Source: an optimization exercise on an open RTL-to-GDS flow (aim: small area, a short achievable clock period and few clock cycles per item). Production flows keep margins and buffers that such runs may drop.
Some runs may be left out. An edit can pass the tests and still lose a function that they never use.
Function was not checked in any run shown here: the RTL went through the layout flow alone.

<file path="design.v">
module fir_top (
    input  wire       clk,
    input  wire       resetN,
    input  wire       sampleClk,
    input  wire [7:0] sample,
    output reg  [7:0] sum,
    output reg        dav
);
   reg [7:0] h1, h2, h3, h4, h5, h6, h7, h8;
   reg [19:0] t1;
   reg [19:0] t2;
   reg [3:0] ic;
   wire busy = ~ic[3] | ~ic[2];
   wire en = sampleClk | busy;
   wire [7:0] xin = busy ? 8'd0 : sample;
   wire [8:0] pe = {h2[7], h2} + {h3[7], h3};
   wire [8:0] pb = {h1[7], h1} + {h4[7], h4};
   wire t2t_s0 = 1'b1 ^ pe[1] ^ ~pb[2];
   wire t2t_c0 = (1'b1 & pe[1]) | (1'b1 & ~pb[2]) | (pe[1] & ~pb[2]);
   wire t2t_s1 = 1'b1 ^ pe[2] ^ ~pe[0];
   wire t2t_c1 = (1'b1 & pe[2]) | (1'b1 & ~pe[0]) | (pe[2] & ~pe[0]);
   wire t2t_s2 = ~pb[3] ^ ~pb[1] ^ t2t_c0;
   wire t2t_c2 = (~pb[3] & ~pb[1]) | (~pb[3] & t2t_c0) | (~pb[1] & t2t_c0);
   wire t2t_s3 = 1'b1 ^ pe[3] ^ ~pe[1];
   wire t2t_c3 = (1'b1 & pe[3]) | (1'b1 & ~pe[1]) | (pe[3] & ~pe[1]);
   wire t2t_s4 = ~pb[4] ^ ~pb[2] ^ ~pb[0];
   wire t2t_c4 = (~pb[4] & ~pb[2]) | (~pb[4] & ~pb[0]) | (~pb[2] & ~pb[0]);
   wire t2t_s5 = t2t_c1 ^ t2t_s3 ^ t2t_s4;
   wire t2t_c5 = (t2t_c1 & t2t_s3) | (t2t_c1 & t2t_s4) | (t2t_s3 & t2t_s4);
   wire t2t_s6 = pe[4] ^ ~pe[2] ^ ~pb[5];
   wire t2t_c6 = (pe[4] & ~pe[2]) | (pe[4] & ~pb[5]) | (~pe[2] & ~pb[5]);
   wire t2t_s7 = ~pb[3] ^ ~pb[1] ^ t2t_c3;
   wire t2t_c7 = (~pb[3] & ~pb[1]) | (~pb[3] & t2t_c3) | (~pb[1] & t2t_c3);
   wire t2t_s8 = t2t_c4 ^ t2t_s6 ^ t2t_c5;
   wire t2t_c8 = (t2t_c4 & t2t_s6) | (t2t_c4 & t2t_c5) | (t2t_s6 & t2t_c5);
   wire t2t_s9 = pe[5] ^ ~pe[3] ^ ~pb[6];
   wire t2t_c9 = (pe[5] & ~pe[3]) | (pe[5] & ~pb[6]) | (~pe[3] & ~pb[6]);
   wire t2t_s10 = ~pb[4] ^ ~pb[2] ^ t2t_c6;
   wire t2t_c10 = (~pb[4] & ~pb[2]) | (~pb[4] & t2t_c6) | (~pb[2] & t2t_c6);
   wire t2t_s11 = t2t_s9 ^ t2t_c7 ^ t2t_s10;
   wire t2t_c11 = (t2t_s9 & t2t_c7) | (t2t_s9 & t2t_s10) | (t2t_c7 & t2t_s10);
   wire t2t_s12 = 1'b1 ^ pe[6] ^ ~pe[4];
   wire t2t_c12 = (1'b1 & pe[6]) | (1'b1 & ~pe[4]) | (pe[6] & ~pe[4]);
   wire t2t_s13 = ~pe[0] ^ ~pb[7] ^ ~pb[5];
   wire t2t_c13 = (~pe[0] & ~pb[7]) | (~pe[0] & ~pb[5]) | (~pb[7] & ~pb[5]);
   wire t2t_s14 = ~pb[3] ^ t2t_c9 ^ t2t_s12;
   wire t2t_c14 = (~pb[3] & t2t_c9) | (~pb[3] & t2t_s12) | (t2t_c9 & t2t_s12);
   wire t2t_s15 = t2t_s13 ^ t2t_c10 ^ t2t_s14;
   wire t2t_c15 = (t2t_s13 & t2t_c10) | (t2t_s13 & t2t_s14) | (t2t_c10 & t2t_s14);
   wire t2t_s16 = 1'b1 ^ pe[7] ^ ~pe[5];
   wire t2t_c16 = (1'b1 & pe[7]) | (1'b1 & ~pe[5]) | (pe[7] & ~pe[5]);
   wire t2t_s17 = ~pe[1] ^ pb[8] ^ ~pb[6];
   wire t2t_c17 = (~pe[1] & pb[8]) | (~pe[1] & ~pb[6]) | (pb[8] & ~pb[6]);
   wire t2t_s18 = ~pb[4] ^ pb[0] ^ t2t_c12;
   wire t2t_c18 = (~pb[4] & pb[0]) | (~pb[4] & t2t_c12) | (pb[0] & t2t_c12);
   wire t2t_s19 = t2t_c13 ^ t2t_s16 ^ t2t_s17;
   wire t2t_c19 = (t2t_c13 & t2t_s16) | (t2t_c13 & t2t_s17) | (t2t_s16 & t2t_s17);
   wire t2t_s20 = t2t_c14 ^ t2t_s18 ^ t2t_s19;
   wire t2t_c20 = (t2t_c14 & t2t_s18) | (t2t_c14 & t2t_s19) | (t2t_s18 & t2t_s19);
   wire t2t_s21 = ~pe[8] ^ ~pe[6] ^ ~pe[2];
   wire t2t_c21 = (~pe[8] & ~pe[6]) | (~pe[8] & ~pe[2]) | (~pe[6] & ~pe[2]);
   wire t2t_s22 = ~pb[7] ^ ~pb[5] ^ pb[1];
   wire t2t_c22 = (~pb[7] & ~pb[5]) | (~pb[7] & pb[1]) | (~pb[5] & pb[1]);
   wire t2t_s23 = t2t_c16 ^ t2t_c17 ^ t2t_s21;
   wire t2t_c23 = (t2t_c16 & t2t_c17) | (t2t_c16 & t2t_s21) | (t2t_c17 & t2t_s21);
   wire t2t_s24 = t2t_s22 ^ t2t_c18 ^ t2t_c19;
   wire t2t_c24 = (t2t_s22 & t2t_c18) | (t2t_s22 & t2t_c19) | (t2t_c18 & t2t_c19);
   wire t2t_s25 = t2t_s23 ^ t2t_c20 ^ t2t_s24;
   wire t2t_c25 = (t2t_s23 & t2t_c20) | (t2t_s23 & t2t_s24) | (t2t_c20 & t2t_s24);
   wire t2t_s26 = ~pe[7] ^ ~pe[3] ^ pe[0];
   wire t2t_c26 = (~pe[7] & ~pe[3]) | (~pe[7] & pe[0]) | (~pe[3] & pe[0]);
   wire t2t_s27 = pb[8] ^ ~pb[6] ^ pb[2];
   wire t2t_c27 = (pb[8] & ~pb[6]) | (pb[8] & pb[2]) | (~pb[6] & pb[2]);
   wire t2t_s28 = t2t_c21 ^ t2t_c22 ^ t2t_s26;
   wire t2t_c28 = (t2t_c21 & t2t_c22) | (t2t_c21 & t2t_s26) | (t2t_c22 & t2t_s26);
   wire t2t_s29 = t2t_s27 ^ t2t_c23 ^ t2t_s28;
   wire t2t_c29 = (t2t_s27 & t2t_c23) | (t2t_s27 & t2t_s28) | (t2t_c23 & t2t_s28);
   wire t2t_s30 = t2t_c24 ^ t2t_s29 ^ t2t_c25;
   wire t2t_c30 = (t2t_c24 & t2t_s29) | (t2t_c24 & t2t_c25) | (t2t_s29 & t2t_c25);
   wire t2t_s31 = pe[8] ^ ~pe[4] ^ pe[1];
   wire t2t_c31 = (pe[8] & ~pe[4]) | (pe[8] & pe[1]) | (~pe[4] & pe[1]);
   wire t2t_s32 = ~pb[7] ^ pb[3] ^ t2t_c26;
   wire t2t_c32 = (~pb[7] & pb[3]) | (~pb[7] & t2t_c26) | (pb[3] & t2t_c26);
   wire t2t_s33 = t2t_c27 ^ t2t_s31 ^ t2t_c28;
   wire t2t_c33 = (t2t_c27 & t2t_s31) | (t2t_c27 & t2t_c28) | (t2t_s31 & t2t_c28);
   wire t2t_s34 = t2t_s32 ^ t2t_c29 ^ t2t_s33;
   wire t2t_c34 = (t2t_s32 & t2t_c29) | (t2t_s32 & t2t_s33) | (t2t_c29 & t2t_s33);
   wire t2t_s35 = ~pe[5] ^ pe[2] ^ pb[8];
   wire t2t_c35 = (~pe[5] & pe[2]) | (~pe[5] & pb[8]) | (pe[2] & pb[8]);
   wire t2t_s36 = pb[4] ^ t2t_c31 ^ t2t_s35;
   wire t2t_c36 = (pb[4] & t2t_c31) | (pb[4] & t2t_s35) | (t2t_c31 & t2t_s35);
   wire t2t_s37 = t2t_c32 ^ t2t_s36 ^ t2t_c33;
   wire t2t_c37 = (t2t_c32 & t2t_s36) | (t2t_c32 & t2t_c33) | (t2t_s36 & t2t_c33);
   wire t2t_s38 = 1'b1 ^ ~pe[6] ^ pe[3];
   wire t2t_c38 = (1'b1 & ~pe[6]) | (1'b1 & pe[3]) | (~pe[6] & pe[3]);
   wire t2t_s39 = pb[5] ^ t2t_c35 ^ t2t_s38;
   wire t2t_c39 = (pb[5] & t2t_c35) | (pb[5] & t2t_s38) | (t2t_c35 & t2t_s38);
   wire t2t_s40 = t2t_c36 ^ t2t_s39 ^ t2t_c37;
   wire t2t_c40 = (t2t_c36 & t2t_s39) | (t2t_c36 & t2t_c37) | (t2t_s39 & t2t_c37);
   wire t2t_s41 = 1'b1 ^ ~pe[7] ^ pe[4];
   wire t2t_c41 = (1'b1 & ~pe[7]) | (1'b1 & pe[4]) | (~pe[7] & pe[4]);
   wire t2t_s42 = pb[6] ^ t2t_c38 ^ t2t_s41;
   wire t2t_c42 = (pb[6] & t2t_c38) | (pb[6] & t2t_s41) | (t2t_c38 & t2t_s41);
   wire t2t_s43 = t2t_c39 ^ t2t_s42 ^ t2t_c40;
   wire t2t_c43 = (t2t_c39 & t2t_s42) | (t2t_c39 & t2t_c40) | (t2t_s42 & t2t_c40);
   wire t2t_s44 = pe[8] ^ pe[5] ^ pb[7];
   wire t2t_c44 = (pe[8] & pe[5]) | (pe[8] & pb[7]) | (pe[5] & pb[7]);
   wire t2t_s45 = t2t_c41 ^ t2t_s44 ^ t2t_c42;
   wire t2t_c45 = (t2t_c41 & t2t_s44) | (t2t_c41 & t2t_c42) | (t2t_s44 & t2t_c42);
   wire t2t_s46 = pe[6] ^ ~pb[8] ^ t2t_c44;
   wire t2t_c46 = (pe[6] & ~pb[8]) | (pe[6] & t2t_c44) | (~pb[8] & t2t_c44);
   wire t2t_s47 = 1'b1 ^ pe[7] ^ t2t_c46;
   wire t2t_c47 = (1'b1 & pe[7]) | (1'b1 & t2t_c46) | (pe[7] & t2t_c46);
   wire [19:0] t2t_a = {1'b1, ~pe[8], t2t_s47, t2t_c45, t2t_c43, t2t_s43, t2t_s40, t2t_c34, t2t_c30, t2t_s30, t2t_s25, t2t_c15, t2t_c11, t2t_c8, t2t_s7, t2t_c2, t2t_s1, ~pb[0], pe[0], ~pb[0]};
   wire [19:0] t2t_b = {1'b0, t2t_c47, 1'b0, t2t_s46, t2t_s45, 1'b0, 1'b0, t2t_s37, t2t_s34, 1'b0, 1'b0, t2t_s20, t2t_s15, t2t_s11, t2t_s8, t2t_s5, t2t_s2, t2t_s0, ~pb[1], 1'b1};
   wire [19:0] t2Next = t2t_a + t2t_b;
   wire [8:0] pa = {h1[7], h1} + {h6[7], h6};
   wire t1t_s0 = 1'b1 ^ t2[0] ^ ~h7[0];
   wire t1t_c0 = (1'b1 & t2[0]) | (1'b1 & ~h7[0]) | (t2[0] & ~h7[0]);
   wire t1t_s1 = t2[1] ^ ~h7[1] ^ t1t_c0;
   wire t1t_c1 = (t2[1] & ~h7[1]) | (t2[1] & t1t_c0) | (~h7[1] & t1t_c0);
   wire t1t_s2 = 1'b1 ^ t2[2] ^ ~pa[0];
   wire t1t_c2 = (1'b1 & t2[2]) | (1'b1 & ~pa[0]) | (t2[2] & ~pa[0]);
   wire t1t_s3 = ~h7[2] ^ t1t_s2 ^ t1t_c1;
   wire t1t_c3 = (~h7[2] & t1t_s2) | (~h7[2] & t1t_c1) | (t1t_s2 & t1t_c1);
   wire t1t_s4 = t2[3] ^ ~pa[1] ^ ~h7[3];
   wire t1t_c4 = (t2[3] & ~pa[1]) | (t2[3] & ~h7[3]) | (~pa[1] & ~h7[3]);
   wire t1t_s5 = h7[0] ^ h8[0] ^ t1t_c2;
   wire t1t_c5 = (h7[0] & h8[0]) | (h7[0] & t1t_c2) | (h8[0] & t1t_c2);
   wire t1t_s6 = t1t_s4 ^ t1t_s5 ^ t1t_c3;
   wire t1t_c6 = (t1t_s4 & t1t_s5) | (t1t_s4 & t1t_c3) | (t1t_s5 & t1t_c3);
   wire t1t_s7 = 1'b1 ^ t2[4] ^ ~pa[2];
   wire t1t_c7 = (1'b1 & t2[4]) | (1'b1 & ~pa[2]) | (t2[4] & ~pa[2]);
   wire t1t_s8 = ~pa[0] ^ ~h7[4] ^ h7[1];
   wire t1t_c8 = (~pa[0] & ~h7[4]) | (~pa[0] & h7[1]) | (~h7[4] & h7[1]);
   wire t1t_s9 = h8[1] ^ t1t_c4 ^ t1t_s7;
   wire t1t_c9 = (h8[1] & t1t_c4) | (h8[1] & t1t_s7) | (t1t_c4 & t1t_s7);
   wire t1t_s10 = t1t_s8 ^ t1t_c5 ^ t1t_s9;
   wire t1t_c10 = (t1t_s8 & t1t_c5) | (t1t_s8 & t1t_s9) | (t1t_c5 & t1t_s9);
   wire t1t_s11 = 1'b1 ^ t2[5] ^ ~pa[3];
   wire t1t_c11 = (1'b1 & t2[5]) | (1'b1 & ~pa[3]) | (t2[5] & ~pa[3]);
   wire t1t_s12 = ~pa[1] ^ ~h7[5] ^ h7[2];
   wire t1t_c12 = (~pa[1] & ~h7[5]) | (~pa[1] & h7[2]) | (~h7[5] & h7[2]);
   wire t1t_s13 = ~h7[0] ^ h8[2] ^ t1t_c7;
   wire t1t_c13 = (~h7[0] & h8[2]) | (~h7[0] & t1t_c7) | (h8[2] & t1t_c7);
   wire t1t_s14 = t1t_c8 ^ t1t_s11 ^ t1t_s12;
   wire t1t_c14 = (t1t_c8 & t1t_s11) | (t1t_c8 & t1t_s12) | (t1t_s11 & t1t_s12);
   wire t1t_s15 = t1t_c9 ^ t1t_s13 ^ t1t_s14;
   wire t1t_c15 = (t1t_c9 & t1t_s13) | (t1t_c9 & t1t_s14) | (t1t_s13 & t1t_s14);
   wire t1t_s16 = 1'b1 ^ t2[6] ^ ~pa[4];
   wire t1t_c16 = (1'b1 & t2[6]) | (1'b1 & ~pa[4]) | (t2[6] & ~pa[4]);
   wire t1t_s17 = ~pa[2] ^ ~pa[0] ^ ~h7[6];
   wire t1t_c17 = (~pa[2] & ~pa[0]) | (~pa[2] & ~h7[6]) | (~pa[0] & ~h7[6]);
   wire t1t_s18 = h7[3] ^ ~h7[1] ^ h8[3];
   wire t1t_c18 = (h7[3] & ~h7[1]) | (h7[3] & h8[3]) | (~h7[1] & h8[3]);
   wire t1t_s19 = t1t_c11 ^ t1t_c12 ^ t1t_s16;
   wire t1t_c19 = (t1t_c11 & t1t_c12) | (t1t_c11 & t1t_s16) | (t1t_c12 & t1t_s16);
   wire t1t_s20 = t1t_s17 ^ t1t_s18 ^ t1t_c13;
   wire t1t_c20 = (t1t_s17 & t1t_s18) | (t1t_s17 & t1t_c13) | (t1t_s18 & t1t_c13);
   wire t1t_s21 = t1t_c14 ^ t1t_s19 ^ t1t_s20;
   wire t1t_c21 = (t1t_c14 & t1t_s19) | (t1t_c14 & t1t_s20) | (t1t_s19 & t1t_s20);
   wire t1t_s22 = 1'b1 ^ t2[7] ^ ~pa[5];
   wire t1t_c22 = (1'b1 & t2[7]) | (1'b1 & ~pa[5]) | (t2[7] & ~pa[5]);
   wire t1t_s23 = ~pa[3] ^ ~pa[1] ^ h7[7];
   wire t1t_c23 = (~pa[3] & ~pa[1]) | (~pa[3] & h7[7]) | (~pa[1] & h7[7]);
   wire t1t_s24 = h7[4] ^ ~h7[2] ^ h8[4];
   wire t1t_c24 = (h7[4] & ~h7[2]) | (h7[4] & h8[4]) | (~h7[2] & h8[4]);
   wire t1t_s25 = t1t_c16 ^ t1t_c17 ^ t1t_c18;
   wire t1t_c25 = (t1t_c16 & t1t_c17) | (t1t_c16 & t1t_c18) | (t1t_c17 & t1t_c18);
   wire t1t_s26 = t1t_s22 ^ t1t_s23 ^ t1t_s24;
   wire t1t_c26 = (t1t_s22 & t1t_s23) | (t1t_s22 & t1t_s24) | (t1t_s23 & t1t_s24);
   wire t1t_s27 = t1t_c19 ^ t1t_s25 ^ t1t_s26;
   wire t1t_c27 = (t1t_c19 & t1t_s25) | (t1t_c19 & t1t_s26) | (t1t_s25 & t1t_s26);
   wire t1t_s28 = t1t_c20 ^ t1t_s27 ^ t1t_c21;
   wire t1t_c28 = (t1t_c20 & t1t_s27) | (t1t_c20 & t1t_c21) | (t1t_s27 & t1t_c21);
   wire t1t_s29 = 1'b1 ^ t2[8] ^ ~pa[6];
   wire t1t_c29 = (1'b1 & t2[8]) | (1'b1 & ~pa[6]) | (t2[8] & ~pa[6]);
   wire t1t_s30 = ~pa[4] ^ ~pa[2] ^ h7[5];
   wire t1t_c30 = (~pa[4] & ~pa[2]) | (~pa[4] & h7[5]) | (~pa[2] & h7[5]);
   wire t1t_s31 = ~h7[3] ^ h8[5] ^ t1t_c22;
   wire t1t_c31 = (~h7[3] & h8[5]) | (~h7[3] & t1t_c22) | (h8[5] & t1t_c22);
   wire t1t_s32 = t1t_c23 ^ t1t_c24 ^ t1t_s29;
   wire t1t_c32 = (t1t_c23 & t1t_c24) | (t1t_c23 & t1t_s29) | (t1t_c24 & t1t_s29);
   wire t1t_s33 = t1t_s30 ^ t1t_c25 ^ t1t_c26;
   wire t1t_c33 = (t1t_s30 & t1t_c25) | (t1t_s30 & t1t_c26) | (t1t_c25 & t1t_c26);
   wire t1t_s34 = t1t_s31 ^ t1t_s32 ^ t1t_c27;
   wire t1t_c34 = (t1t_s31 & t1t_s32) | (t1t_s31 & t1t_c27) | (t1t_s32 & t1t_c27);
   wire t1t_s35 = t1t_s33 ^ t1t_s34 ^ t1t_c28;
   wire t1t_c35 = (t1t_s33 & t1t_s34) | (t1t_s33 & t1t_c28) | (t1t_s34 & t1t_c28);
   wire t1t_s36 = 1'b1 ^ t2[9] ^ ~pa[7];
   wire t1t_c36 = (1'b1 & t2[9]) | (1'b1 & ~pa[7]) | (t2[9] & ~pa[7]);
   wire t1t_s37 = ~pa[5] ^ ~pa[3] ^ h7[6];
   wire t1t_c37 = (~pa[5] & ~pa[3]) | (~pa[5] & h7[6]) | (~pa[3] & h7[6]);
   wire t1t_s38 = ~h7[4] ^ h8[6] ^ t1t_c29;
   wire t1t_c38 = (~h7[4] & h8[6]) | (~h7[4] & t1t_c29) | (h8[6] & t1t_c29);
   wire t1t_s39 = t1t_c30 ^ t1t_s36 ^ t1t_s37;
   wire t1t_c39 = (t1t_c30 & t1t_s36) | (t1t_c30 & t1t_s37) | (t1t_s36 & t1t_s37);
   wire t1t_s40 = t1t_c31 ^ t1t_c32 ^ t1t_s38;
   wire t1t_c40 = (t1t_c31 & t1t_c32) | (t1t_c31 & t1t_s38) | (t1t_c32 & t1t_s38);
   wire t1t_s41 = t1t_s39 ^ t1t_c33 ^ t1t_s40;
   wire t1t_c41 = (t1t_s39 & t1t_c33) | (t1t_s39 & t1t_s40) | (t1t_c33 & t1t_s40);
   wire t1t_s42 = t1t_c34 ^ t1t_s41 ^ t1t_c35;
   wire t1t_c42 = (t1t_c34 & t1t_s41) | (t1t_c34 & t1t_c35) | (t1t_s41 & t1t_c35);
   wire t1t_s43 = t2[10] ^ pa[8] ^ ~pa[6];
   wire t1t_c43 = (t2[10] & pa[8]) | (t2[10] & ~pa[6]) | (pa[8] & ~pa[6]);
   wire t1t_s44 = ~pa[4] ^ ~h7[7] ^ ~h7[5];
   wire t1t_c44 = (~pa[4] & ~h7[7]) | (~pa[4] & ~h7[5]) | (~h7[7] & ~h7[5]);
   wire t1t_s45 = ~h8[7] ^ t1t_c36 ^ t1t_c37;
   wire t1t_c45 = (~h8[7] & t1t_c36) | (~h8[7] & t1t_c37) | (t1t_c36 & t1t_c37);
   wire t1t_s46 = t1t_s43 ^ t1t_s44 ^ t1t_c38;
   wire t1t_c46 = (t1t_s43 & t1t_s44) | (t1t_s43 & t1t_c38) | (t1t_s44 & t1t_c38);
   wire t1t_s47 = t1t_c39 ^ t1t_s45 ^ t1t_c40;
   wire t1t_c47 = (t1t_c39 & t1t_s45) | (t1t_c39 & t1t_c40) | (t1t_s45 & t1t_c40);
   wire t1t_s48 = t1t_s46 ^ t1t_c41 ^ t1t_s47;
   wire t1t_c48 = (t1t_s46 & t1t_c41) | (t1t_s46 & t1t_s47) | (t1t_c41 & t1t_s47);
   wire t1t_s49 = t2[11] ^ ~pa[7] ^ ~pa[5];
   wire t1t_c49 = (t2[11] & ~pa[7]) | (t2[11] & ~pa[5]) | (~pa[7] & ~pa[5]);
   wire t1t_s50 = ~h7[6] ^ t1t_c43 ^ t1t_c44;
   wire t1t_c50 = (~h7[6] & t1t_c43) | (~h7[6] & t1t_c44) | (t1t_c43 & t1t_c44);
   wire t1t_s51 = t1t_s49 ^ t1t_c45 ^ t1t_s50;
   wire t1t_c51 = (t1t_s49 & t1t_c45) | (t1t_s49 & t1t_s50) | (t1t_c45 & t1t_s50);
   wire t1t_s52 = t1t_c46 ^ t1t_s51 ^ t1t_c47;
   wire t1t_c52 = (t1t_c46 & t1t_s51) | (t1t_c46 & t1t_c47) | (t1t_s51 & t1t_c47);
   wire t1t_s53 = 1'b1 ^ t2[12] ^ pa[8];
   wire t1t_c53 = (1'b1 & t2[12]) | (1'b1 & pa[8]) | (t2[12] & pa[8]);
   wire t1t_s54 = ~pa[6] ^ h7[7] ^ t1t_c49;
   wire t1t_c54 = (~pa[6] & h7[7]) | (~pa[6] & t1t_c49) | (h7[7] & t1t_c49);
   wire t1t_s55 = t1t_s53 ^ t1t_c50 ^ t1t_s54;
   wire t1t_c55 = (t1t_s53 & t1t_c50) | (t1t_s53 & t1t_s54) | (t1t_c50 & t1t_s54);
   wire t1t_s56 = t1t_c51 ^ t1t_s55 ^ t1t_c52;
   wire t1t_c56 = (t1t_c51 & t1t_s55) | (t1t_c51 & t1t_c52) | (t1t_s55 & t1t_c52);
   wire t1t_s57 = t2[13] ^ ~pa[7] ^ t1t_c53;
   wire t1t_c57 = (t2[13] & ~pa[7]) | (t2[13] & t1t_c53) | (~pa[7] & t1t_c53);
   wire t1t_s58 = t1t_c54 ^ t1t_s57 ^ t1t_c55;
   wire t1t_c58 = (t1t_c54 & t1t_s57) | (t1t_c54 & t1t_c55) | (t1t_s57 & t1t_c55);
   wire t1t_s59 = t2[14] ^ pa[8] ^ t1t_c57;
   wire t1t_c59 = (t2[14] & pa[8]) | (t2[14] & t1t_c57) | (pa[8] & t1t_c57);
   wire t1t_s60 = 1'b1 ^ t2[15] ^ t1t_c59;
   wire t1t_c60 = (1'b1 & t2[15]) | (1'b1 & t1t_c59) | (t2[15] & t1t_c59);
   wire t1t_s61 = 1'b1 ^ t2[16] ^ t1t_c60;
   wire t1t_c61 = (1'b1 & t2[16]) | (1'b1 & t1t_c60) | (t2[16] & t1t_c60);
   wire t1t_s62 = 1'b1 ^ t2[17] ^ t1t_c61;
   wire t1t_c62 = (1'b1 & t2[17]) | (1'b1 & t1t_c61) | (t2[17] & t1t_c61);
   wire t1t_s63 = 1'b1 ^ t2[18] ^ t1t_c62;
   wire t1t_c63 = (1'b1 & t2[18]) | (1'b1 & t1t_c62) | (t2[18] & t1t_c62);
   wire [19:0] t1t_a = {~t2[19], t1t_s63, t1t_s62, t1t_s61, t1t_s60, t1t_c58, t1t_c56, t1t_s56, t1t_c48, t1t_c42, t1t_s42, t1t_s35, t1t_s28, t1t_c15, t1t_c10, t1t_c6, t1t_s6, t1t_s3, t1t_s1, t1t_s0};
   wire [19:0] t1t_b = {t1t_c63, 1'b0, 1'b0, 1'b0, 1'b0, t1t_s59, t1t_s58, 1'b0, t1t_s52, t1t_s48, 1'b0, 1'b0, 1'b0, t1t_s21, t1t_s15, t1t_s10, 1'b0, 1'b0, 1'b0, 1'b0};
   wire [19:0] t1Next = t1t_a + t1t_b;
   wire rt_s0 = 1'b1 ^ t1[0] ^ ~h1[0];
   wire rt_c0 = (1'b1 & t1[0]) | (1'b1 & ~h1[0]) | (t1[0] & ~h1[0]);
   wire rt_s1 = t1[1] ^ ~h1[1] ^ rt_c0;
   wire rt_c1 = (t1[1] & ~h1[1]) | (t1[1] & rt_c0) | (~h1[1] & rt_c0);
   wire rt_s2 = t1[2] ^ ~h1[2] ^ rt_c1;
   wire rt_c2 = (t1[2] & ~h1[2]) | (t1[2] & rt_c1) | (~h1[2] & rt_c1);
   wire rt_s3 = t1[3] ^ ~h1[3] ^ h1[0];
   wire rt_c3 = (t1[3] & ~h1[3]) | (t1[3] & h1[0]) | (~h1[3] & h1[0]);
   wire rt_s4 = t1[4] ^ ~h1[4] ^ h1[1];
   wire rt_c4 = (t1[4] & ~h1[4]) | (t1[4] & h1[1]) | (~h1[4] & h1[1]);
   wire rt_s5 = 1'b1 ^ t1[5] ^ ~h1[5];
   wire rt_c5 = (1'b1 & t1[5]) | (1'b1 & ~h1[5]) | (t1[5] & ~h1[5]);
   wire rt_s6 = h1[2] ^ ~h1[0] ^ rt_c4;
   wire rt_c6 = (h1[2] & ~h1[0]) | (h1[2] & rt_c4) | (~h1[0] & rt_c4);
   wire rt_s7 = t1[6] ^ ~h1[6] ^ h1[3];
   wire rt_c7 = (t1[6] & ~h1[6]) | (t1[6] & h1[3]) | (~h1[6] & h1[3]);
   wire rt_s8 = ~h1[1] ^ rt_c5 ^ rt_s7;
   wire rt_c8 = (~h1[1] & rt_c5) | (~h1[1] & rt_s7) | (rt_c5 & rt_s7);
   wire rt_s9 = 1'b1 ^ t1[7] ^ h1[7];
   wire rt_c9 = (1'b1 & t1[7]) | (1'b1 & h1[7]) | (t1[7] & h1[7]);
   wire rt_s10 = h1[4] ^ ~h1[2] ^ rt_c7;
   wire rt_c10 = (h1[4] & ~h1[2]) | (h1[4] & rt_c7) | (~h1[2] & rt_c7);
   wire rt_s11 = rt_s9 ^ rt_c8 ^ rt_s10;
   wire rt_c11 = (rt_s9 & rt_c8) | (rt_s9 & rt_s10) | (rt_c8 & rt_s10);
   wire rt_s12 = 1'b1 ^ t1[8] ^ h1[5];
   wire rt_c12 = (1'b1 & t1[8]) | (1'b1 & h1[5]) | (t1[8] & h1[5]);
   wire rt_s13 = ~h1[3] ^ rt_c9 ^ rt_s12;
   wire rt_c13 = (~h1[3] & rt_c9) | (~h1[3] & rt_s12) | (rt_c9 & rt_s12);
   wire rt_s14 = rt_c10 ^ rt_s13 ^ rt_c11;
   wire rt_c14 = (rt_c10 & rt_s13) | (rt_c10 & rt_c11) | (rt_s13 & rt_c11);
   wire rt_s15 = 1'b1 ^ t1[9] ^ h1[6];
   wire rt_c15 = (1'b1 & t1[9]) | (1'b1 & h1[6]) | (t1[9] & h1[6]);
   wire rt_s16 = ~h1[4] ^ rt_c12 ^ rt_s15;
   wire rt_c16 = (~h1[4] & rt_c12) | (~h1[4] & rt_s15) | (rt_c12 & rt_s15);
   wire rt_s17 = rt_c13 ^ rt_s16 ^ rt_c14;
   wire rt_c17 = (rt_c13 & rt_s16) | (rt_c13 & rt_c14) | (rt_s16 & rt_c14);
   wire rt_s18 = t1[10] ^ ~h1[7] ^ ~h1[5];
   wire rt_c18 = (t1[10] & ~h1[7]) | (t1[10] & ~h1[5]) | (~h1[7] & ~h1[5]);
   wire rt_s19 = rt_c15 ^ rt_s18 ^ rt_c16;
   wire rt_c19 = (rt_c15 & rt_s18) | (rt_c15 & rt_c16) | (rt_s18 & rt_c16);
   wire rt_s20 = 1'b1 ^ t1[11] ^ ~h1[6];
   wire rt_c20 = (1'b1 & t1[11]) | (1'b1 & ~h1[6]) | (t1[11] & ~h1[6]);
   wire rt_s21 = rt_c18 ^ rt_s20 ^ rt_c19;
   wire rt_c21 = (rt_c18 & rt_s20) | (rt_c18 & rt_c19) | (rt_s20 & rt_c19);
   wire rt_s22 = t1[12] ^ h1[7] ^ rt_c20;
   wire rt_c22 = (t1[12] & h1[7]) | (t1[12] & rt_c20) | (h1[7] & rt_c20);
   wire rt_s23 = 1'b1 ^ t1[13] ^ rt_c22;
   wire rt_c23 = (1'b1 & t1[13]) | (1'b1 & rt_c22) | (t1[13] & rt_c22);
   wire rt_s24 = 1'b1 ^ t1[14] ^ rt_c23;
   wire rt_c24 = (1'b1 & t1[14]) | (1'b1 & rt_c23) | (t1[14] & rt_c23);
   wire rt_s25 = 1'b1 ^ t1[15] ^ rt_c24;
   wire rt_c25 = (1'b1 & t1[15]) | (1'b1 & rt_c24) | (t1[15] & rt_c24);
   wire rt_s26 = 1'b1 ^ t1[16] ^ rt_c25;
   wire rt_c26 = (1'b1 & t1[16]) | (1'b1 & rt_c25) | (t1[16] & rt_c25);
   wire rt_s27 = 1'b1 ^ t1[17] ^ rt_c26;
   wire rt_c27 = (1'b1 & t1[17]) | (1'b1 & rt_c26) | (t1[17] & rt_c26);
   wire rt_s28 = 1'b1 ^ t1[18] ^ rt_c27;
   wire rt_c28 = (1'b1 & t1[18]) | (1'b1 & rt_c27) | (t1[18] & rt_c27);
   wire [19:0] rt_a = {~t1[19], rt_s28, rt_s27, rt_s26, rt_s25, rt_s24, rt_s23, rt_c21, rt_s21, rt_c17, rt_s17, rt_s14, rt_s11, rt_c6, rt_s5, rt_c3, rt_c2, rt_s2, rt_s1, rt_s0};
   wire [19:0] rt_b = {rt_c28, 1'b0, 1'b0, 1'b0, 1'b0, 1'b0, 1'b0, rt_s22, 1'b0, rt_s19, 1'b0, 1'b0, 1'b0, rt_s8, rt_s6, rt_s4, rt_s3, 1'b0, 1'b0, 1'b0};
   wire [19:0] r = rt_a + rt_b;
   wire [8:0] lo = {1'b0, r[10:3]} + {1'b0, sample};
   wire [8:0] hi = r[19:11];
   wire [8:0] hiM = hi - 9'd1;
   wire [8:0] hiP = hi + 9'd1;
   wire up = lo[8] & ~sample[7];
   wire dn = ~lo[8] & sample[7];
   wire [8:0] ah = up ? hiP : dn ? hiM : hi;
   wire a7 = lo[7];
   reg [7:0] sumNext;
   always @* begin
      sumNext = ah[7:0] + a7;
      if (!ah[8] && ah[7]) sumNext = 8'h7f;
      if (ah[8] && !ah[7]) sumNext = 8'h80;
   end
   always @(posedge clk, negedge resetN)
     if (!resetN) begin
        ic <= 4'd0;
        dav <= 1'b0;
     end else begin
        if (busy) ic <= ic + 4'd1;
        dav <= sampleClk & ~busy;
     end
   always @(posedge clk) begin
      sum <= sumNext;
      if (en) begin
         t1 <= t1Next;
         t2 <= t2Next;
         h1 <= xin; h2 <= h1; h3 <= h2; h4 <= h3;
         h5 <= h4; h6 <= h5; h7 <= h6; h8 <= h7;
      end
   end
endmodule
</file>
<file path="run.sh">
#!/bin/bash
# synth_recipe.tcl (not shown) runs the flow's synth.tcl, then flattens the netlist and writes it again
# the make line also repeats each setting of config.mk as NAME=value (left out here)
make -C /OpenROAD-flow-scripts/flow DESIGN_CONFIG=/design/flow/config.mk WORK_HOME=/design/flow/orfs CLKGATE_MAP_FILE= SYNTH_SCRIPT=/design/flow/synth_recipe.tcl finish
</file>
<file path="config.mk">
export PLATFORM = sky130hd
export DESIGN_NAME = fir_top
export DESIGN_NICKNAME = fir_top
export VERILOG_FILES = /design/flow/design.v
export SDC_FILE = /design/flow/constraint.sdc
export NUM_CORES = 4
export LEC_CHECK = 0
export CAP_MARGIN = 20
export CORE_MARGIN = 2
export CORE_UTILIZATION = 40
export SLEW_MARGIN = 20
</file>
<file path="constraint.sdc">
create_clock -name core_clock -period 10.0 [get_ports {clk}]
set_input_delay 2.0000 -clock core_clock [delete_from_list [all_inputs] [get_ports {clk}]]
set_output_delay 2.0000 -clock core_clock [all_outputs]
set_load 0.01 [all_outputs]
</file>
Fig. 1: run 1, track usage over the die
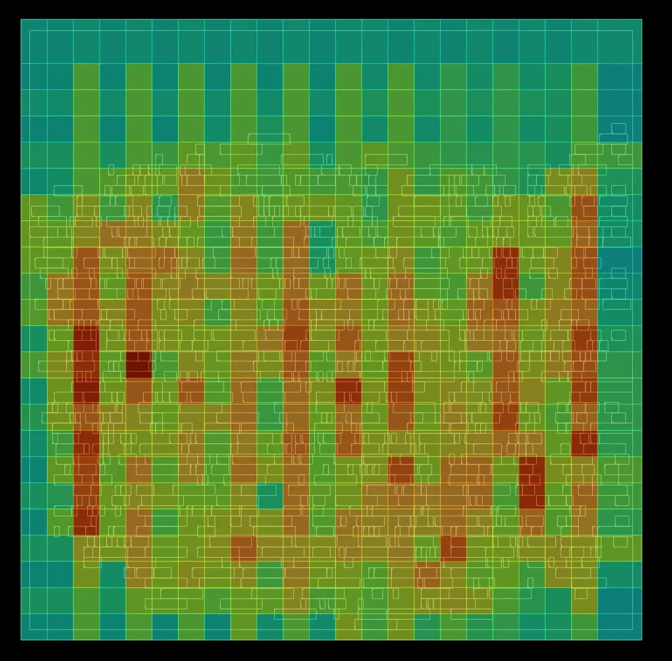
wire per inst: 14.23 um
met3 Use GR: 2.260%
GR peak layer: met2
GRT Resource Usage Total: 15.27%

Fig. 2: run 1, zoomed window
Region (28, 28) to (53, 53) um. Cells in grey, sequential cells in the stronger grey; small squares are vias.
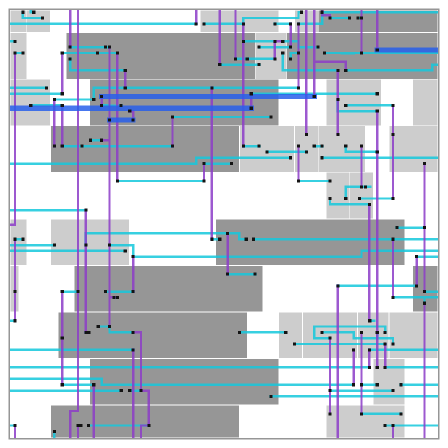
colour	layer
blue	metal 3
purple	metal 2
cyan	metal 1
cells with their middle in the window	25
sequential cells in the window	9
netlist names of flops here include	h3 (3), h4 (2), t2 (2)
most frequent	edfxtp_1 (9), a21oi_1 (4), ha_1 (4)

==> impl_metrics.json, run 1 <==
{
  "status": "timing/DRC/antenna clean",
  "post-route-util_pct": 45.16,
  "dr_wl_met2_um": 9214,
  "grt_pass1_wl_um": 31620,
  "final_cell_mix": "inv_1 (240), fa_1 (110), edfxtp_1 (104)",
  "async_flop_share_pct": 4.274,
  "synth_top_area_cell": "edfxtp_1",
  "yosysSeqAreaShare_pct": 33.52,
  "placed_area_um2": 10740,
  "critPathLaunchType": "flip-flop",
  "cp-end-kind": "flip-flop",
  "crit_path_cell_trace": "ha_1, fa_1, a21oi_1, nor2_1, nor2_1, o21bai_1, a21oi_1, xnor2_1, inv_1, fa_1, inv_1, fa_1, fa_1, fa_1, inv_1, fa_1, inv_1, ha_1, nor3b_1, nand3_1, a21oi_1, o41ai_1, or3b_2, xnor2_1",
  "maxSlewViolCount": 0,
  "reg_top3": "t1 (20), t2 (20)",
  "max-slew-margin-rel_pct": 38.74,
  "dp_cells": 1264,
  "fp.coreArea_um2": 25040,
  "rrSetupSlack_ps": 3470,
  "antenna_found_initial": 0,
  "max-clock-path-buffers": 2,
  "synth_cell_type_count": 69,
  "crit_top_cell": "fa_1",
  "first_iter_violations": 325,
  "max_cap_violations": 0,
  "cp_slowest_cell": "fa_1",
  "crit_type": "reg -> reg",
  "start_util_pct": 40.61,
  "dr.pass1.iters": 5,
  "fin_crit_ps": 6528,
  "remaining_drc_errors": 0,
  "hold_class": "reg -> reg",
  "slowest_delay_ps": 540,
  "syn_inst": 922,
  "globalRouteMet2Util_pct": 26.87,
  "syn_avg_cell_area_um2": 11.03,
  "vias_per_cell": 4.707,
  "gp_congestion": 0.8321,
  "setup_tns_ps": 0,
  "area.growth.synth_to_final_pct": 11.20,
  "synth_seq_cells": 117,
  "post_cts_buffers": 0,
  "critPathMaxFanout": 5,
  "worstMarginPinSlew_ps": 918.9,
  "final.setup.worst_slack_ps": 3472,
  "synth_nets": 1137,
  "yosys-top-cells-count": "inv_1 (240), fa_1 (110), edfxtp_1 (104)",
  "netlist_top_cells_area": "edfxtp_1 (31%), fa_1 (22%), ha_1 (12%)",
  "cts-resized-gates": 0,
  "die_w_um": 163.4,
  "hpwl_um": 15040,
  "stdcell_area_um2": 11310,
  "rows": 58,
  "startpoint": "h1[0]",
  "wl_met1_um": 8610,
  "reg2reg_depth": 24,
  "fin_cells": 1295,
  "cts-root-buf": "clkbuf_16",
  "setup_violations": 0,
  "dieArea_um2": 26710,
  "port_buffers": 19,
  "whs_path_depth": 0,
  "hp-start": "h5[7]",
  "globalRouteMet1Util_pct": 19.26,
  "timing.rr.end": "t2[15]",
  "insertion_delay_ps": 420,
  "rsz0062_at_grt": "no",
  "htreeDepth": 4,
  "numCtsBuffers": 17,
  "max_freq_ghz": 0.1532,
  "worst_ep_required_time_ps": 10170,
  "diodes": 0,
  "finalClockSkew_ps": 20.57,
  "dr_wl_met3_um": 359,
  "preCtsSetupSlack_ps": 3465,
  "hold_ws_ps": 415.6,
  "ios": 20,
  "yosysMostFrequentCell": "inv_1",
  "die_y_um": 163.4,
  "drive_gt1_share_pct": 5.596,
  "grt_max_degree": 76,
  "tritoncts": "done",
  "yosys_warnings": 1,
  "hold_viol": 0,
  "synth_edf_count": 104,
  "hold_end": "h6[7]",
  "grt_pass1_vias": 6469,
  "nets": 1168,
  "crit_arrival_ps": 6700,
  "grt_overflow": 0,
  "r2r-start": "h1[0]",
  "highest_layer": "met4"
}
Fig. 3: run 1, routed metal per tile
Bar = 50 um. The die is cut into 33 by 33 equal tiles; dark blue is low, red is high, scaled to the fullest tile. Values are wire area over tile area, all layers added.
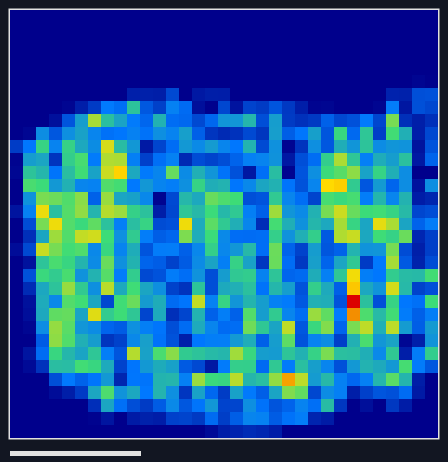
mean over tiles	0.11
tiles over half the peak	11%
fullest tile	0.46
densest ninth of the die	middle left
WL final: 18430 um
via count: 6095

-- run 1: cell type report --
type                            count  area (um^2)
Inverter                          240        900.9
Timing Repair Buffer               20        197.7
Fill cell                        2401        13730
Sequential cell                   117         3408
Clock buffer                       17        425.4
Tap cell                          330        412.9
Clock inverter                     14        141.4
Multi-Input combinational cell    557         5819
-- run 1: worst max-delay path, delay by kind of cell (launching register included) --
| family | cells | cell delay [ps] |
|---|---|---|
| AO/OA/AOI/OAI | 5 | 790 |
| flip-flops | 1 | 460 |
| XOR/XNOR | 2 | 470 |
| adder cells (fa/ha/maj) | 8 | 2910 |
| buffers and inverters | 4 | 350 |
| AND/OR/NAND/NOR | 5 | 1280 |
-- run 1: cells by family (layout without fill, tap and decap cells) --
logic type	Yosys count	in the layout	share of synthesized area, %
mux	6	6	0.6399
xor+xnor	77	77	6.855
buf+inv	248	291	9.266
flops	117	117	33.52
fa+ha+maj	213	213	34.14
compound gates	117	117	8.085
simple gates	144	144	7.495
-- run 1: worst max-delay path by stage --
stage	end	slack, ps	cells past startpoint
finish	t2[15]	3470	24
floorplan	t1[19]	4040	24
detailed placement	t2[15]	3470	22
CTS	t2[15]	3440	24
global route	t2[15]	2960	24
global placement	t1[19]	3630	24
Fig. 4: run 1, the metal 2 layer
Bar = 50 um.
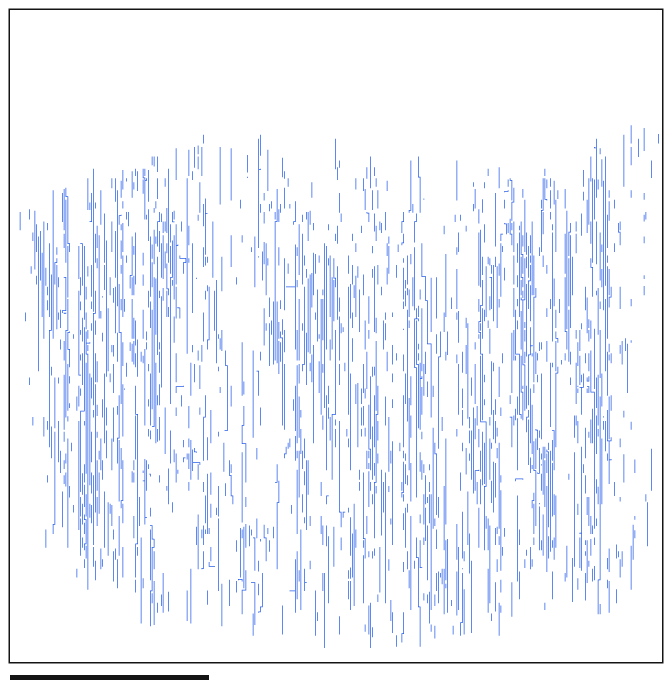

==> inputs of run 2 (changes only) <==
--- a/config.mk
+++ b/config.mk
@@ -8,4 +8,5 @@
 export CAP_MARGIN = 20
 export CORE_MARGIN = 2
 export CORE_UTILIZATION = 40
+export SETUP_SLACK_MARGIN = 5
 export SLEW_MARGIN = 20
Fig. 5: run 2, the metal 2 layer
Bar = 50 um.
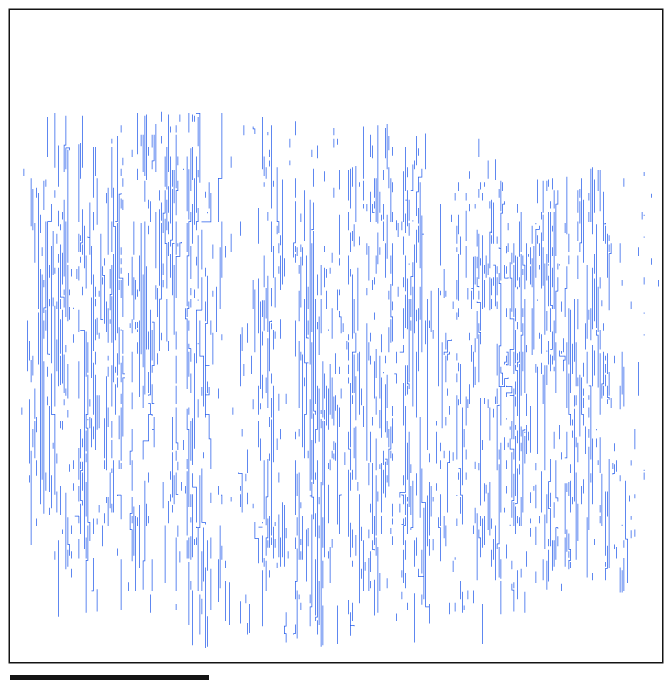
share of all routed wire	51%
longest straight run	58.8 um
via count: 6457
WL final: 19880 um
grt met2 use: 28.79%

Fig. 6: run 2, track usage over the die
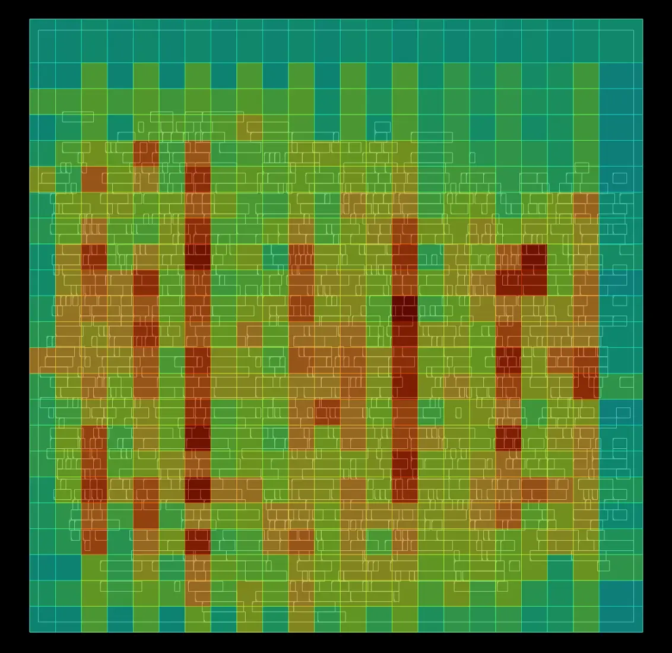
met3 Use GR: 2.819%
GRT Resource Usage Total: 16.04%

==> run 2 against run 1 <==
Still clean. Synthesized cell count is the same. Critical path depth grew 1. Routed wire length grew 7.9%. Die area is the same. Clock skew shrank 9.6 ps. Non-clock buffer count grew 58. Design area grew 10%. Maximum frequency grew 12%. Register-to-register slack gained 700 ps. Critical endpoint is now t1[19].
==> impl_metrics.json, run 2 <==
{
  "nets": 1226,
  "highest_layer": "met4",
  "remaining_drc_errors": 0,
  "multiInputGateArea_um2": 6523,
  "ios": 20,
  "preCtsSetupSlack_ps": 3846,
  "setup_tns_ps": 0,
  "diodes": 0,
  "max-clock-path-buffers": 2,
  "seq_area_um2": 3408,
  "cts-resized-gates": 54,
  "finalClockSkew_ps": 11.00,
  "hold_end": "h6[6]",
  "cp-end-kind": "flip-flop",
  "cts-root-buf": "clkbuf_16",
  "insertion_delay_ps": 430,
  "async_flop_share_pct": 4.274,
  "whs_path_depth": 0,
  "dieArea_um2": 26710,
  "max_freq_ghz": 0.1715,
  "fp.coreArea_um2": 25040,
  "fin_crit_ps": 5831,
  "vias_per_cell": 4.772,
  "start_util_pct": 40.61,
  "hold_viol": 0,
  "synth_top_area_cell": "edfxtp_1",
  "drive_gt1_share_pct": 22.87,
  "startpoint": "h1[0]",
  "die_y_um": 163.4,
  "syn_inst": 922,
  "avgRoutedWirePerCell_um": 14.69,
  "max_cap_violations": 0,
  "area.growth.synth_to_final_pct": 22.59,
  "grt_max_degree": 86,
  "top_usage_layer": "met2",
  "rows": 58,
  "synth_nets": 1137,
  "crit_top_cell": "fa_2",
  "synth_seq_cells": 117,
  "yosysMostFrequentCell": "inv_1",
  "post_cts_buffers": 46,
  "crit_type": "reg -> reg",
  "dr_wl_met3_um": 475,
  "hp-start": "h5[6]",
  "final_cell_mix": "inv_1 (227), edfxtp_1 (104), fa_1 (92)",
  "grt_overflow": 0,
  "r2r-start": "h1[0]",
  "htreeDepth": 4,
  "status": "timing/DRC/antenna clean",
  "gp_congestion": 0.8143,
  "cp_top_family": "adder cells",
  "numCtsBuffers": 17,
  "hold_class": "reg -> reg",
  "first_iter_violations": 286,
  "yosysSeqAreaShare_pct": 33.52,
  "dp_cells": 1264,
  "die_w_um": 163.4,
  "globalRouteMet1Util_pct": 19.61,
  "slowest_delay_ps": 510,
  "grt_pass1_vias": 6912,
  "netlist_top_cells_area": "edfxtp_1 (31%), fa_1 (22%), ha_1 (12%)",
  "max-slew-margin-rel_pct": 47.58,
  "rsz0062_at_grt": "yes",
  "post-route-util_pct": 49.79,
  "worstMarginPinSlew_ps": 785.0,
  "syn_avg_cell_area_um2": 11.03,
  "final.setup.worst_slack_ps": 4169,
  "wl_met1_um": 9023
}
Fig. 7: run 2, zoomed window
Region (28, 28) to (53, 53) um. Cells in grey, sequential cells in the stronger grey; small squares are vias.
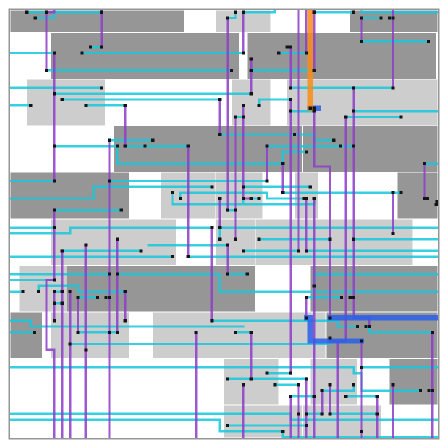
colour	layer
orange	metal 4
purple	metal 2
blue	metal 3
cyan	metal 1
cells with their middle in the window	24
sequential cells in the window	8
most frequent	edfxtp_1 (8), ha_1 (4)
netlist names of flops here include	h3 (3), h2 (2)

-- run 2: cell counts after synthesis --
Identical to the previous run, type by type.
-- run 2: cell families (layout without fill, tap and decap cells) --
| family | count (synthesis) | count (layout) | share of synthesized area (%) |
|---|---|---|---|
| multiplexers | 6 | 6 | 0.6399 |
| flip-flops | 117 | 117 | 33.52 |
| buffers and inverters | 248 | 349 | 9.266 |
| adder cells (fa/ha/maj) | 213 | 213 | 34.14 |
| AO/OA/AOI/OAI | 117 | 117 | 8.085 |
| AND/OR/NAND/NOR | 144 | 144 | 7.495 |
| XOR/XNOR | 77 | 77 | 6.855 |
-- run 2: layout make-up --
class,instances,area share [%]
multi-input combinational,557,52.33
sequential,117,27.34
inverter,240,7.227
timing repair buffer,78,5.411
clock buffer,17,3.413
tap,330,3.313
clock inverter,14,0.9637
-- run 2: stage by stage --
| step | hold WS (ps) | instance area [um^2] |
|---|---|---|
| final | 420.2 | 12460 |
| after global routing | 427.3 | 12460 |
| after CTS | 420.4 | 12120 |
| after detailed placement | 404.5 | 10980 |
| after global placement | 401.3 | 10980 |
| after floorplan | 400.3 | 10410 |
Fig. 8: run 2, routed metal per tile
Bar = 50 um. The die is cut into 33 by 33 equal tiles; dark blue is low, red is high, scaled to the fullest tile. Values are wire area over tile area, all layers added.
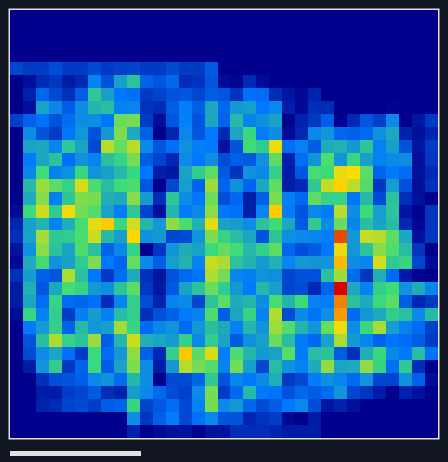

==> inputs of run 3 (changes only) <==
--- a/config.mk
+++ b/config.mk
@@ -8,5 +8,5 @@
 export CAP_MARGIN = 20
 export CORE_MARGIN = 2
 export CORE_UTILIZATION = 40
-export SETUP_SLACK_MARGIN = 5
+export SETUP_SLACK_MARGIN = 3
 export SLEW_MARGIN = 20
Fig. 9: run 3, routed metal per tile
Bar = 50 um. The die is cut into 33 by 33 equal tiles; dark blue is low, red is high, scaled to the fullest tile. Values are wire area over tile area, all layers added.
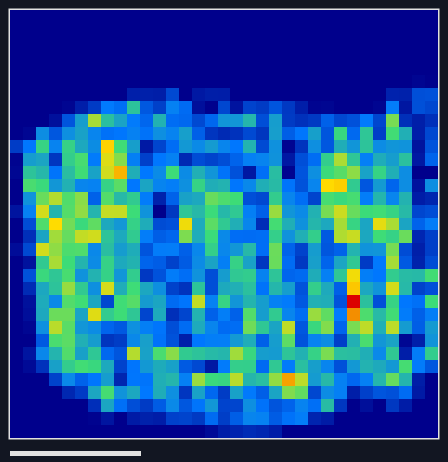
tiles over half the peak	11%
fullest tile	0.46
densest ninth of the die	middle left
mean over tiles	0.11
WL final: 18450 um
wire per inst: 14.25 um
GRT Resource Usage Total: 15.27%
via count: 6100

Fig. 10: run 3, track usage over the die
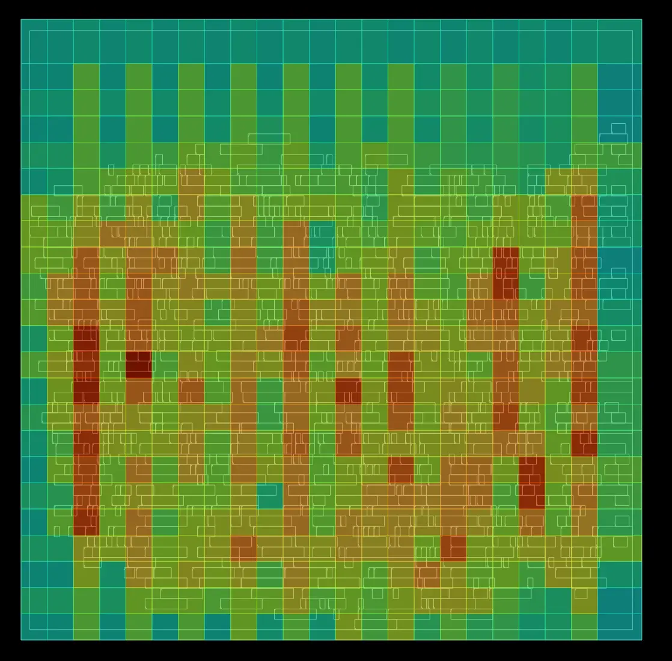
met3 Use GR: 2.260%
grt met2 use: 26.87%
GR Util met1: 19.26%
fin util: 45.18%

==> run 3 against run 2 <==
Maximum frequency fell by 10%. Register-to-register slack got worse by 670 ps. Global-route usage fell by 0.76 points. Sequential share of layout area rose by 2.8 points. Non-clock buffer count fell by 58.
==> impl_metrics.json, run 3 <==
{
  "status": "timing/DRC/antenna clean",
  "preCtsSetupSlack_ps": 3465,
  "worstMarginPinSlew_ps": 915.8,
  "multi_input_area_share_pct": 51.49,
  "post_cts_buffers": 0,
  "rsz0062_at_grt": "no",
  "nonClkBufAreaFrac_pct": 1.748,
  "highest_layer": "met4",
  "numCtsBuffers": 17,
  "nNonClkInverters": 240,
  "synth_nets": 1137,
  "hold_viol": 0,
  "area.growth.synth_to_final_pct": 11.25,
  "seq-cell-share_pct": 30.13,
  "layout.clock.cell_area_share_pct": 5.011,
  "crit_top_cell": "fa_1",
  "nets": 1168,
  "multiInputGateArea_um2": 5824,
  "placed_area_um2": 10740,
  "final.setup.worst_slack_ps": 3501,
  "synth_top_area_cell": "edfxtp_1",
  "n_all_buffers": 20,
  "rows": 58,
  "yosysSeqAreaShare_pct": 33.52,
  "async_flop_share_pct": 4.274,
  "htreeDepth": 4,
  "synth_seq_cells": 117,
  "insertion_delay_ps": 420,
  "vias_per_cell": 4.710,
  "wl_met1_um": 8629,
  "nMultiInputCombCells": 557,
  "remaining_drc_errors": 0,
  "n_clock_buffer": 17,
  "first_iter_violations": 325,
  "crit_type": "reg -> reg",
  "top_area_cell_class": "multi-input combinational cells",
  "seq_area_um2": 3408,
  "finalClockSkew_ps": 20.51,
  "cts-root-buf": "clkbuf_16",
  "dieArea_um2": 26710,
  "die_w_um": 163.4,
  "dp_cells": 1264,
  "design.seq.count": 117,
  "max_cap_violations": 0,
  "final_cell_mix": "inv_1 (240), fa_1 (110), edfxtp_1 (104)",
  "hold_ws_ps": 415.5,
  "max-slew-margin-rel_pct": 38.94,
  "max_freq_ghz": 0.1539,
  "dr_wl_met3_um": 361,
  "start_util_pct": 40.61
}
Fig. 11: run 3, nets reached from selected ports
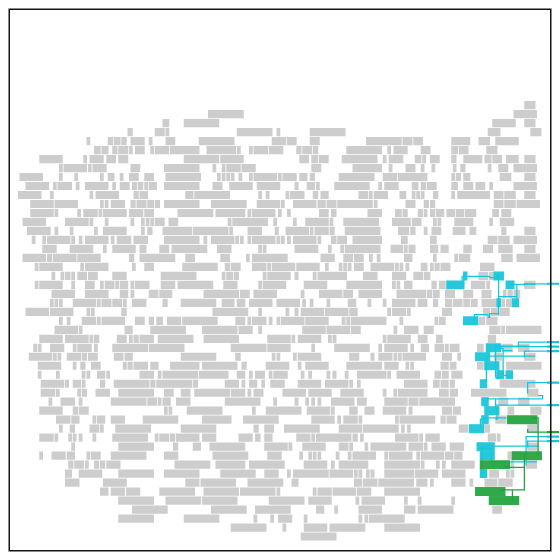
colour	port	bits	direction	end cells	wire
cyan	sample	8	input	21	294 um
green	resetN	1	input	5	48.4 um
# IOs: 20
port bufs: 19

run 3: cell counts after synthesis:
Identical to the previous run, type by type.
run 3: what timing repair did:
action,CTS,global route
gates resized for setup,0,1
setup endpoints to repair,0,1
hold buffers,0,0
run 3: kinds of logic (layout without fill, tap and decap cells):
logic type | Yosys count | count (layout) | share of synthesized area, %
buffers and inverters | 248 | 291 | 9.266
adders and majority gates | 213 | 213 | 34.14
and+or+nand+nor | 144 | 144 | 7.495
AOI/OAI and AO/OA | 117 | 117 | 8.085
DFF | 117 | 117 | 33.52
xor gates and xnor gates | 77 | 77 | 6.855
muxes | 6 | 6 | 0.6399
run 3: final timing paths:
check,from,to,slack [ps],cells after the start
setup / recovery,h1[1],t1[19],3500,24
min in group asynchronous,resetN,ic[2],1800,1
max in group asynchronous,resetN,dav,8000,1
setup reg to reg,h1[1],t1[19],3500,24
hold reg to reg,h5[7],h6[7],420,0
hold / removal,h5[7],h6[7],420,0
run 3: critical path, delay by kind of cell, from the launching register on:
family	cells	cell delay, ps
compound gates	8	1300
fa+ha+maj	7	2840
simple gates	5	1120
xor+xnor	2	270
buf+inv	2	130
flops	1	570
Fig. 12: run 3, zoomed window
Region (28, 28) to (53, 53) um. Cells in grey, sequential cells in the stronger grey; small squares are vias.
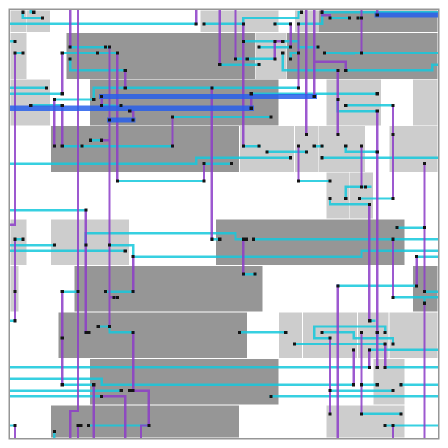

==> run 4: a larger rewrite; changed files in full <==
==> design.v <==
module fir_top (
    input  wire       clk,
    input  wire       resetN,
    input  wire       sampleClk,
    input  wire [7:0] sample,
    output reg  [7:0] sum,
    output reg        dav
);
   reg [7:0] h1, h2, h3, h4, h5, h6, h7, h8;
   reg [19:0] t1;
   reg [3:0] ic;
   wire busy = ~ic[3] | ~ic[2];
   wire en = sampleClk | busy;
   wire [7:0] xin = busy ? 8'd0 : sample;
   wire [8:0] pa = {h1[7], h1} + {h6[7], h6};
   wire [8:0] pb = {h2[7], h2} + {h5[7], h5};
   wire [8:0] pe = {h3[7], h3} + {h4[7], h4};
   wire tt_s0 = 1'b1 ^ ~pb[1] ^ pe[0];
   wire tt_c0 = (1'b1 & ~pb[1]) | (1'b1 & pe[0]) | (~pb[1] & pe[0]);
   wire tt_s1 = ~pa[0] ^ ~pb[2] ^ ~pb[0];
   wire tt_c1 = (~pa[0] & ~pb[2]) | (~pa[0] & ~pb[0]) | (~pb[2] & ~pb[0]);
   wire tt_s2 = pe[1] ^ ~h7[2] ^ tt_c0;
   wire tt_c2 = (pe[1] & ~h7[2]) | (pe[1] & tt_c0) | (~h7[2] & tt_c0);
   wire tt_s3 = ~pa[1] ^ ~pb[3] ^ ~pb[1];
   wire tt_c3 = (~pa[1] & ~pb[3]) | (~pa[1] & ~pb[1]) | (~pb[3] & ~pb[1]);
   wire tt_s4 = pe[2] ^ ~pe[0] ^ ~h7[3];
   wire tt_c4 = (pe[2] & ~pe[0]) | (pe[2] & ~h7[3]) | (~pe[0] & ~h7[3]);
   wire tt_s5 = h7[0] ^ h8[0] ^ tt_c1;
   wire tt_c5 = (h7[0] & h8[0]) | (h7[0] & tt_c1) | (h8[0] & tt_c1);
   wire tt_s6 = tt_s3 ^ tt_s4 ^ tt_c2;
   wire tt_c6 = (tt_s3 & tt_s4) | (tt_s3 & tt_c2) | (tt_s4 & tt_c2);
   wire tt_s7 = 1'b1 ^ ~pa[2] ^ ~pa[0];
   wire tt_c7 = (1'b1 & ~pa[2]) | (1'b1 & ~pa[0]) | (~pa[2] & ~pa[0]);
   wire tt_s8 = ~pb[4] ^ ~pb[2] ^ ~pb[0];
   wire tt_c8 = (~pb[4] & ~pb[2]) | (~pb[4] & ~pb[0]) | (~pb[2] & ~pb[0]);
   wire tt_s9 = pe[3] ^ ~pe[1] ^ ~h7[4];
   wire tt_c9 = (pe[3] & ~pe[1]) | (pe[3] & ~h7[4]) | (~pe[1] & ~h7[4]);
   wire tt_s10 = h7[1] ^ h8[1] ^ tt_c3;
   wire tt_c10 = (h7[1] & h8[1]) | (h7[1] & tt_c3) | (h8[1] & tt_c3);
   wire tt_s11 = tt_c4 ^ tt_s7 ^ tt_s8;
   wire tt_c11 = (tt_c4 & tt_s7) | (tt_c4 & tt_s8) | (tt_s7 & tt_s8);
   wire tt_s12 = tt_s9 ^ tt_c5 ^ tt_s10;
   wire tt_c12 = (tt_s9 & tt_c5) | (tt_s9 & tt_s10) | (tt_c5 & tt_s10);
   wire tt_s13 = tt_s11 ^ tt_c6 ^ tt_s12;
   wire tt_c13 = (tt_s11 & tt_c6) | (tt_s11 & tt_s12) | (tt_c6 & tt_s12);
   wire tt_s14 = ~pa[3] ^ ~pa[1] ^ ~pb[5];
   wire tt_c14 = (~pa[3] & ~pa[1]) | (~pa[3] & ~pb[5]) | (~pa[1] & ~pb[5]);
   wire tt_s15 = ~pb[3] ^ ~pb[1] ^ pe[4];
   wire tt_c15 = (~pb[3] & ~pb[1]) | (~pb[3] & pe[4]) | (~pb[1] & pe[4]);
   wire tt_s16 = ~pe[2] ^ ~h7[5] ^ h7[2];
   wire tt_c16 = (~pe[2] & ~h7[5]) | (~pe[2] & h7[2]) | (~h7[5] & h7[2]);
   wire tt_s17 = ~h7[0] ^ h8[2] ^ tt_c7;
   wire tt_c17 = (~h7[0] & h8[2]) | (~h7[0] & tt_c7) | (h8[2] & tt_c7);
   wire tt_s18 = tt_c8 ^ tt_c9 ^ tt_s14;
   wire tt_c18 = (tt_c8 & tt_c9) | (tt_c8 & tt_s14) | (tt_c9 & tt_s14);
   wire tt_s19 = tt_s15 ^ tt_s16 ^ tt_c10;
   wire tt_c19 = (tt_s15 & tt_s16) | (tt_s15 & tt_c10) | (tt_s16 & tt_c10);
   wire tt_s20 = tt_c11 ^ tt_s17 ^ tt_s18;
   wire tt_c20 = (tt_c11 & tt_s17) | (tt_c11 & tt_s18) | (tt_s17 & tt_s18);
   wire tt_s21 = tt_c12 ^ tt_s19 ^ tt_s20;
   wire tt_c21 = (tt_c12 & tt_s19) | (tt_c12 & tt_s20) | (tt_s19 & tt_s20);
   wire tt_s22 = ~pa[4] ^ ~pa[2] ^ ~pa[0];
   wire tt_c22 = (~pa[4] & ~pa[2]) | (~pa[4] & ~pa[0]) | (~pa[2] & ~pa[0]);
   wire tt_s23 = ~pb[6] ^ ~pb[4] ^ ~pb[2];
   wire tt_c23 = (~pb[6] & ~pb[4]) | (~pb[6] & ~pb[2]) | (~pb[4] & ~pb[2]);
   wire tt_s24 = pe[5] ^ ~pe[3] ^ ~h7[6];
   wire tt_c24 = (pe[5] & ~pe[3]) | (pe[5] & ~h7[6]) | (~pe[3] & ~h7[6]);
   wire tt_s25 = h7[3] ^ ~h7[1] ^ h8[3];
   wire tt_c25 = (h7[3] & ~h7[1]) | (h7[3] & h8[3]) | (~h7[1] & h8[3]);
   wire tt_s26 = tt_c14 ^ tt_c15 ^ tt_c16;
   wire tt_c26 = (tt_c14 & tt_c15) | (tt_c14 & tt_c16) | (tt_c15 & tt_c16);
   wire tt_s27 = tt_s22 ^ tt_s23 ^ tt_s24;
   wire tt_c27 = (tt_s22 & tt_s23) | (tt_s22 & tt_s24) | (tt_s23 & tt_s24);
   wire tt_s28 = tt_s25 ^ tt_c17 ^ tt_c18;
   wire tt_c28 = (tt_s25 & tt_c17) | (tt_s25 & tt_c18) | (tt_c17 & tt_c18);
   wire tt_s29 = tt_s26 ^ tt_s27 ^ tt_c19;
   wire tt_c29 = (tt_s26 & tt_s27) | (tt_s26 & tt_c19) | (tt_s27 & tt_c19);
   wire tt_s30 = tt_c20 ^ tt_s28 ^ tt_s29;
   wire tt_c30 = (tt_c20 & tt_s28) | (tt_c20 & tt_s29) | (tt_s28 & tt_s29);
   wire tt_s31 = 1'b1 ^ ~pa[5] ^ ~pa[3];
   wire tt_c31 = (1'b1 & ~pa[5]) | (1'b1 & ~pa[3]) | (~pa[5] & ~pa[3]);
   wire tt_s32 = ~pa[1] ^ ~pb[7] ^ ~pb[5];
   wire tt_c32 = (~pa[1] & ~pb[7]) | (~pa[1] & ~pb[5]) | (~pb[7] & ~pb[5]);
   wire tt_s33 = ~pb[3] ^ pe[6] ^ ~pe[4];
   wire tt_c33 = (~pb[3] & pe[6]) | (~pb[3] & ~pe[4]) | (pe[6] & ~pe[4]);
   wire tt_s34 = ~pe[0] ^ h7[7] ^ h7[4];
   wire tt_c34 = (~pe[0] & h7[7]) | (~pe[0] & h7[4]) | (h7[7] & h7[4]);
   wire tt_s35 = ~h7[2] ^ h8[4] ^ tt_c22;
   wire tt_c35 = (~h7[2] & h8[4]) | (~h7[2] & tt_c22) | (h8[4] & tt_c22);
   wire tt_s36 = tt_c23 ^ tt_c24 ^ tt_c25;
   wire tt_c36 = (tt_c23 & tt_c24) | (tt_c23 & tt_c25) | (tt_c24 & tt_c25);
   wire tt_s37 = tt_s31 ^ tt_s32 ^ tt_s33;
   wire tt_c37 = (tt_s31 & tt_s32) | (tt_s31 & tt_s33) | (tt_s32 & tt_s33);
   wire tt_s38 = tt_s34 ^ tt_c26 ^ tt_c27;
   wire tt_c38 = (tt_s34 & tt_c26) | (tt_s34 & tt_c27) | (tt_c26 & tt_c27);
   wire tt_s39 = tt_s35 ^ tt_s36 ^ tt_s37;
   wire tt_c39 = (tt_s35 & tt_s36) | (tt_s35 & tt_s37) | (tt_s36 & tt_s37);
   wire tt_s40 = tt_c28 ^ tt_s38 ^ tt_s39;
   wire tt_c40 = (tt_c28 & tt_s38) | (tt_c28 & tt_s39) | (tt_s38 & tt_s39);
   wire tt_s41 = tt_c29 ^ tt_s40 ^ tt_c30;
   wire tt_c41 = (tt_c29 & tt_s40) | (tt_c29 & tt_c30) | (tt_s40 & tt_c30);
   wire tt_s42 = 1'b1 ^ ~pa[6] ^ ~pa[4];
   wire tt_c42 = (1'b1 & ~pa[6]) | (1'b1 & ~pa[4]) | (~pa[6] & ~pa[4]);
   wire tt_s43 = ~pa[2] ^ pb[8] ^ ~pb[6];
   wire tt_c43 = (~pa[2] & pb[8]) | (~pa[2] & ~pb[6]) | (pb[8] & ~pb[6]);
   wire tt_s44 = ~pb[4] ^ pb[0] ^ pe[7];
   wire tt_c44 = (~pb[4] & pb[0]) | (~pb[4] & pe[7]) | (pb[0] & pe[7]);
   wire tt_s45 = ~pe[5] ^ ~pe[1] ^ h7[5];
   wire tt_c45 = (~pe[5] & ~pe[1]) | (~pe[5] & h7[5]) | (~pe[1] & h7[5]);
   wire tt_s46 = ~h7[3] ^ h8[5] ^ tt_c31;
   wire tt_c46 = (~h7[3] & h8[5]) | (~h7[3] & tt_c31) | (h8[5] & tt_c31);
   wire tt_s47 = tt_c32 ^ tt_c33 ^ tt_c34;
   wire tt_c47 = (tt_c32 & tt_c33) | (tt_c32 & tt_c34) | (tt_c33 & tt_c34);
   wire tt_s48 = tt_s42 ^ tt_s43 ^ tt_s44;
   wire tt_c48 = (tt_s42 & tt_s43) | (tt_s42 & tt_s44) | (tt_s43 & tt_s44);
   wire tt_s49 = tt_s45 ^ tt_c35 ^ tt_c36;
   wire tt_c49 = (tt_s45 & tt_c35) | (tt_s45 & tt_c36) | (tt_c35 & tt_c36);
   wire tt_s50 = tt_c37 ^ tt_s46 ^ tt_s47;
   wire tt_c50 = (tt_c37 & tt_s46) | (tt_c37 & tt_s47) | (tt_s46 & tt_s47);
   wire tt_s51 = tt_s48 ^ tt_c38 ^ tt_s49;
   wire tt_c51 = (tt_s48 & tt_c38) | (tt_s48 & tt_s49) | (tt_c38 & tt_s49);
   wire tt_s52 = tt_c39 ^ tt_s50 ^ tt_s51;
   wire tt_c52 = (tt_c39 & tt_s50) | (tt_c39 & tt_s51) | (tt_s50 & tt_s51);
   wire tt_s53 = tt_c40 ^ tt_s52 ^ tt_c41;
   wire tt_c53 = (tt_c40 & tt_s52) | (tt_c40 & tt_c41) | (tt_s52 & tt_c41);
   wire tt_s54 = ~pa[7] ^ ~pa[5] ^ ~pa[3];
   wire tt_c54 = (~pa[7] & ~pa[5]) | (~pa[7] & ~pa[3]) | (~pa[5] & ~pa[3]);
   wire tt_s55 = ~pb[7] ^ ~pb[5] ^ pb[1];
   wire tt_c55 = (~pb[7] & ~pb[5]) | (~pb[7] & pb[1]) | (~pb[5] & pb[1]);
   wire tt_s56 = ~pe[8] ^ ~pe[6] ^ ~pe[2];
   wire tt_c56 = (~pe[8] & ~pe[6]) | (~pe[8] & ~pe[2]) | (~pe[6] & ~pe[2]);
   wire tt_s57 = h7[6] ^ ~h7[4] ^ h8[6];
   wire tt_c57 = (h7[6] & ~h7[4]) | (h7[6] & h8[6]) | (~h7[4] & h8[6]);
   wire tt_s58 = tt_c42 ^ tt_c43 ^ tt_c44;
   wire tt_c58 = (tt_c42 & tt_c43) | (tt_c42 & tt_c44) | (tt_c43 & tt_c44);
   wire tt_s59 = tt_c45 ^ tt_s54 ^ tt_s55;
   wire tt_c59 = (tt_c45 & tt_s54) | (tt_c45 & tt_s55) | (tt_s54 & tt_s55);
   wire tt_s60 = tt_s56 ^ tt_s57 ^ tt_c46;
   wire tt_c60 = (tt_s56 & tt_s57) | (tt_s56 & tt_c46) | (tt_s57 & tt_c46);
   wire tt_s61 = tt_c47 ^ tt_c48 ^ tt_s58;
   wire tt_c61 = (tt_c47 & tt_c48) | (tt_c47 & tt_s58) | (tt_c48 & tt_s58);
   wire tt_s62 = tt_s59 ^ tt_c49 ^ tt_c50;
   wire tt_c62 = (tt_s59 & tt_c49) | (tt_s59 & tt_c50) | (tt_c49 & tt_c50);
   wire tt_s63 = tt_s60 ^ tt_s61 ^ tt_c51;
   wire tt_c63 = (tt_s60 & tt_s61) | (tt_s60 & tt_c51) | (tt_s61 & tt_c51);
   wire tt_s64 = tt_s62 ^ tt_c52 ^ tt_s63;
   wire tt_c64 = (tt_s62 & tt_c52) | (tt_s62 & tt_s63) | (tt_c52 & tt_s63);
   wire tt_s65 = 1'b1 ^ pa[8] ^ ~pa[6];
   wire tt_c65 = (1'b1 & pa[8]) | (1'b1 & ~pa[6]) | (pa[8] & ~pa[6]);
   wire tt_s66 = ~pa[4] ^ pb[8] ^ ~pb[6];
   wire tt_c66 = (~pa[4] & pb[8]) | (~pa[4] & ~pb[6]) | (pb[8] & ~pb[6]);
   wire tt_s67 = pb[2] ^ ~pe[7] ^ ~pe[3];
   wire tt_c67 = (pb[2] & ~pe[7]) | (pb[2] & ~pe[3]) | (~pe[7] & ~pe[3]);
   wire tt_s68 = pe[0] ^ ~h7[7] ^ ~h7[5];
   wire tt_c68 = (pe[0] & ~h7[7]) | (pe[0] & ~h7[5]) | (~h7[7] & ~h7[5]);
   wire tt_s69 = ~h8[7] ^ tt_c54 ^ tt_c55;
   wire tt_c69 = (~h8[7] & tt_c54) | (~h8[7] & tt_c55) | (tt_c54 & tt_c55);
   wire tt_s70 = tt_c56 ^ tt_c57 ^ tt_s65;
   wire tt_c70 = (tt_c56 & tt_c57) | (tt_c56 & tt_s65) | (tt_c57 & tt_s65);
   wire tt_s71 = tt_s66 ^ tt_s67 ^ tt_s68;
   wire tt_c71 = (tt_s66 & tt_s67) | (tt_s66 & tt_s68) | (tt_s67 & tt_s68);
   wire tt_s72 = tt_c58 ^ tt_c59 ^ tt_s69;
   wire tt_c72 = (tt_c58 & tt_c59) | (tt_c58 & tt_s69) | (tt_c59 & tt_s69);
   wire tt_s73 = tt_s70 ^ tt_s71 ^ tt_c60;
   wire tt_c73 = (tt_s70 & tt_s71) | (tt_s70 & tt_c60) | (tt_s71 & tt_c60);
   wire tt_s74 = tt_c61 ^ tt_s72 ^ tt_c62;
   wire tt_c74 = (tt_c61 & tt_s72) | (tt_c61 & tt_c62) | (tt_s72 & tt_c62);
   wire tt_s75 = tt_s73 ^ tt_c63 ^ tt_s74;
   wire tt_c75 = (tt_s73 & tt_c63) | (tt_s73 & tt_s74) | (tt_c63 & tt_s74);
   wire tt_s76 = ~pa[7] ^ ~pa[5] ^ ~pb[7];
   wire tt_c76 = (~pa[7] & ~pa[5]) | (~pa[7] & ~pb[7]) | (~pa[5] & ~pb[7]);
   wire tt_s77 = pb[3] ^ pe[8] ^ ~pe[4];
   wire tt_c77 = (pb[3] & pe[8]) | (pb[3] & ~pe[4]) | (pe[8] & ~pe[4]);
   wire tt_s78 = pe[1] ^ ~h7[6] ^ tt_c65;
   wire tt_c78 = (pe[1] & ~h7[6]) | (pe[1] & tt_c65) | (~h7[6] & tt_c65);
   wire tt_s79 = tt_c66 ^ tt_c67 ^ tt_c68;
   wire tt_c79 = (tt_c66 & tt_c67) | (tt_c66 & tt_c68) | (tt_c67 & tt_c68);
   wire tt_s80 = tt_s76 ^ tt_s77 ^ tt_c69;
   wire tt_c80 = (tt_s76 & tt_s77) | (tt_s76 & tt_c69) | (tt_s77 & tt_c69);
   wire tt_s81 = tt_c70 ^ tt_c71 ^ tt_s78;
   wire tt_c81 = (tt_c70 & tt_c71) | (tt_c70 & tt_s78) | (tt_c71 & tt_s78);
   wire tt_s82 = tt_s79 ^ tt_c72 ^ tt_s80;
   wire tt_c82 = (tt_s79 & tt_c72) | (tt_s79 & tt_s80) | (tt_c72 & tt_s80);
   wire tt_s83 = tt_s81 ^ tt_c73 ^ tt_s82;
   wire tt_c83 = (tt_s81 & tt_c73) | (tt_s81 & tt_s82) | (tt_c73 & tt_s82);
   wire tt_s84 = tt_c74 ^ tt_s83 ^ tt_c75;
   wire tt_c84 = (tt_c74 & tt_s83) | (tt_c74 & tt_c75) | (tt_s83 & tt_c75);
   wire tt_s85 = 1'b1 ^ pa[8] ^ ~pa[6];
   wire tt_c85 = (1'b1 & pa[8]) | (1'b1 & ~pa[6]) | (pa[8] & ~pa[6]);
   wire tt_s86 = pb[8] ^ pb[4] ^ ~pe[5];
   wire tt_c86 = (pb[8] & pb[4]) | (pb[8] & ~pe[5]) | (pb[4] & ~pe[5]);
   wire tt_s87 = pe[2] ^ h7[7] ^ tt_c76;
   wire tt_c87 = (pe[2] & h7[7]) | (pe[2] & tt_c76) | (h7[7] & tt_c76);
   wire tt_s88 = tt_c77 ^ tt_s85 ^ tt_s86;
   wire tt_c88 = (tt_c77 & tt_s85) | (tt_c77 & tt_s86) | (tt_s85 & tt_s86);
   wire tt_s89 = tt_c78 ^ tt_c79 ^ tt_s87;
   wire tt_c89 = (tt_c78 & tt_c79) | (tt_c78 & tt_s87) | (tt_c79 & tt_s87);
   wire tt_s90 = tt_s88 ^ tt_c80 ^ tt_c81;
   wire tt_c90 = (tt_s88 & tt_c80) | (tt_s88 & tt_c81) | (tt_c80 & tt_c81);
   wire tt_s91 = tt_s89 ^ tt_c82 ^ tt_s90;
   wire tt_c91 = (tt_s89 & tt_c82) | (tt_s89 & tt_s90) | (tt_c82 & tt_s90);
   wire tt_s92 = tt_c83 ^ tt_s91 ^ tt_c84;
   wire tt_c92 = (tt_c83 & tt_s91) | (tt_c83 & tt_c84) | (tt_s91 & tt_c84);
   wire tt_s93 = 1'b1 ^ ~pa[7] ^ pb[5];
   wire tt_c93 = (1'b1 & ~pa[7]) | (1'b1 & pb[5]) | (~pa[7] & pb[5]);
   wire tt_s94 = ~pe[6] ^ pe[3] ^ tt_c85;
   wire tt_c94 = (~pe[6] & pe[3]) | (~pe[6] & tt_c85) | (pe[3] & tt_c85);
   wire tt_s95 = tt_c86 ^ tt_s93 ^ tt_c87;
   wire tt_c95 = (tt_c86 & tt_s93) | (tt_c86 & tt_c87) | (tt_s93 & tt_c87);
   wire tt_s96 = tt_c88 ^ tt_s94 ^ tt_c89;
   wire tt_c96 = (tt_c88 & tt_s94) | (tt_c88 & tt_c89) | (tt_s94 & tt_c89);
   wire tt_s97 = tt_s95 ^ tt_c90 ^ tt_s96;
   wire tt_c97 = (tt_s95 & tt_c90) | (tt_s95 & tt_s96) | (tt_c90 & tt_s96);
   wire tt_s98 = tt_c91 ^ tt_s97 ^ tt_c92;
   wire tt_c98 = (tt_c91 & tt_s97) | (tt_c91 & tt_c92) | (tt_s97 & tt_c92);
   wire tt_s99 = 1'b1 ^ pa[8] ^ pb[6];
   wire tt_c99 = (1'b1 & pa[8]) | (1'b1 & pb[6]) | (pa[8] & pb[6]);
   wire tt_s100 = ~pe[7] ^ pe[4] ^ tt_c93;
   wire tt_c100 = (~pe[7] & pe[4]) | (~pe[7] & tt_c93) | (pe[4] & tt_c93);
   wire tt_s101 = tt_s99 ^ tt_c94 ^ tt_s100;
   wire tt_c101 = (tt_s99 & tt_c94) | (tt_s99 & tt_s100) | (tt_c94 & tt_s100);
   wire tt_s102 = tt_c95 ^ tt_s101 ^ tt_c96;
   wire tt_c102 = (tt_c95 & tt_s101) | (tt_c95 & tt_c96) | (tt_s101 & tt_c96);
   wire tt_s103 = tt_c97 ^ tt_s102 ^ tt_c98;
   wire tt_c103 = (tt_c97 & tt_s102) | (tt_c97 & tt_c98) | (tt_s102 & tt_c98);
   wire tt_s104 = 1'b1 ^ pb[7] ^ pe[8];
   wire tt_c104 = (1'b1 & pb[7]) | (1'b1 & pe[8]) | (pb[7] & pe[8]);
   wire tt_s105 = pe[5] ^ tt_c99 ^ tt_s104;
   wire tt_c105 = (pe[5] & tt_c99) | (pe[5] & tt_s104) | (tt_c99 & tt_s104);
   wire tt_s106 = tt_c100 ^ tt_s105 ^ tt_c101;
   wire tt_c106 = (tt_c100 & tt_s105) | (tt_c100 & tt_c101) | (tt_s105 & tt_c101);
   wire tt_s107 = tt_s106 ^ tt_c102 ^ tt_c103;
   wire tt_c107 = (tt_s106 & tt_c102) | (tt_s106 & tt_c103) | (tt_c102 & tt_c103);
   wire tt_s108 = 1'b1 ^ ~pb[8] ^ pe[6];
   wire tt_c108 = (1'b1 & ~pb[8]) | (1'b1 & pe[6]) | (~pb[8] & pe[6]);
   wire tt_s109 = tt_c104 ^ tt_s108 ^ tt_c105;
   wire tt_c109 = (tt_c104 & tt_s108) | (tt_c104 & tt_c105) | (tt_s108 & tt_c105);
   wire tt_s110 = tt_s109 ^ tt_c106 ^ tt_c107;
   wire tt_c110 = (tt_s109 & tt_c106) | (tt_s109 & tt_c107) | (tt_c106 & tt_c107);
   wire tt_s111 = pe[7] ^ tt_c108 ^ tt_c109;
   wire tt_c111 = (pe[7] & tt_c108) | (pe[7] & tt_c109) | (tt_c108 & tt_c109);
   wire [19:0] tt_a = {1'b1, ~pe[8], tt_c110, tt_s110, tt_s107, tt_s103, tt_s98, tt_s92, tt_s84, tt_c64, tt_c53, tt_s53, tt_s41, tt_c21, tt_c13, tt_s13, tt_s5, tt_s1, ~h7[1], ~pb[0]};
   wire [19:0] tt_b = {1'b0, tt_c111, tt_s111, 1'b0, 1'b0, 1'b0, 1'b0, 1'b0, 1'b0, tt_s75, tt_s64, 1'b0, 1'b0, tt_s30, tt_s21, 1'b0, tt_s6, tt_s2, tt_s0, ~h7[0]};
   wire [19:0] t1Next = tt_a + tt_b;
   wire rt_s0 = 1'b1 ^ t1[0] ^ ~h1[0];
   wire rt_c0 = (1'b1 & t1[0]) | (1'b1 & ~h1[0]) | (t1[0] & ~h1[0]);
   wire rt_s1 = t1[1] ^ ~h1[1] ^ rt_c0;
   wire rt_c1 = (t1[1] & ~h1[1]) | (t1[1] & rt_c0) | (~h1[1] & rt_c0);
   wire rt_s2 = t1[2] ^ ~h1[2] ^ rt_c1;
   wire rt_c2 = (t1[2] & ~h1[2]) | (t1[2] & rt_c1) | (~h1[2] & rt_c1);
   wire rt_s3 = t1[3] ^ ~h1[3] ^ h1[0];
   wire rt_c3 = (t1[3] & ~h1[3]) | (t1[3] & h1[0]) | (~h1[3] & h1[0]);
   wire rt_s4 = t1[4] ^ ~h1[4] ^ h1[1];
   wire rt_c4 = (t1[4] & ~h1[4]) | (t1[4] & h1[1]) | (~h1[4] & h1[1]);
   wire rt_s5 = 1'b1 ^ t1[5] ^ ~h1[5];
   wire rt_c5 = (1'b1 & t1[5]) | (1'b1 & ~h1[5]) | (t1[5] & ~h1[5]);
   wire rt_s6 = h1[2] ^ ~h1[0] ^ rt_c4;
   wire rt_c6 = (h1[2] & ~h1[0]) | (h1[2] & rt_c4) | (~h1[0] & rt_c4);
   wire rt_s7 = t1[6] ^ ~h1[6] ^ h1[3];
   wire rt_c7 = (t1[6] & ~h1[6]) | (t1[6] & h1[3]) | (~h1[6] & h1[3]);
   wire rt_s8 = ~h1[1] ^ rt_c5 ^ rt_s7;
   wire rt_c8 = (~h1[1] & rt_c5) | (~h1[1] & rt_s7) | (rt_c5 & rt_s7);
   wire rt_s9 = 1'b1 ^ t1[7] ^ h1[7];
   wire rt_c9 = (1'b1 & t1[7]) | (1'b1 & h1[7]) | (t1[7] & h1[7]);
   wire rt_s10 = h1[4] ^ ~h1[2] ^ rt_c7;
   wire rt_c10 = (h1[4] & ~h1[2]) | (h1[4] & rt_c7) | (~h1[2] & rt_c7);
   wire rt_s11 = rt_s9 ^ rt_c8 ^ rt_s10;
   wire rt_c11 = (rt_s9 & rt_c8) | (rt_s9 & rt_s10) | (rt_c8 & rt_s10);
   wire rt_s12 = 1'b1 ^ t1[8] ^ h1[5];
   wire rt_c12 = (1'b1 & t1[8]) | (1'b1 & h1[5]) | (t1[8] & h1[5]);
   wire rt_s13 = ~h1[3] ^ rt_c9 ^ rt_s12;
   wire rt_c13 = (~h1[3] & rt_c9) | (~h1[3] & rt_s12) | (rt_c9 & rt_s12);
   wire rt_s14 = rt_c10 ^ rt_s13 ^ rt_c11;
   wire rt_c14 = (rt_c10 & rt_s13) | (rt_c10 & rt_c11) | (rt_s13 & rt_c11);
   wire rt_s15 = 1'b1 ^ t1[9] ^ h1[6];
   wire rt_c15 = (1'b1 & t1[9]) | (1'b1 & h1[6]) | (t1[9] & h1[6]);
   wire rt_s16 = ~h1[4] ^ rt_c12 ^ rt_s15;
   wire rt_c16 = (~h1[4] & rt_c12) | (~h1[4] & rt_s15) | (rt_c12 & rt_s15);
   wire rt_s17 = rt_c13 ^ rt_s16 ^ rt_c14;
   wire rt_c17 = (rt_c13 & rt_s16) | (rt_c13 & rt_c14) | (rt_s16 & rt_c14);
   wire rt_s18 = t1[10] ^ ~h1[7] ^ ~h1[5];
   wire rt_c18 = (t1[10] & ~h1[7]) | (t1[10] & ~h1[5]) | (~h1[7] & ~h1[5]);
   wire rt_s19 = rt_c15 ^ rt_s18 ^ rt_c16;
   wire rt_c19 = (rt_c15 & rt_s18) | (rt_c15 & rt_c16) | (rt_s18 & rt_c16);
   wire rt_s20 = 1'b1 ^ t1[11] ^ ~h1[6];
   wire rt_c20 = (1'b1 & t1[11]) | (1'b1 & ~h1[6]) | (t1[11] & ~h1[6]);
   wire rt_s21 = rt_c18 ^ rt_s20 ^ rt_c19;
   wire rt_c21 = (rt_c18 & rt_s20) | (rt_c18 & rt_c19) | (rt_s20 & rt_c19);
   wire rt_s22 = t1[12] ^ h1[7] ^ rt_c20;
   wire rt_c22 = (t1[12] & h1[7]) | (t1[12] & rt_c20) | (h1[7] & rt_c20);
   wire rt_s23 = 1'b1 ^ t1[13] ^ rt_c22;
   wire rt_c23 = (1'b1 & t1[13]) | (1'b1 & rt_c22) | (t1[13] & rt_c22);
   wire rt_s24 = 1'b1 ^ t1[14] ^ rt_c23;
   wire rt_c24 = (1'b1 & t1[14]) | (1'b1 & rt_c23) | (t1[14] & rt_c23);
   wire rt_s25 = 1'b1 ^ t1[15] ^ rt_c24;
   wire rt_c25 = (1'b1 & t1[15]) | (1'b1 & rt_c24) | (t1[15] & rt_c24);
   wire rt_s26 = 1'b1 ^ t1[16] ^ rt_c25;
   wire rt_c26 = (1'b1 & t1[16]) | (1'b1 & rt_c25) | (t1[16] & rt_c25);
   wire rt_s27 = 1'b1 ^ t1[17] ^ rt_c26;
   wire rt_c27 = (1'b1 & t1[17]) | (1'b1 & rt_c26) | (t1[17] & rt_c26);
   wire rt_s28 = 1'b1 ^ t1[18] ^ rt_c27;
   wire rt_c28 = (1'b1 & t1[18]) | (1'b1 & rt_c27) | (t1[18] & rt_c27);
   wire [19:0] rt_a = {~t1[19], rt_s28, rt_s27, rt_s26, rt_s25, rt_s24, rt_s23, rt_c21, rt_s21, rt_c17, rt_s17, rt_s14, rt_s11, rt_c6, rt_s5, rt_c3, rt_c2, rt_s2, rt_s1, rt_s0};
   wire [19:0] rt_b = {rt_c28, 1'b0, 1'b0, 1'b0, 1'b0, 1'b0, 1'b0, rt_s22, 1'b0, rt_s19, 1'b0, 1'b0, 1'b0, rt_s8, rt_s6, rt_s4, rt_s3, 1'b0, 1'b0, 1'b0};
   wire [19:0] r = rt_a + rt_b;
   wire [8:0] lo = {1'b0, r[10:3]} + {1'b0, sample};
   wire [8:0] hi = r[19:11];
   wire [8:0] hiM = hi - 9'd1;
   wire [8:0] hiP = hi + 9'd1;
   wire up = lo[8] & ~sample[7];
   wire dn = ~lo[8] & sample[7];
   wire [8:0] ah = up ? hiP : dn ? hiM : hi;
   wire a7 = lo[7];
   reg [7:0] sumNext;
   always @* begin
      sumNext = ah[7:0] + a7;
      if (!ah[8] && ah[7]) sumNext = 8'h7f;
      if (ah[8] && !ah[7]) sumNext = 8'h80;
   end
   always @(posedge clk, negedge resetN)
     if (!resetN) begin
        ic <= 4'd0;
        dav <= 1'b0;
     end else begin
        if (busy) ic <= ic + 4'd1;
        dav <= sampleClk & ~busy;
     end
   always @(posedge clk) begin
      sum <= sumNext;
      if (en) begin
         t1 <= t1Next;
         h1 <= xin; h2 <= h1; h3 <= h2; h4 <= h3;
         h5 <= h4; h6 <= h5; h7 <= h6; h8 <= h7;
      end
   end
endmodule
==> config.mk <==
export PLATFORM = sky130hd
export DESIGN_NAME = fir_top
export DESIGN_NICKNAME = fir_top
export VERILOG_FILES = /design/flow/design.v
export SDC_FILE = /design/flow/constraint.sdc
export NUM_CORES = 4
export LEC_CHECK = 0
export CAP_MARGIN = 20
export CORE_MARGIN = 2
export CORE_UTILIZATION = 40
export SLEW_MARGIN = 20
Fig. 13: run 4, zoomed window
Region (26, 26) to (51, 51) um. Cells in grey, sequential cells in the stronger grey; small squares are vias.
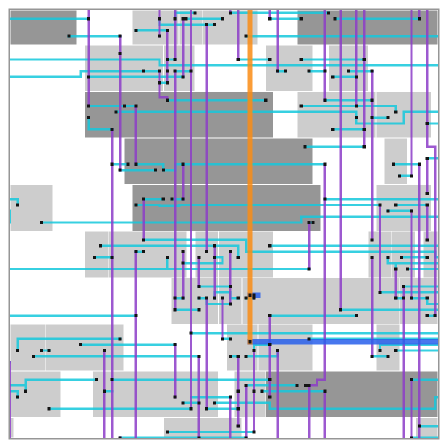
colour	layer
purple	metal 2
blue	metal 3
orange	metal 4
cyan	metal 1
netlist names of flops here include	h2 (2), h6 (2)
sequential cells in the window	5
most frequent	xnor2_1 (6), edfxtp_1 (5)
cells with their middle in the window	35

Fig. 14: run 4, the metal 2 layer
Bar = 50 um.
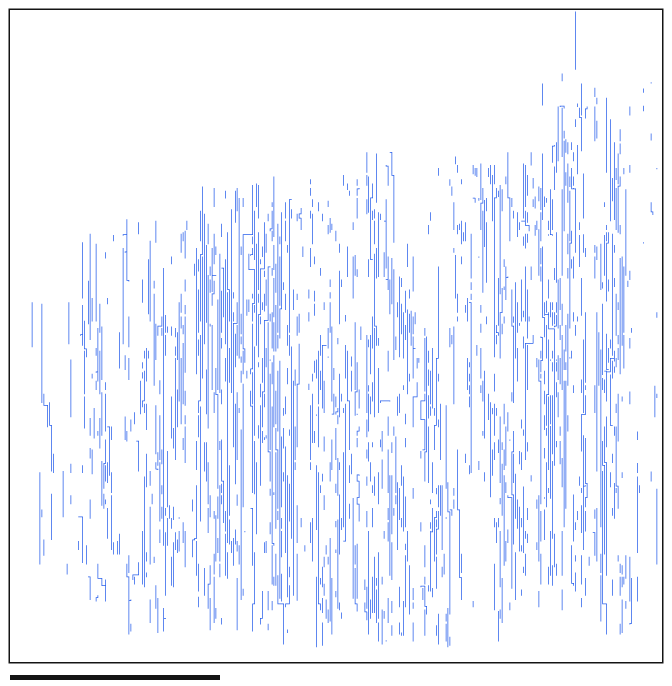
main direction	vertical
wire length on this layer	8360 um
nets with wire on the layer	843
share of all routed wire	48%
longest straight run	66.0 um

==> run 4 against run 3 <==
Via count fell by 13%. Sequential share of layout area fell by 2.0 points. Sequential cell count fell by 20. Critical path depth rose by 4. Die area fell by 9.9%. Cell count fell by 14%. Routed wire length fell by 6.3%.
==> impl_metrics.json, run 4 <==
{
  "synth_top_family_by_area": "adder cells",
  "fp.coreArea_um2": 22500,
  "final_cell_mix": "inv_1 (206), fa_1 (122), edfxtp_1 (84)",
  "nets": 1031,
  "cp_slowest_cell": "fa_1",
  "synth_xor_area_share_pct": 6.042,
  "rows": 55,
  "worstMarginPinSlew_ps": 790.8,
  "synth-compound-area-share_pct": 7.796,
  "synth_top_flop_cell": "edfxtp_1",
  "rsz0062_at_grt": "no",
  "netlist_top_cells_area": "edfxtp_1 (28%), fa_1 (27%), ha_1 (10%)",
  "cts-resized-gates": 0,
  "htreeDepth": 3,
  "grt_overflow": 0,
  "preCtsSetupSlack_ps": 2075,
  "die_w_um": 155.1,
  "routed_wl_um": 17290,
  "seq_area_um2": 2808,
  "numCtsBuffers": 9,
  "max_cap_violations": 0,
  "synth_nets": 1005,
  "dp_cells": 1099,
  "crit_type": "reg -> reg",
  "max-slew-margin-rel_pct": 46.90,
  "hold_ws_ps": 455.5,
  "drive_gt1_share_pct": 5.181,
  "area.growth.synth_to_final_pct": 9.097,
  "final.setup.worst_slack_ps": 2050,
  "status": "timing/DRC/antenna clean",
  "crit_top_cell": "fa_1",
  "remaining_drc_errors": 0,
  "max_flop_register": "t1",
  "insertion_delay_ps": 360,
  "tritoncts": "done",
  "antenna_found_initial": 0,
  "dieArea_um2": 24060,
  "fin_crit_sh_pct": 79.50,
  "multiInputGateArea_um2": 5527,
  "ctsHoldBuffers": 0,
  "synth_top_area_cell": "edfxtp_1",
  "syn_avg_cell_area_um2": 11.43,
  "syn_inst": 799,
  "port_buffers": 19,
  "antenna_left": 0,
  "max_freq_ghz": 0.1258,
  "async_flop_share_pct": 5.155,
  "cp-end-kind": "flip-flop",
  "post_cts_buffers": 0,
  "slowest_delay_ps": 550,
  "finalClockSkew_ps": 11.25,
  "yosysTopAreaCellShare_pct": 27.62,
  "vias_per_cell": 4.766,
  "crit_arrival_ps": 8060,
  "synth.cell_area_um2": 9133,
  "synth_mux_area_share_pct": 0.7946,
  "cts-root-buf": "clkbuf_16",
  "yosysSeqAreaShare_pct": 30.74,
  "first_iter_violations": 192,
  "placed_area_um2": 9662,
  "ios": 20,
  "cp_top_family": "adder cells",
  "synth_adder_area_share_pct": 37.76,
  "synth_seq_cells": 97,
  "hold_viol": 0,
  "vias": 5314,
  "yosys.area_share.simple_pct": 8.097,
  "synth_cell_type_count": 71,
  "path_buf_inv": 5,
  "start_util_pct": 40.58
}
Fig. 15: run 4, track usage over the die
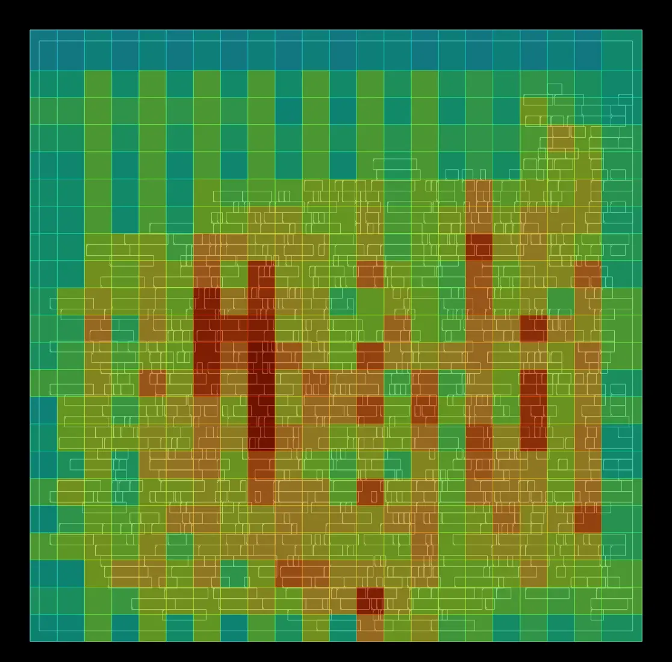
wire per inst: 15.50 um
GRT Resource Usage Total: 15.69%
grt met2 use: 27.07%
fin util: 44.28%

[run 4: changes by cell type in the layout (fill, tap and decap cells not counted), sizes merged, moves of 9 or more]
cell | previous run | this run
edfxtp | 104 | 84
o21ai | 18 | 8
ha | 94 | 73
xnor2 | 53 | 44
inv | 248 | 211
nand2 | 30 | 18
fa | 110 | 122
[run 4: final cells by class]
type,count,share of cell area (%)
inverters,206,7.761
clock buffers,9,2.260
well taps,285,3.579
repair buffers,20,1.984
flip-flops and latches,97,28.18
clock inverters,7,0.7660
multi-input cells,491,55.47
[run 4: cell families after synthesis]
kind of cell,Yosys count
flops,97
mux,7
buf+inv,211
compound gates,95
fa+ha+maj,204
xor+xnor,60
simple gates,125
[run 4: final timing paths]
check,from,endpoint,slack [ps],cells past startpoint
max,h2[0],t1[18],2050,28
min,h4[5],h5[5],460,0
max reg2reg,h2[0],t1[18],2050,28
min reg2reg,h4[5],h5[5],460,0
max in group asynchronous,resetN,dav,7950,1
min in group asynchronous,resetN,ic[3],1860,1
[run 4: routing by layer]
layer / part of all wire, % / GRT usage, %
met1: 46 / 19.95
met2: 48 / 27.07
met3: 2.5 / 2.786
met4: 2.6 / 5.467
met5: 0 / 0
Fig. 16: run 4, routed metal per tile
Bar = 50 um. The die is cut into 31 by 31 equal tiles; dark blue is low, red is high, scaled to the fullest tile. Values are wire area over tile area, all layers added.
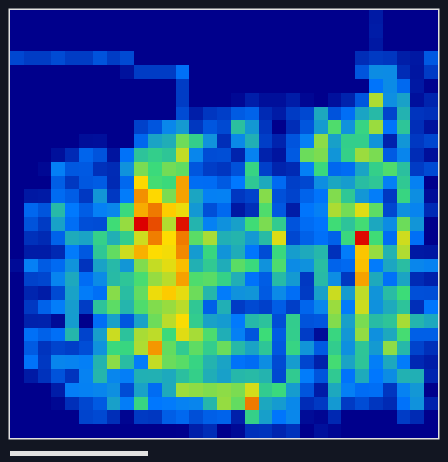

==> run 5: too many edits to list; what changed since run 4 <==
design.v: 336 -> 1025 lines; modules unchanged: 0
  fir_top: edited, 336 -> 1025 lines
Fig. 17: run 5, routed metal per tile
Bar = 50 um. The die is cut into 34 by 34 equal tiles; dark blue is low, red is high, scaled to the fullest tile. Values are wire area over tile area, all layers added.
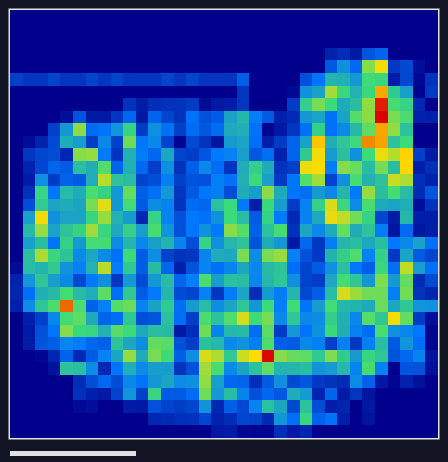
nearly empty tiles	27%
tiles over half the peak	11%
mean over tiles	0.12
fullest tile	0.54
WL final: 22910 um
GRT Resource Usage Total: 16.99%
via count: 7243
wire per inst: 16.19 um

Fig. 18: run 5, the metal 2 layer
Bar = 50 um.
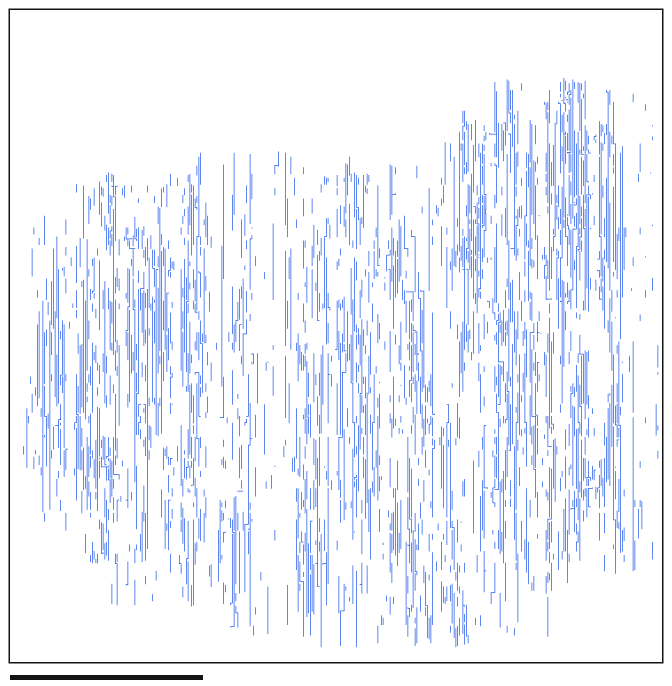
share of all routed wire	50%
nets with wire on the layer	1102
main direction	vertical
longest straight run	67.3 um
wire length on this layer	11400 um
grt met2 use: 29.90%

Fig. 19: run 5, nets reached from selected ports
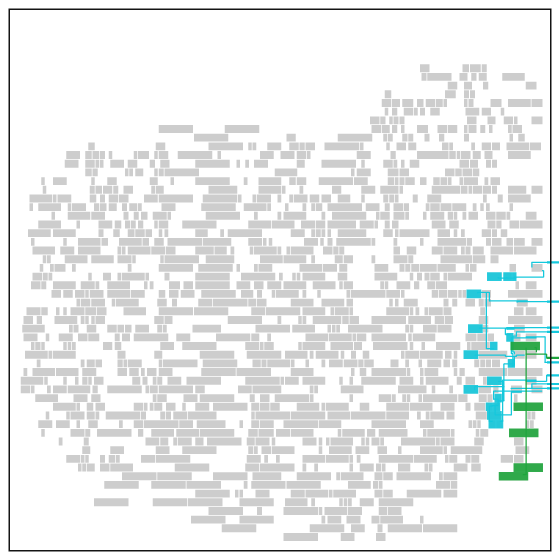
colour	port	bits	direction	end cells	wire
green	resetN	1	input	5	50.8 um
cyan	sample	8	input	17	307 um

==> run 5 against run 4 <==
Critical path depth down 10. Die area up 19%. Setup slack better by 1500 ps. Worst hold slack worse by 37 ps. Sequential cell count up 20. Synthesized cell count up 29%. Routed wire length up 33%. Largest cell class unchanged.
==> impl_metrics.json, run 5 <==
{
  "syn_avg_cell_area_um2": 10.58,
  "final_cell_mix": "inv_1 (210), ha_1 (124), edfxtp_1 (104)",
  "die_w_um": 169.2,
  "crit_arrival_ps": 6730,
  "dieArea_um2": 28630,
  "hold_viol": 0,
  "netlist_top_cells_area": "edfxtp_1 (29%), fa_1 (17%), ha_1 (14%)",
  "synth.cell_area_um2": 10920,
  "drive_gt1_share_pct": 6.052,
  "dp_cells": 1383,
  "max_freq_ghz": 0.1553,
  "crit_top_cell": "fa_1",
  "startpoint": "h1[3]",
  "antenna_found_initial": 0,
  "status": "timing/DRC/antenna clean",
  "post-route-util_pct": 45.00,
  "cp_top_family": "compound AO/OA/AOI/OAI gates",
  "path_buf_inv": 2,
  "numCtsBuffers": 17,
  "cp_slowest_cell": "nor2_1",
  "ctsHoldBuffers": 0,
  "ios": 20,
  "hp-start": "h5[3]",
  "worstMarginPinSlew_ps": 1133,
  "synth_cell_type_count": 80,
  "highest_layer": "met4",
  "synth_xor_area_share_pct": 7.793,
  "whs_path_depth": 0,
  "port_buffers": 19,
  "synth_mux_area_share_pct": 1.043,
  "yosysSeqAreaShare_pct": 31.22,
  "hold_ws_ps": 418.4,
  "max-slew-margin-rel_pct": 24.22,
  "preCtsSetupSlack_ps": 3630,
  "fin_crit_sh_pct": 64.39,
  "synth-compound-area-share_pct": 11.93,
  "max_cap_violations": 0,
  "synth_nets": 1259,
  "yosysTopAreaCellShare_pct": 28.60,
  "rows": 60,
  "grt_overflow": 0,
  "nets": 1288,
  "dr_wl_met3_um": 661,
  "timing.rr.end": "sum[5]",
  "dr_wl_met2_um": 11390,
  "wl_met1_um": 10430,
  "area.growth.synth_to_final_pct": 10.77,
  "synth_top_area_cell": "edfxtp_1"
}
-- run 5: changes by cell type after synthesis, moves of 6 or more --
cell and delta:
o21bai_1 +6, fa_1 -30, nor3_1 +6, edfxtp_1 +20, xnor2_1 +19, nor2_1 +23, and3_1 -6, o21ai_0 +20
nand2_1 +21, ha_1 +51, xor2_1 +17, a21oi_1 +20, nor4_1 +7
-- run 5: worst max-delay path by stage --
stage               endpoint  slack (ps)  cells after the start
finish                sum[5]        3560                     18
global route          sum[5]        3290                     19
CTS                   sum[5]        3570                     18
detailed placement    sum[5]        3630                     18
global placement      sum[5]        3630                     18
floorplan             t2[17]        4470                     19
-- run 5: final cells by class --
cell class | instances | area share, %
flip-flops and latches | 117 | 28.18
repair buffers | 21 | 1.697
well taps | 341 | 3.528
clock buffers | 17 | 3.517
clock inverters | 15 | 1.417
inverters | 211 | 6.549
multi-input cells | 693 | 55.11
-- run 5: layer usage --
metal  global-route usage, %  vias to the layer above
met5                       0                        -
met4                   5.277                        0
met2                   29.90                      105
li1                        -                     3563
met3                   3.288                       29
met1                   21.10                     3546
Fig. 20: run 5, track usage over the die
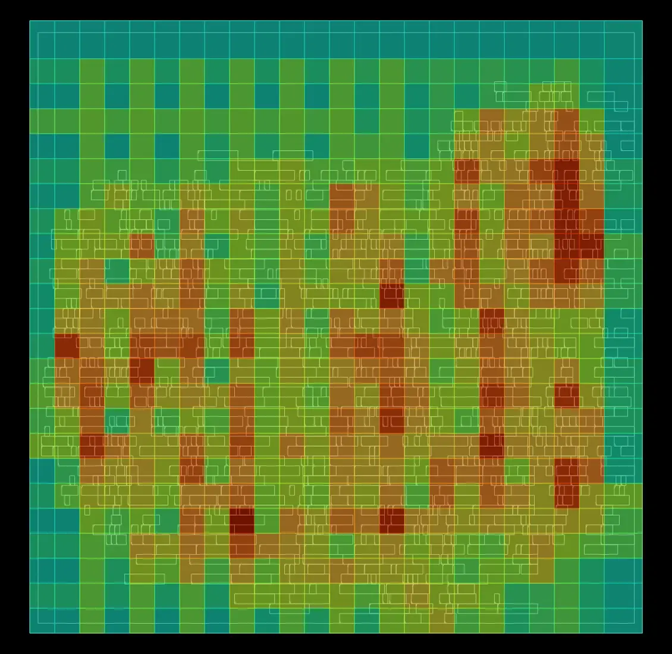

--- run 6: outline of the changes from run 5 ---
design.v: 1025 -> 1029 lines; modules unchanged: 0
  fir_top: edited, 1025 -> 1029 lines
Fig. 21: run 6, track usage over the die
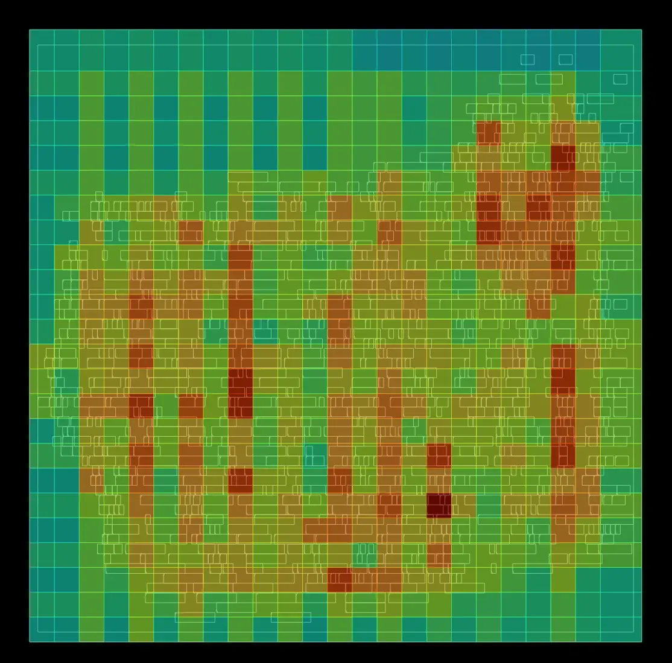
met3 Use GR: 3.070%
GR Util met1: 21.19%

Fig. 22: run 6, nets reached from selected ports
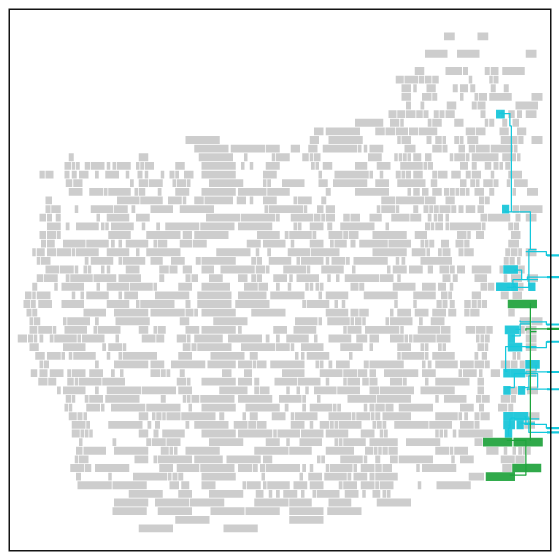
colour	port	bits	direction	end cells	wire
cyan	sample	8	input	20	241 um
green	resetN	1	input	5	74.6 um

==> run 6 against run 5 <==
Register-to-register slack better by 450 ps. Via count is 3.4% lower. Cell count is 0.49% higher.
==> impl_metrics.json, run 6 <==
{
  "synth_cell_type_count": 73,
  "status": "timing/DRC/antenna clean",
  "multiInputGateArea_um2": 6437,
  "post_cts_buffers": 0,
  "final_cell_mix": "inv_1 (231), ha_1 (121), edfxtp_1 (113)",
  "hold_class": "reg -> reg",
  "worstMarginPinSlew_ps": 1004,
  "synth_xor_area_share_pct": 6.593,
  "track_usage_pct": 15.89,
  "grt_pass1_vias": 7201,
  "cts-root-buf": "clkbuf_16",
  "startpoint": "h1[0]",
  "syn_inst": 1041,
  "async_flop_share_pct": 3.968,
  "synth_nets": 1272,
  "grt_overflow": 0,
  "max_freq_ghz": 0.1671,
  "nets": 1299,
  "maxSlewViolCount": 0,
  "post-route-util_pct": 45.10,
  "synth_top_family_by_area": "adder cells",
  "htreeDepth": 4,
  "netlist_top_cells_area": "edfxtp_1 (31%), fa_1 (18%), ha_1 (14%)",
  "hpwl_um": 16810,
  "rsz0062_at_grt": "no",
  "dp_cells": 1390,
  "cts-resized-gates": 0,
  "synth_top_area_cell": "edfxtp_1",
  "seq_area_um2": 3679,
  "drive_gt1_share_pct": 6.013,
  "worst_ep_required_time_ps": 10160,
  "rows": 60,
  "port_buffers": 19,
  "max-slew-margin-rel_pct": 33.06,
  "reg2reg_depth": 22,
  "fin_crit_sh_pct": 59.86,
  "syn_avg_cell_area_um2": 10.61,
  "insertion_delay_ps": 430,
  "critPathMaxFanout": 6,
  "hold_ws_ps": 420.4,
  "dr_wl_met2_um": 10120,
  "hp-start": "h5[0]",
  "cp-end-kind": "flip-flop",
  "whs_path_depth": 0,
  "numCtsBuffers": 17,
  "vias": 6997,
  "hold_end": "h6[0]",
  "placed_area_um2": 11620,
  "r2r-start": "h1[0]",
  "tritoncts": "done",
  "fp.coreArea_um2": 27030,
  "synth-compound-area-share_pct": 10.02,
  "preCtsSetupSlack_ps": 4025,
  "crit_arrival_ps": 6150,
  "top_usage_layer": "met2",
  "max_cap_violations": 0,
  "gp_congestion": 0.8490,
  "ios": 20,
  "numClockSinks": 126,
  "wl_met1_um": 10060,
  "synth_mux_area_share_pct": 0.4871,
  "hold_viol": 0,
  "critPathLaunchType": "flip-flop",
  "max-clock-path-buffers": 2,
  "highest_layer": "met4",
  "antenna_found_initial": 1,
  "dr.pass1.iters": 5,
  "fin_cells": 1422,
  "yosysTopAreaCellShare_pct": 30.72,
  "fin_crit_ps": 5986,
  "synth_adder_area_share_pct": 31.92,
  "setup_violations": 0,
  "finalClockSkew_ps": 25.60,
  "start_util_pct": 40.87,
  "yosys-top-cells-count": "inv_1 (231), ha_1 (121), edfxtp_1 (113)",
  "yosysSeqAreaShare_pct": 33.30,
  "grt_pass1_wl_um": 35860,
  "dr_wl_met3_um": 671,
  "synth.cell_area_um2": 11050,
  "yosysMostFrequentCell": "inv_1",
  "timing.rr.end": "t2[18]",
  "antenna_left": 0,
  "diodes": 0,
  "area.growth.synth_to_final_pct": 10.34,
  "setup_tns_ps": 0,
  "ctsHoldBuffers": 0,
  "first_iter_violations": 356,
  "vias_per_cell": 4.921,
  "die_w_um": 170.2,
  "stdcell_area_um2": 12190,
  "crit_end": "t2[18]",
  "dieArea_um2": 28960,
  "grt_max_degree": 81,
  "avgRoutedWirePerCell_um": 14.79
}
Fig. 23: run 6, the metal 2 layer
Bar = 50 um.
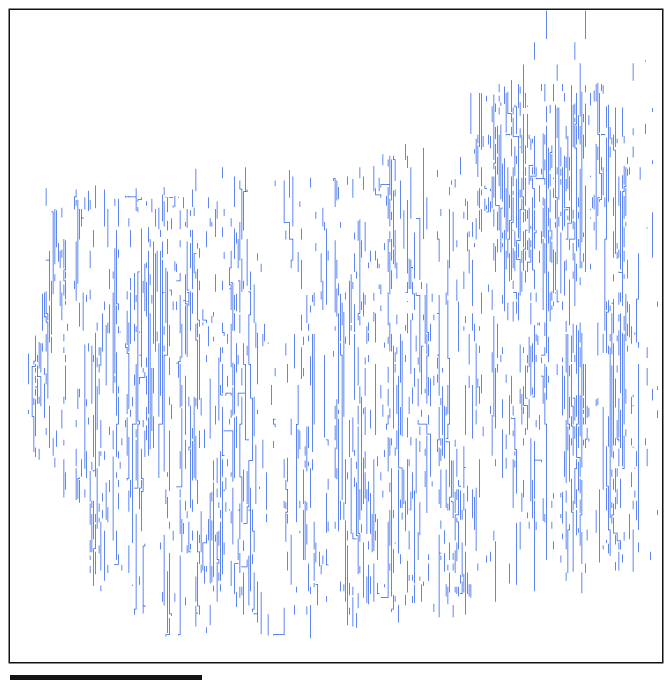
nets with wire on the layer	1073
share of all routed wire	48%
longest straight run	59.2 um
grt met2 use: 26.79%
WL final: 21040 um

==> run 6: changes by cell type after synthesis, sizes merged, moves of 7 or more <==
cell	previous run	this run
a2111oi	8	0
a21oi	51	65
nor3	13	21
xor2	34	20
edfxtp	104	113
inv	211	233
fa	92	99
==> run 6: worst max-delay path: stages, from the launching register on <==
cell and delay [ps]:
edfxtp_1 570, ha_1 310, a21o_1 160, a21oi_1 270, o21bai_1 110, a21oi_1 250, o21bai_1 100, a21oi_1 220
xnor2_1 220, inv_1 200, fa_1 570, inv_1 50, fa_1 490, inv_1 50, ha_1 270, ha_1 330
and2_1 160, or2_2 280, o21ai_0 320, a211oi_1 180, o31a_1 320, o21ai_0 200, xnor2_1 90
==> run 6: cell type report <==
cell class / instances / share of cell area, %
Clock inverter: 15 / 1.191
Inverter: 233 / 7.196
Multi-Input combinational cell: 670 / 52.82
Clock buffer: 17 / 3.490
Tap cell: 341 / 3.501
Sequential cell: 126 / 30.18
Timing Repair Buffer: 20 / 1.622
Fig. 24: run 6, routed metal per tile
Bar = 50 um. The die is cut into 34 by 34 equal tiles; dark blue is low, red is high, scaled to the fullest tile. Values are wire area over tile area, all layers added.
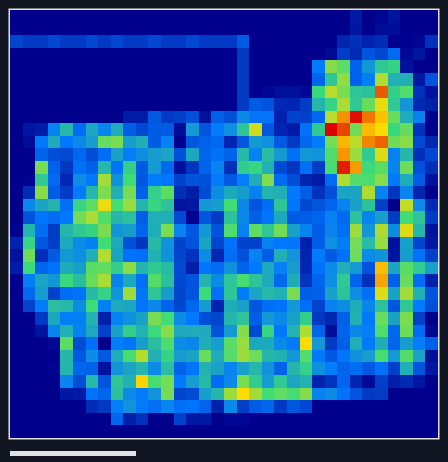

==> run 7: too many edits to list; what changed since run 6 <==
design.v: 1029 -> 1034 lines; modules unchanged: 0
  fir_top: edited, 1029 -> 1034 lines
--- a/config.mk
+++ b/config.mk
@@ -9,3 +9,4 @@
 export CORE_MARGIN = 2
 export CORE_UTILIZATION = 40
+export SETUP_SLACK_MARGIN = 5
 export SLEW_MARGIN = 20
Fig. 25: run 7, routed metal per tile
Bar = 50 um. The die is cut into 35 by 35 equal tiles; dark blue is low, red is high, scaled to the fullest tile. Values are wire area over tile area, all layers added.
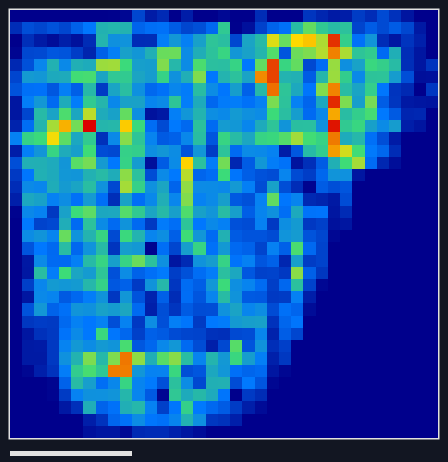
mean over tiles	0.13
emptiest ninth of the die	lower right
nearly empty tiles	26%
WL final: 26290 um
wire per inst: 17.16 um
via count: 7741
GRT Resource Usage Total: 17.71%

Fig. 26: run 7, zoomed window
Region (31, 31) to (56, 56) um. Cells in grey, sequential cells in the stronger grey; small squares are vias.
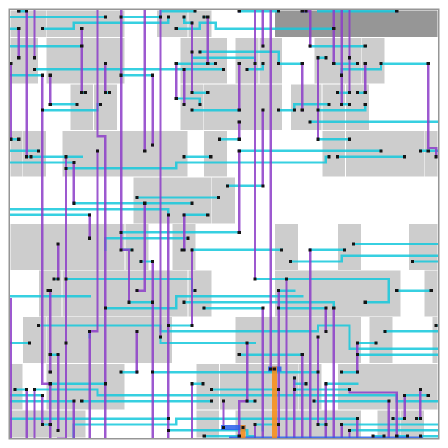
colour	layer
cyan	metal 1
blue	metal 3
purple	metal 2
orange	metal 4
most frequent	inv_1 (23), fa_1 (9), ha_1 (7)
sequential cells in the window	1
netlist names of flops here include	t2 (1)
cells with their middle in the window	51

==> run 7 against run 6 <==
Routed wire length increased by 25%. Register-to-register slack better by 1000 ps. Worst hold slack got worse by 3.2 ps. Highest routed layer unchanged. Critical path depth down 4. Largest cell class unchanged. Clock skew decreased by 6.1 ps. Core utilization up 1.9 points. Sequential cell count is 18 higher.
==> impl_metrics.json, run 7 <==
{
  "crit_arrival_ps": 5240,
  "crit_end": "sum[6]",
  "nMultiInputCombCells": 678,
  "nWellTaps": 384,
  "die_w_um": 175.0,
  "setup_violations": 0,
  "numCtsBuffers": 17,
  "synth.cell_area_um2": 11690,
  "startpoint": "h1[3]",
  "start_util_pct": 40.63,
  "worstSetupPathDepth": 18,
  "dr_wl_met2_um": 12770,
  "hold_viol": 0,
  "async_flop_share_pct": 3.472,
  "yosysSeqAreaShare_pct": 36.08,
  "ctsHoldBuffers": 0,
  "yosysMostFrequentCell": "inv_1",
  "hpwl_um": 20710,
  "diodes": 0,
  "worst_ep_required_time_ps": 10300,
  "worstMarginPinSlew_ps": 1035,
  "dieArea_um2": 30610,
  "final_cell_mix": "inv_1 (239), edfxtp_1 (131), ha_1 (117)",
  "max_freq_ghz": 0.2025,
  "seq_area_um2": 4219,
  "synth_xor_area_share_pct": 5.918,
  "antenna_found_initial": 0,
  "fp.coreArea_um2": 28780,
  "max-slew-margin-rel_pct": 30.75,
  "ios": 20,
  "highest_layer": "met4",
  "rows": 62,
  "critPathLaunchType": "flip-flop",
  "hp-start": "h4[7]",
  "grt_pass1_vias": 7845,
  "fill_cells": 2636,
  "htreeDepth": 4,
  "cp_slowest_cell": "fa_1",
  "hold_end": "h5[7]",
  "multi_input_area_share_pct": 50.62,
  "seq-cell-share_pct": 31.21,
  "nonClkBufAreaFrac_pct": 3.277,
  "port_buffers": 19,
  "vias_per_cell": 5.053,
  "dr_wl_met3_um": 834,
  "post-route-util_pct": 46.97,
  "insertion_delay_ps": 430,
  "timing.rr.end": "sum[6]",
  "path_buf_inv": 1,
  "nets": 1367,
  "r2r-start": "h1[3]",
  "n_clock_buffer": 17,
  "first_iter_violations": 483,
  "fin_crit_sh_pct": 49.38,
  "syn_avg_cell_area_um2": 10.88,
  "synth-compound-area-share_pct": 11.34,
  "whs_path_depth": 0,
  "cp-end-kind": "flip-flop",
  "synth_mux_area_share_pct": 0.3745,
  "design.seq.count": 144,
  "stdcell_area_um2": 13520,
  "hold_class": "reg -> reg",
  "status": "timing/DRC/antenna clean",
  "netlist_top_cells_area": "edfxtp_1 (34%), fa_1 (17%), ha_1 (13%)",
  "synth_top_area_cell": "edfxtp_1",
  "nNonClkInverters": 243,
  "maxSlewViolCount": 0,
  "numClockSinks": 144,
  "critPathMaxFanout": 7,
  "synth_top_family_by_area": "adder cells",
  "area.growth.synth_to_final_pct": 15.60,
  "max-clock-path-buffers": 2,
  "tritoncts": "done",
  "setup_tns_ps": 0,
  "crit_path_cell_trace": "fa_1, fa_2, ha_4, nand2_4, o31a_4, buf_4, nand2b_1, xnor2_1, ha_1, nor2_1, nor3_1, a311o_2, or3_4, nand4_1, a31oi_2, xor2_1, a2bb2oi_1, o31ai_1",
  "cp_top_family": "adder cells",
  "antenna_left": 0,
  "synth_nets": 1307,
  "top_area_cell_class": "multi-input combinational cells"
}
Fig. 27: run 7, nets reached from selected ports
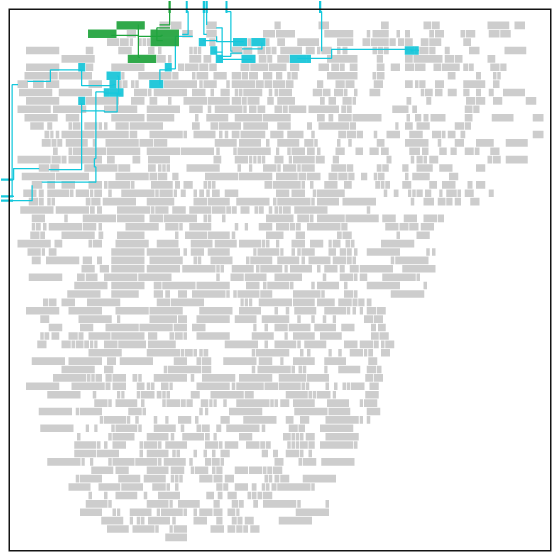
colour	port	bits	direction	end cells	wire
cyan	sample	8	input	18	391 um
green	resetN	1	input	5	46.1 um

[run 7: cell types whose count changed in the layout (fill, tap and decap cells not counted), moves of 8 or more]
cell      before  now
buf_4          1   31
edfxtp_1     113  131
a21oi_1       64   47
inv_1        231  239
xor2_1        20   12
[run 7: stage by stage]
step                hold slack (ps)  setup slack [ps]  std cells
global placement              401.0              4546       1468
finish                        417.2              5062       1532
detailed placement            404.5              4446       1468
floorplan                     400.3              5274       1075
CTS                           419.6              4999       1512
global route                  427.0              4799       1532
[run 7: repair_timing]
item	CTS	global route
setup buffers	12	19
cloned	0	1
pin swaps	6	22
gates resized for setup	19	43
setup endpoints to repair	8	9
[run 7: routing by layer]
metal	GRT usage [%]	vias to the layer above
met5	0	-
met4	5.174	0
met3	2.393	35
met2	29.33	133
met1	24.35	3804
li1	-	3769

==> notes/layouts.md <==
Pictures saved along the way, in no particular order.

Nets reached from selected ports.
(a)
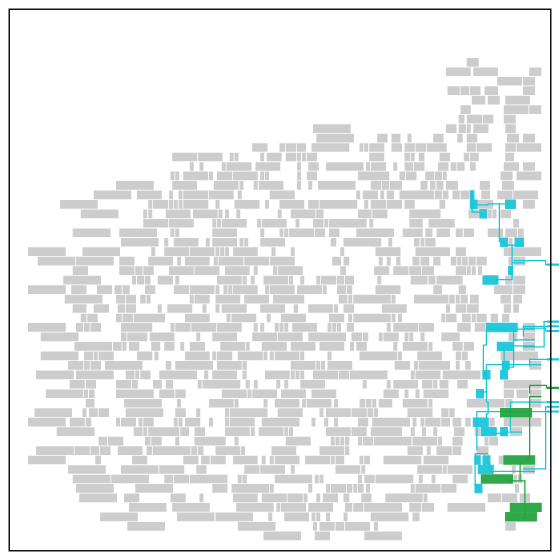
(b)
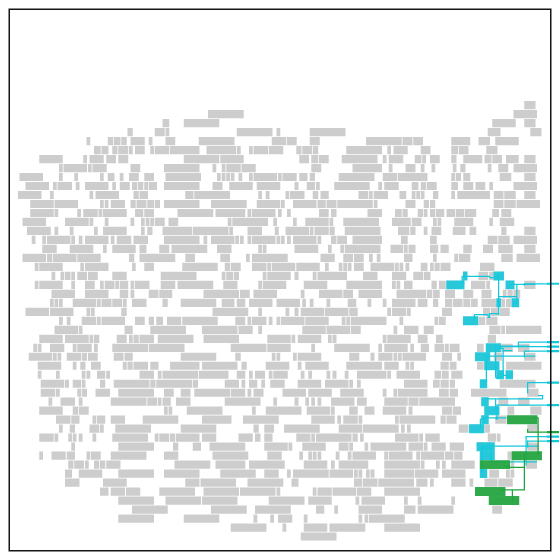
- (b) = run 1
- (a) = run 4
The one with the most cells is (b).

Key to (a):
colour	port	bits	direction	end cells	wire
cyan	sample	8	input	22	326 um
green	resetN	1	input	5	53.1 um

re-timing with driven ports:
The results above use ideal ports. As a check the final layouts listed here were re-extracted and re-timed, cells and wires unchanged. Step 1, drivers: a clkbuf_16 drives clk and a buf_2 each remaining input, both assumed. Step 2 times the ports against the registers' clock, not the clock port: input delays grow and output delays shrink by t, the midpoint of the rising clock arrivals with the driver on. Three values: ideal, step 1, step 2; two values: the first two.
| run | shift t [ns] | setup slack, ns | worst setup path after step 2 | cell pins on the clock port's net |
|---|---|---|---|---|
| run 1 | 0.455 | 3.472 / 3.472 / 3.472 | register to register | 1 |
| run 2 | 0.469 | 4.169 / 4.169 / 4.169 | register to register | 1 |
| run 3 | 0.455 | 3.501 / 3.501 / 3.501 | register to register | 1 |
| run 4 | 0.402 | 2.050 / 2.050 / 2.050 | register to register | 1 |
| run 5 | 0.469 | 3.561 / 3.561 / 3.561 | register to register | 1 |
| run 6 | 0.461 | 4.014 / 4.014 / 4.014 | register to register | 1 |
| run 7 | 0.466 | 5.062 / 5.062 / 5.041 | input to register | 1 |
After both steps every run listed still meets setup and hold. For run 7, which loses most, drivers alone change the setup slack by 0.000 ns; drivers and shift together by -0.021 ns.
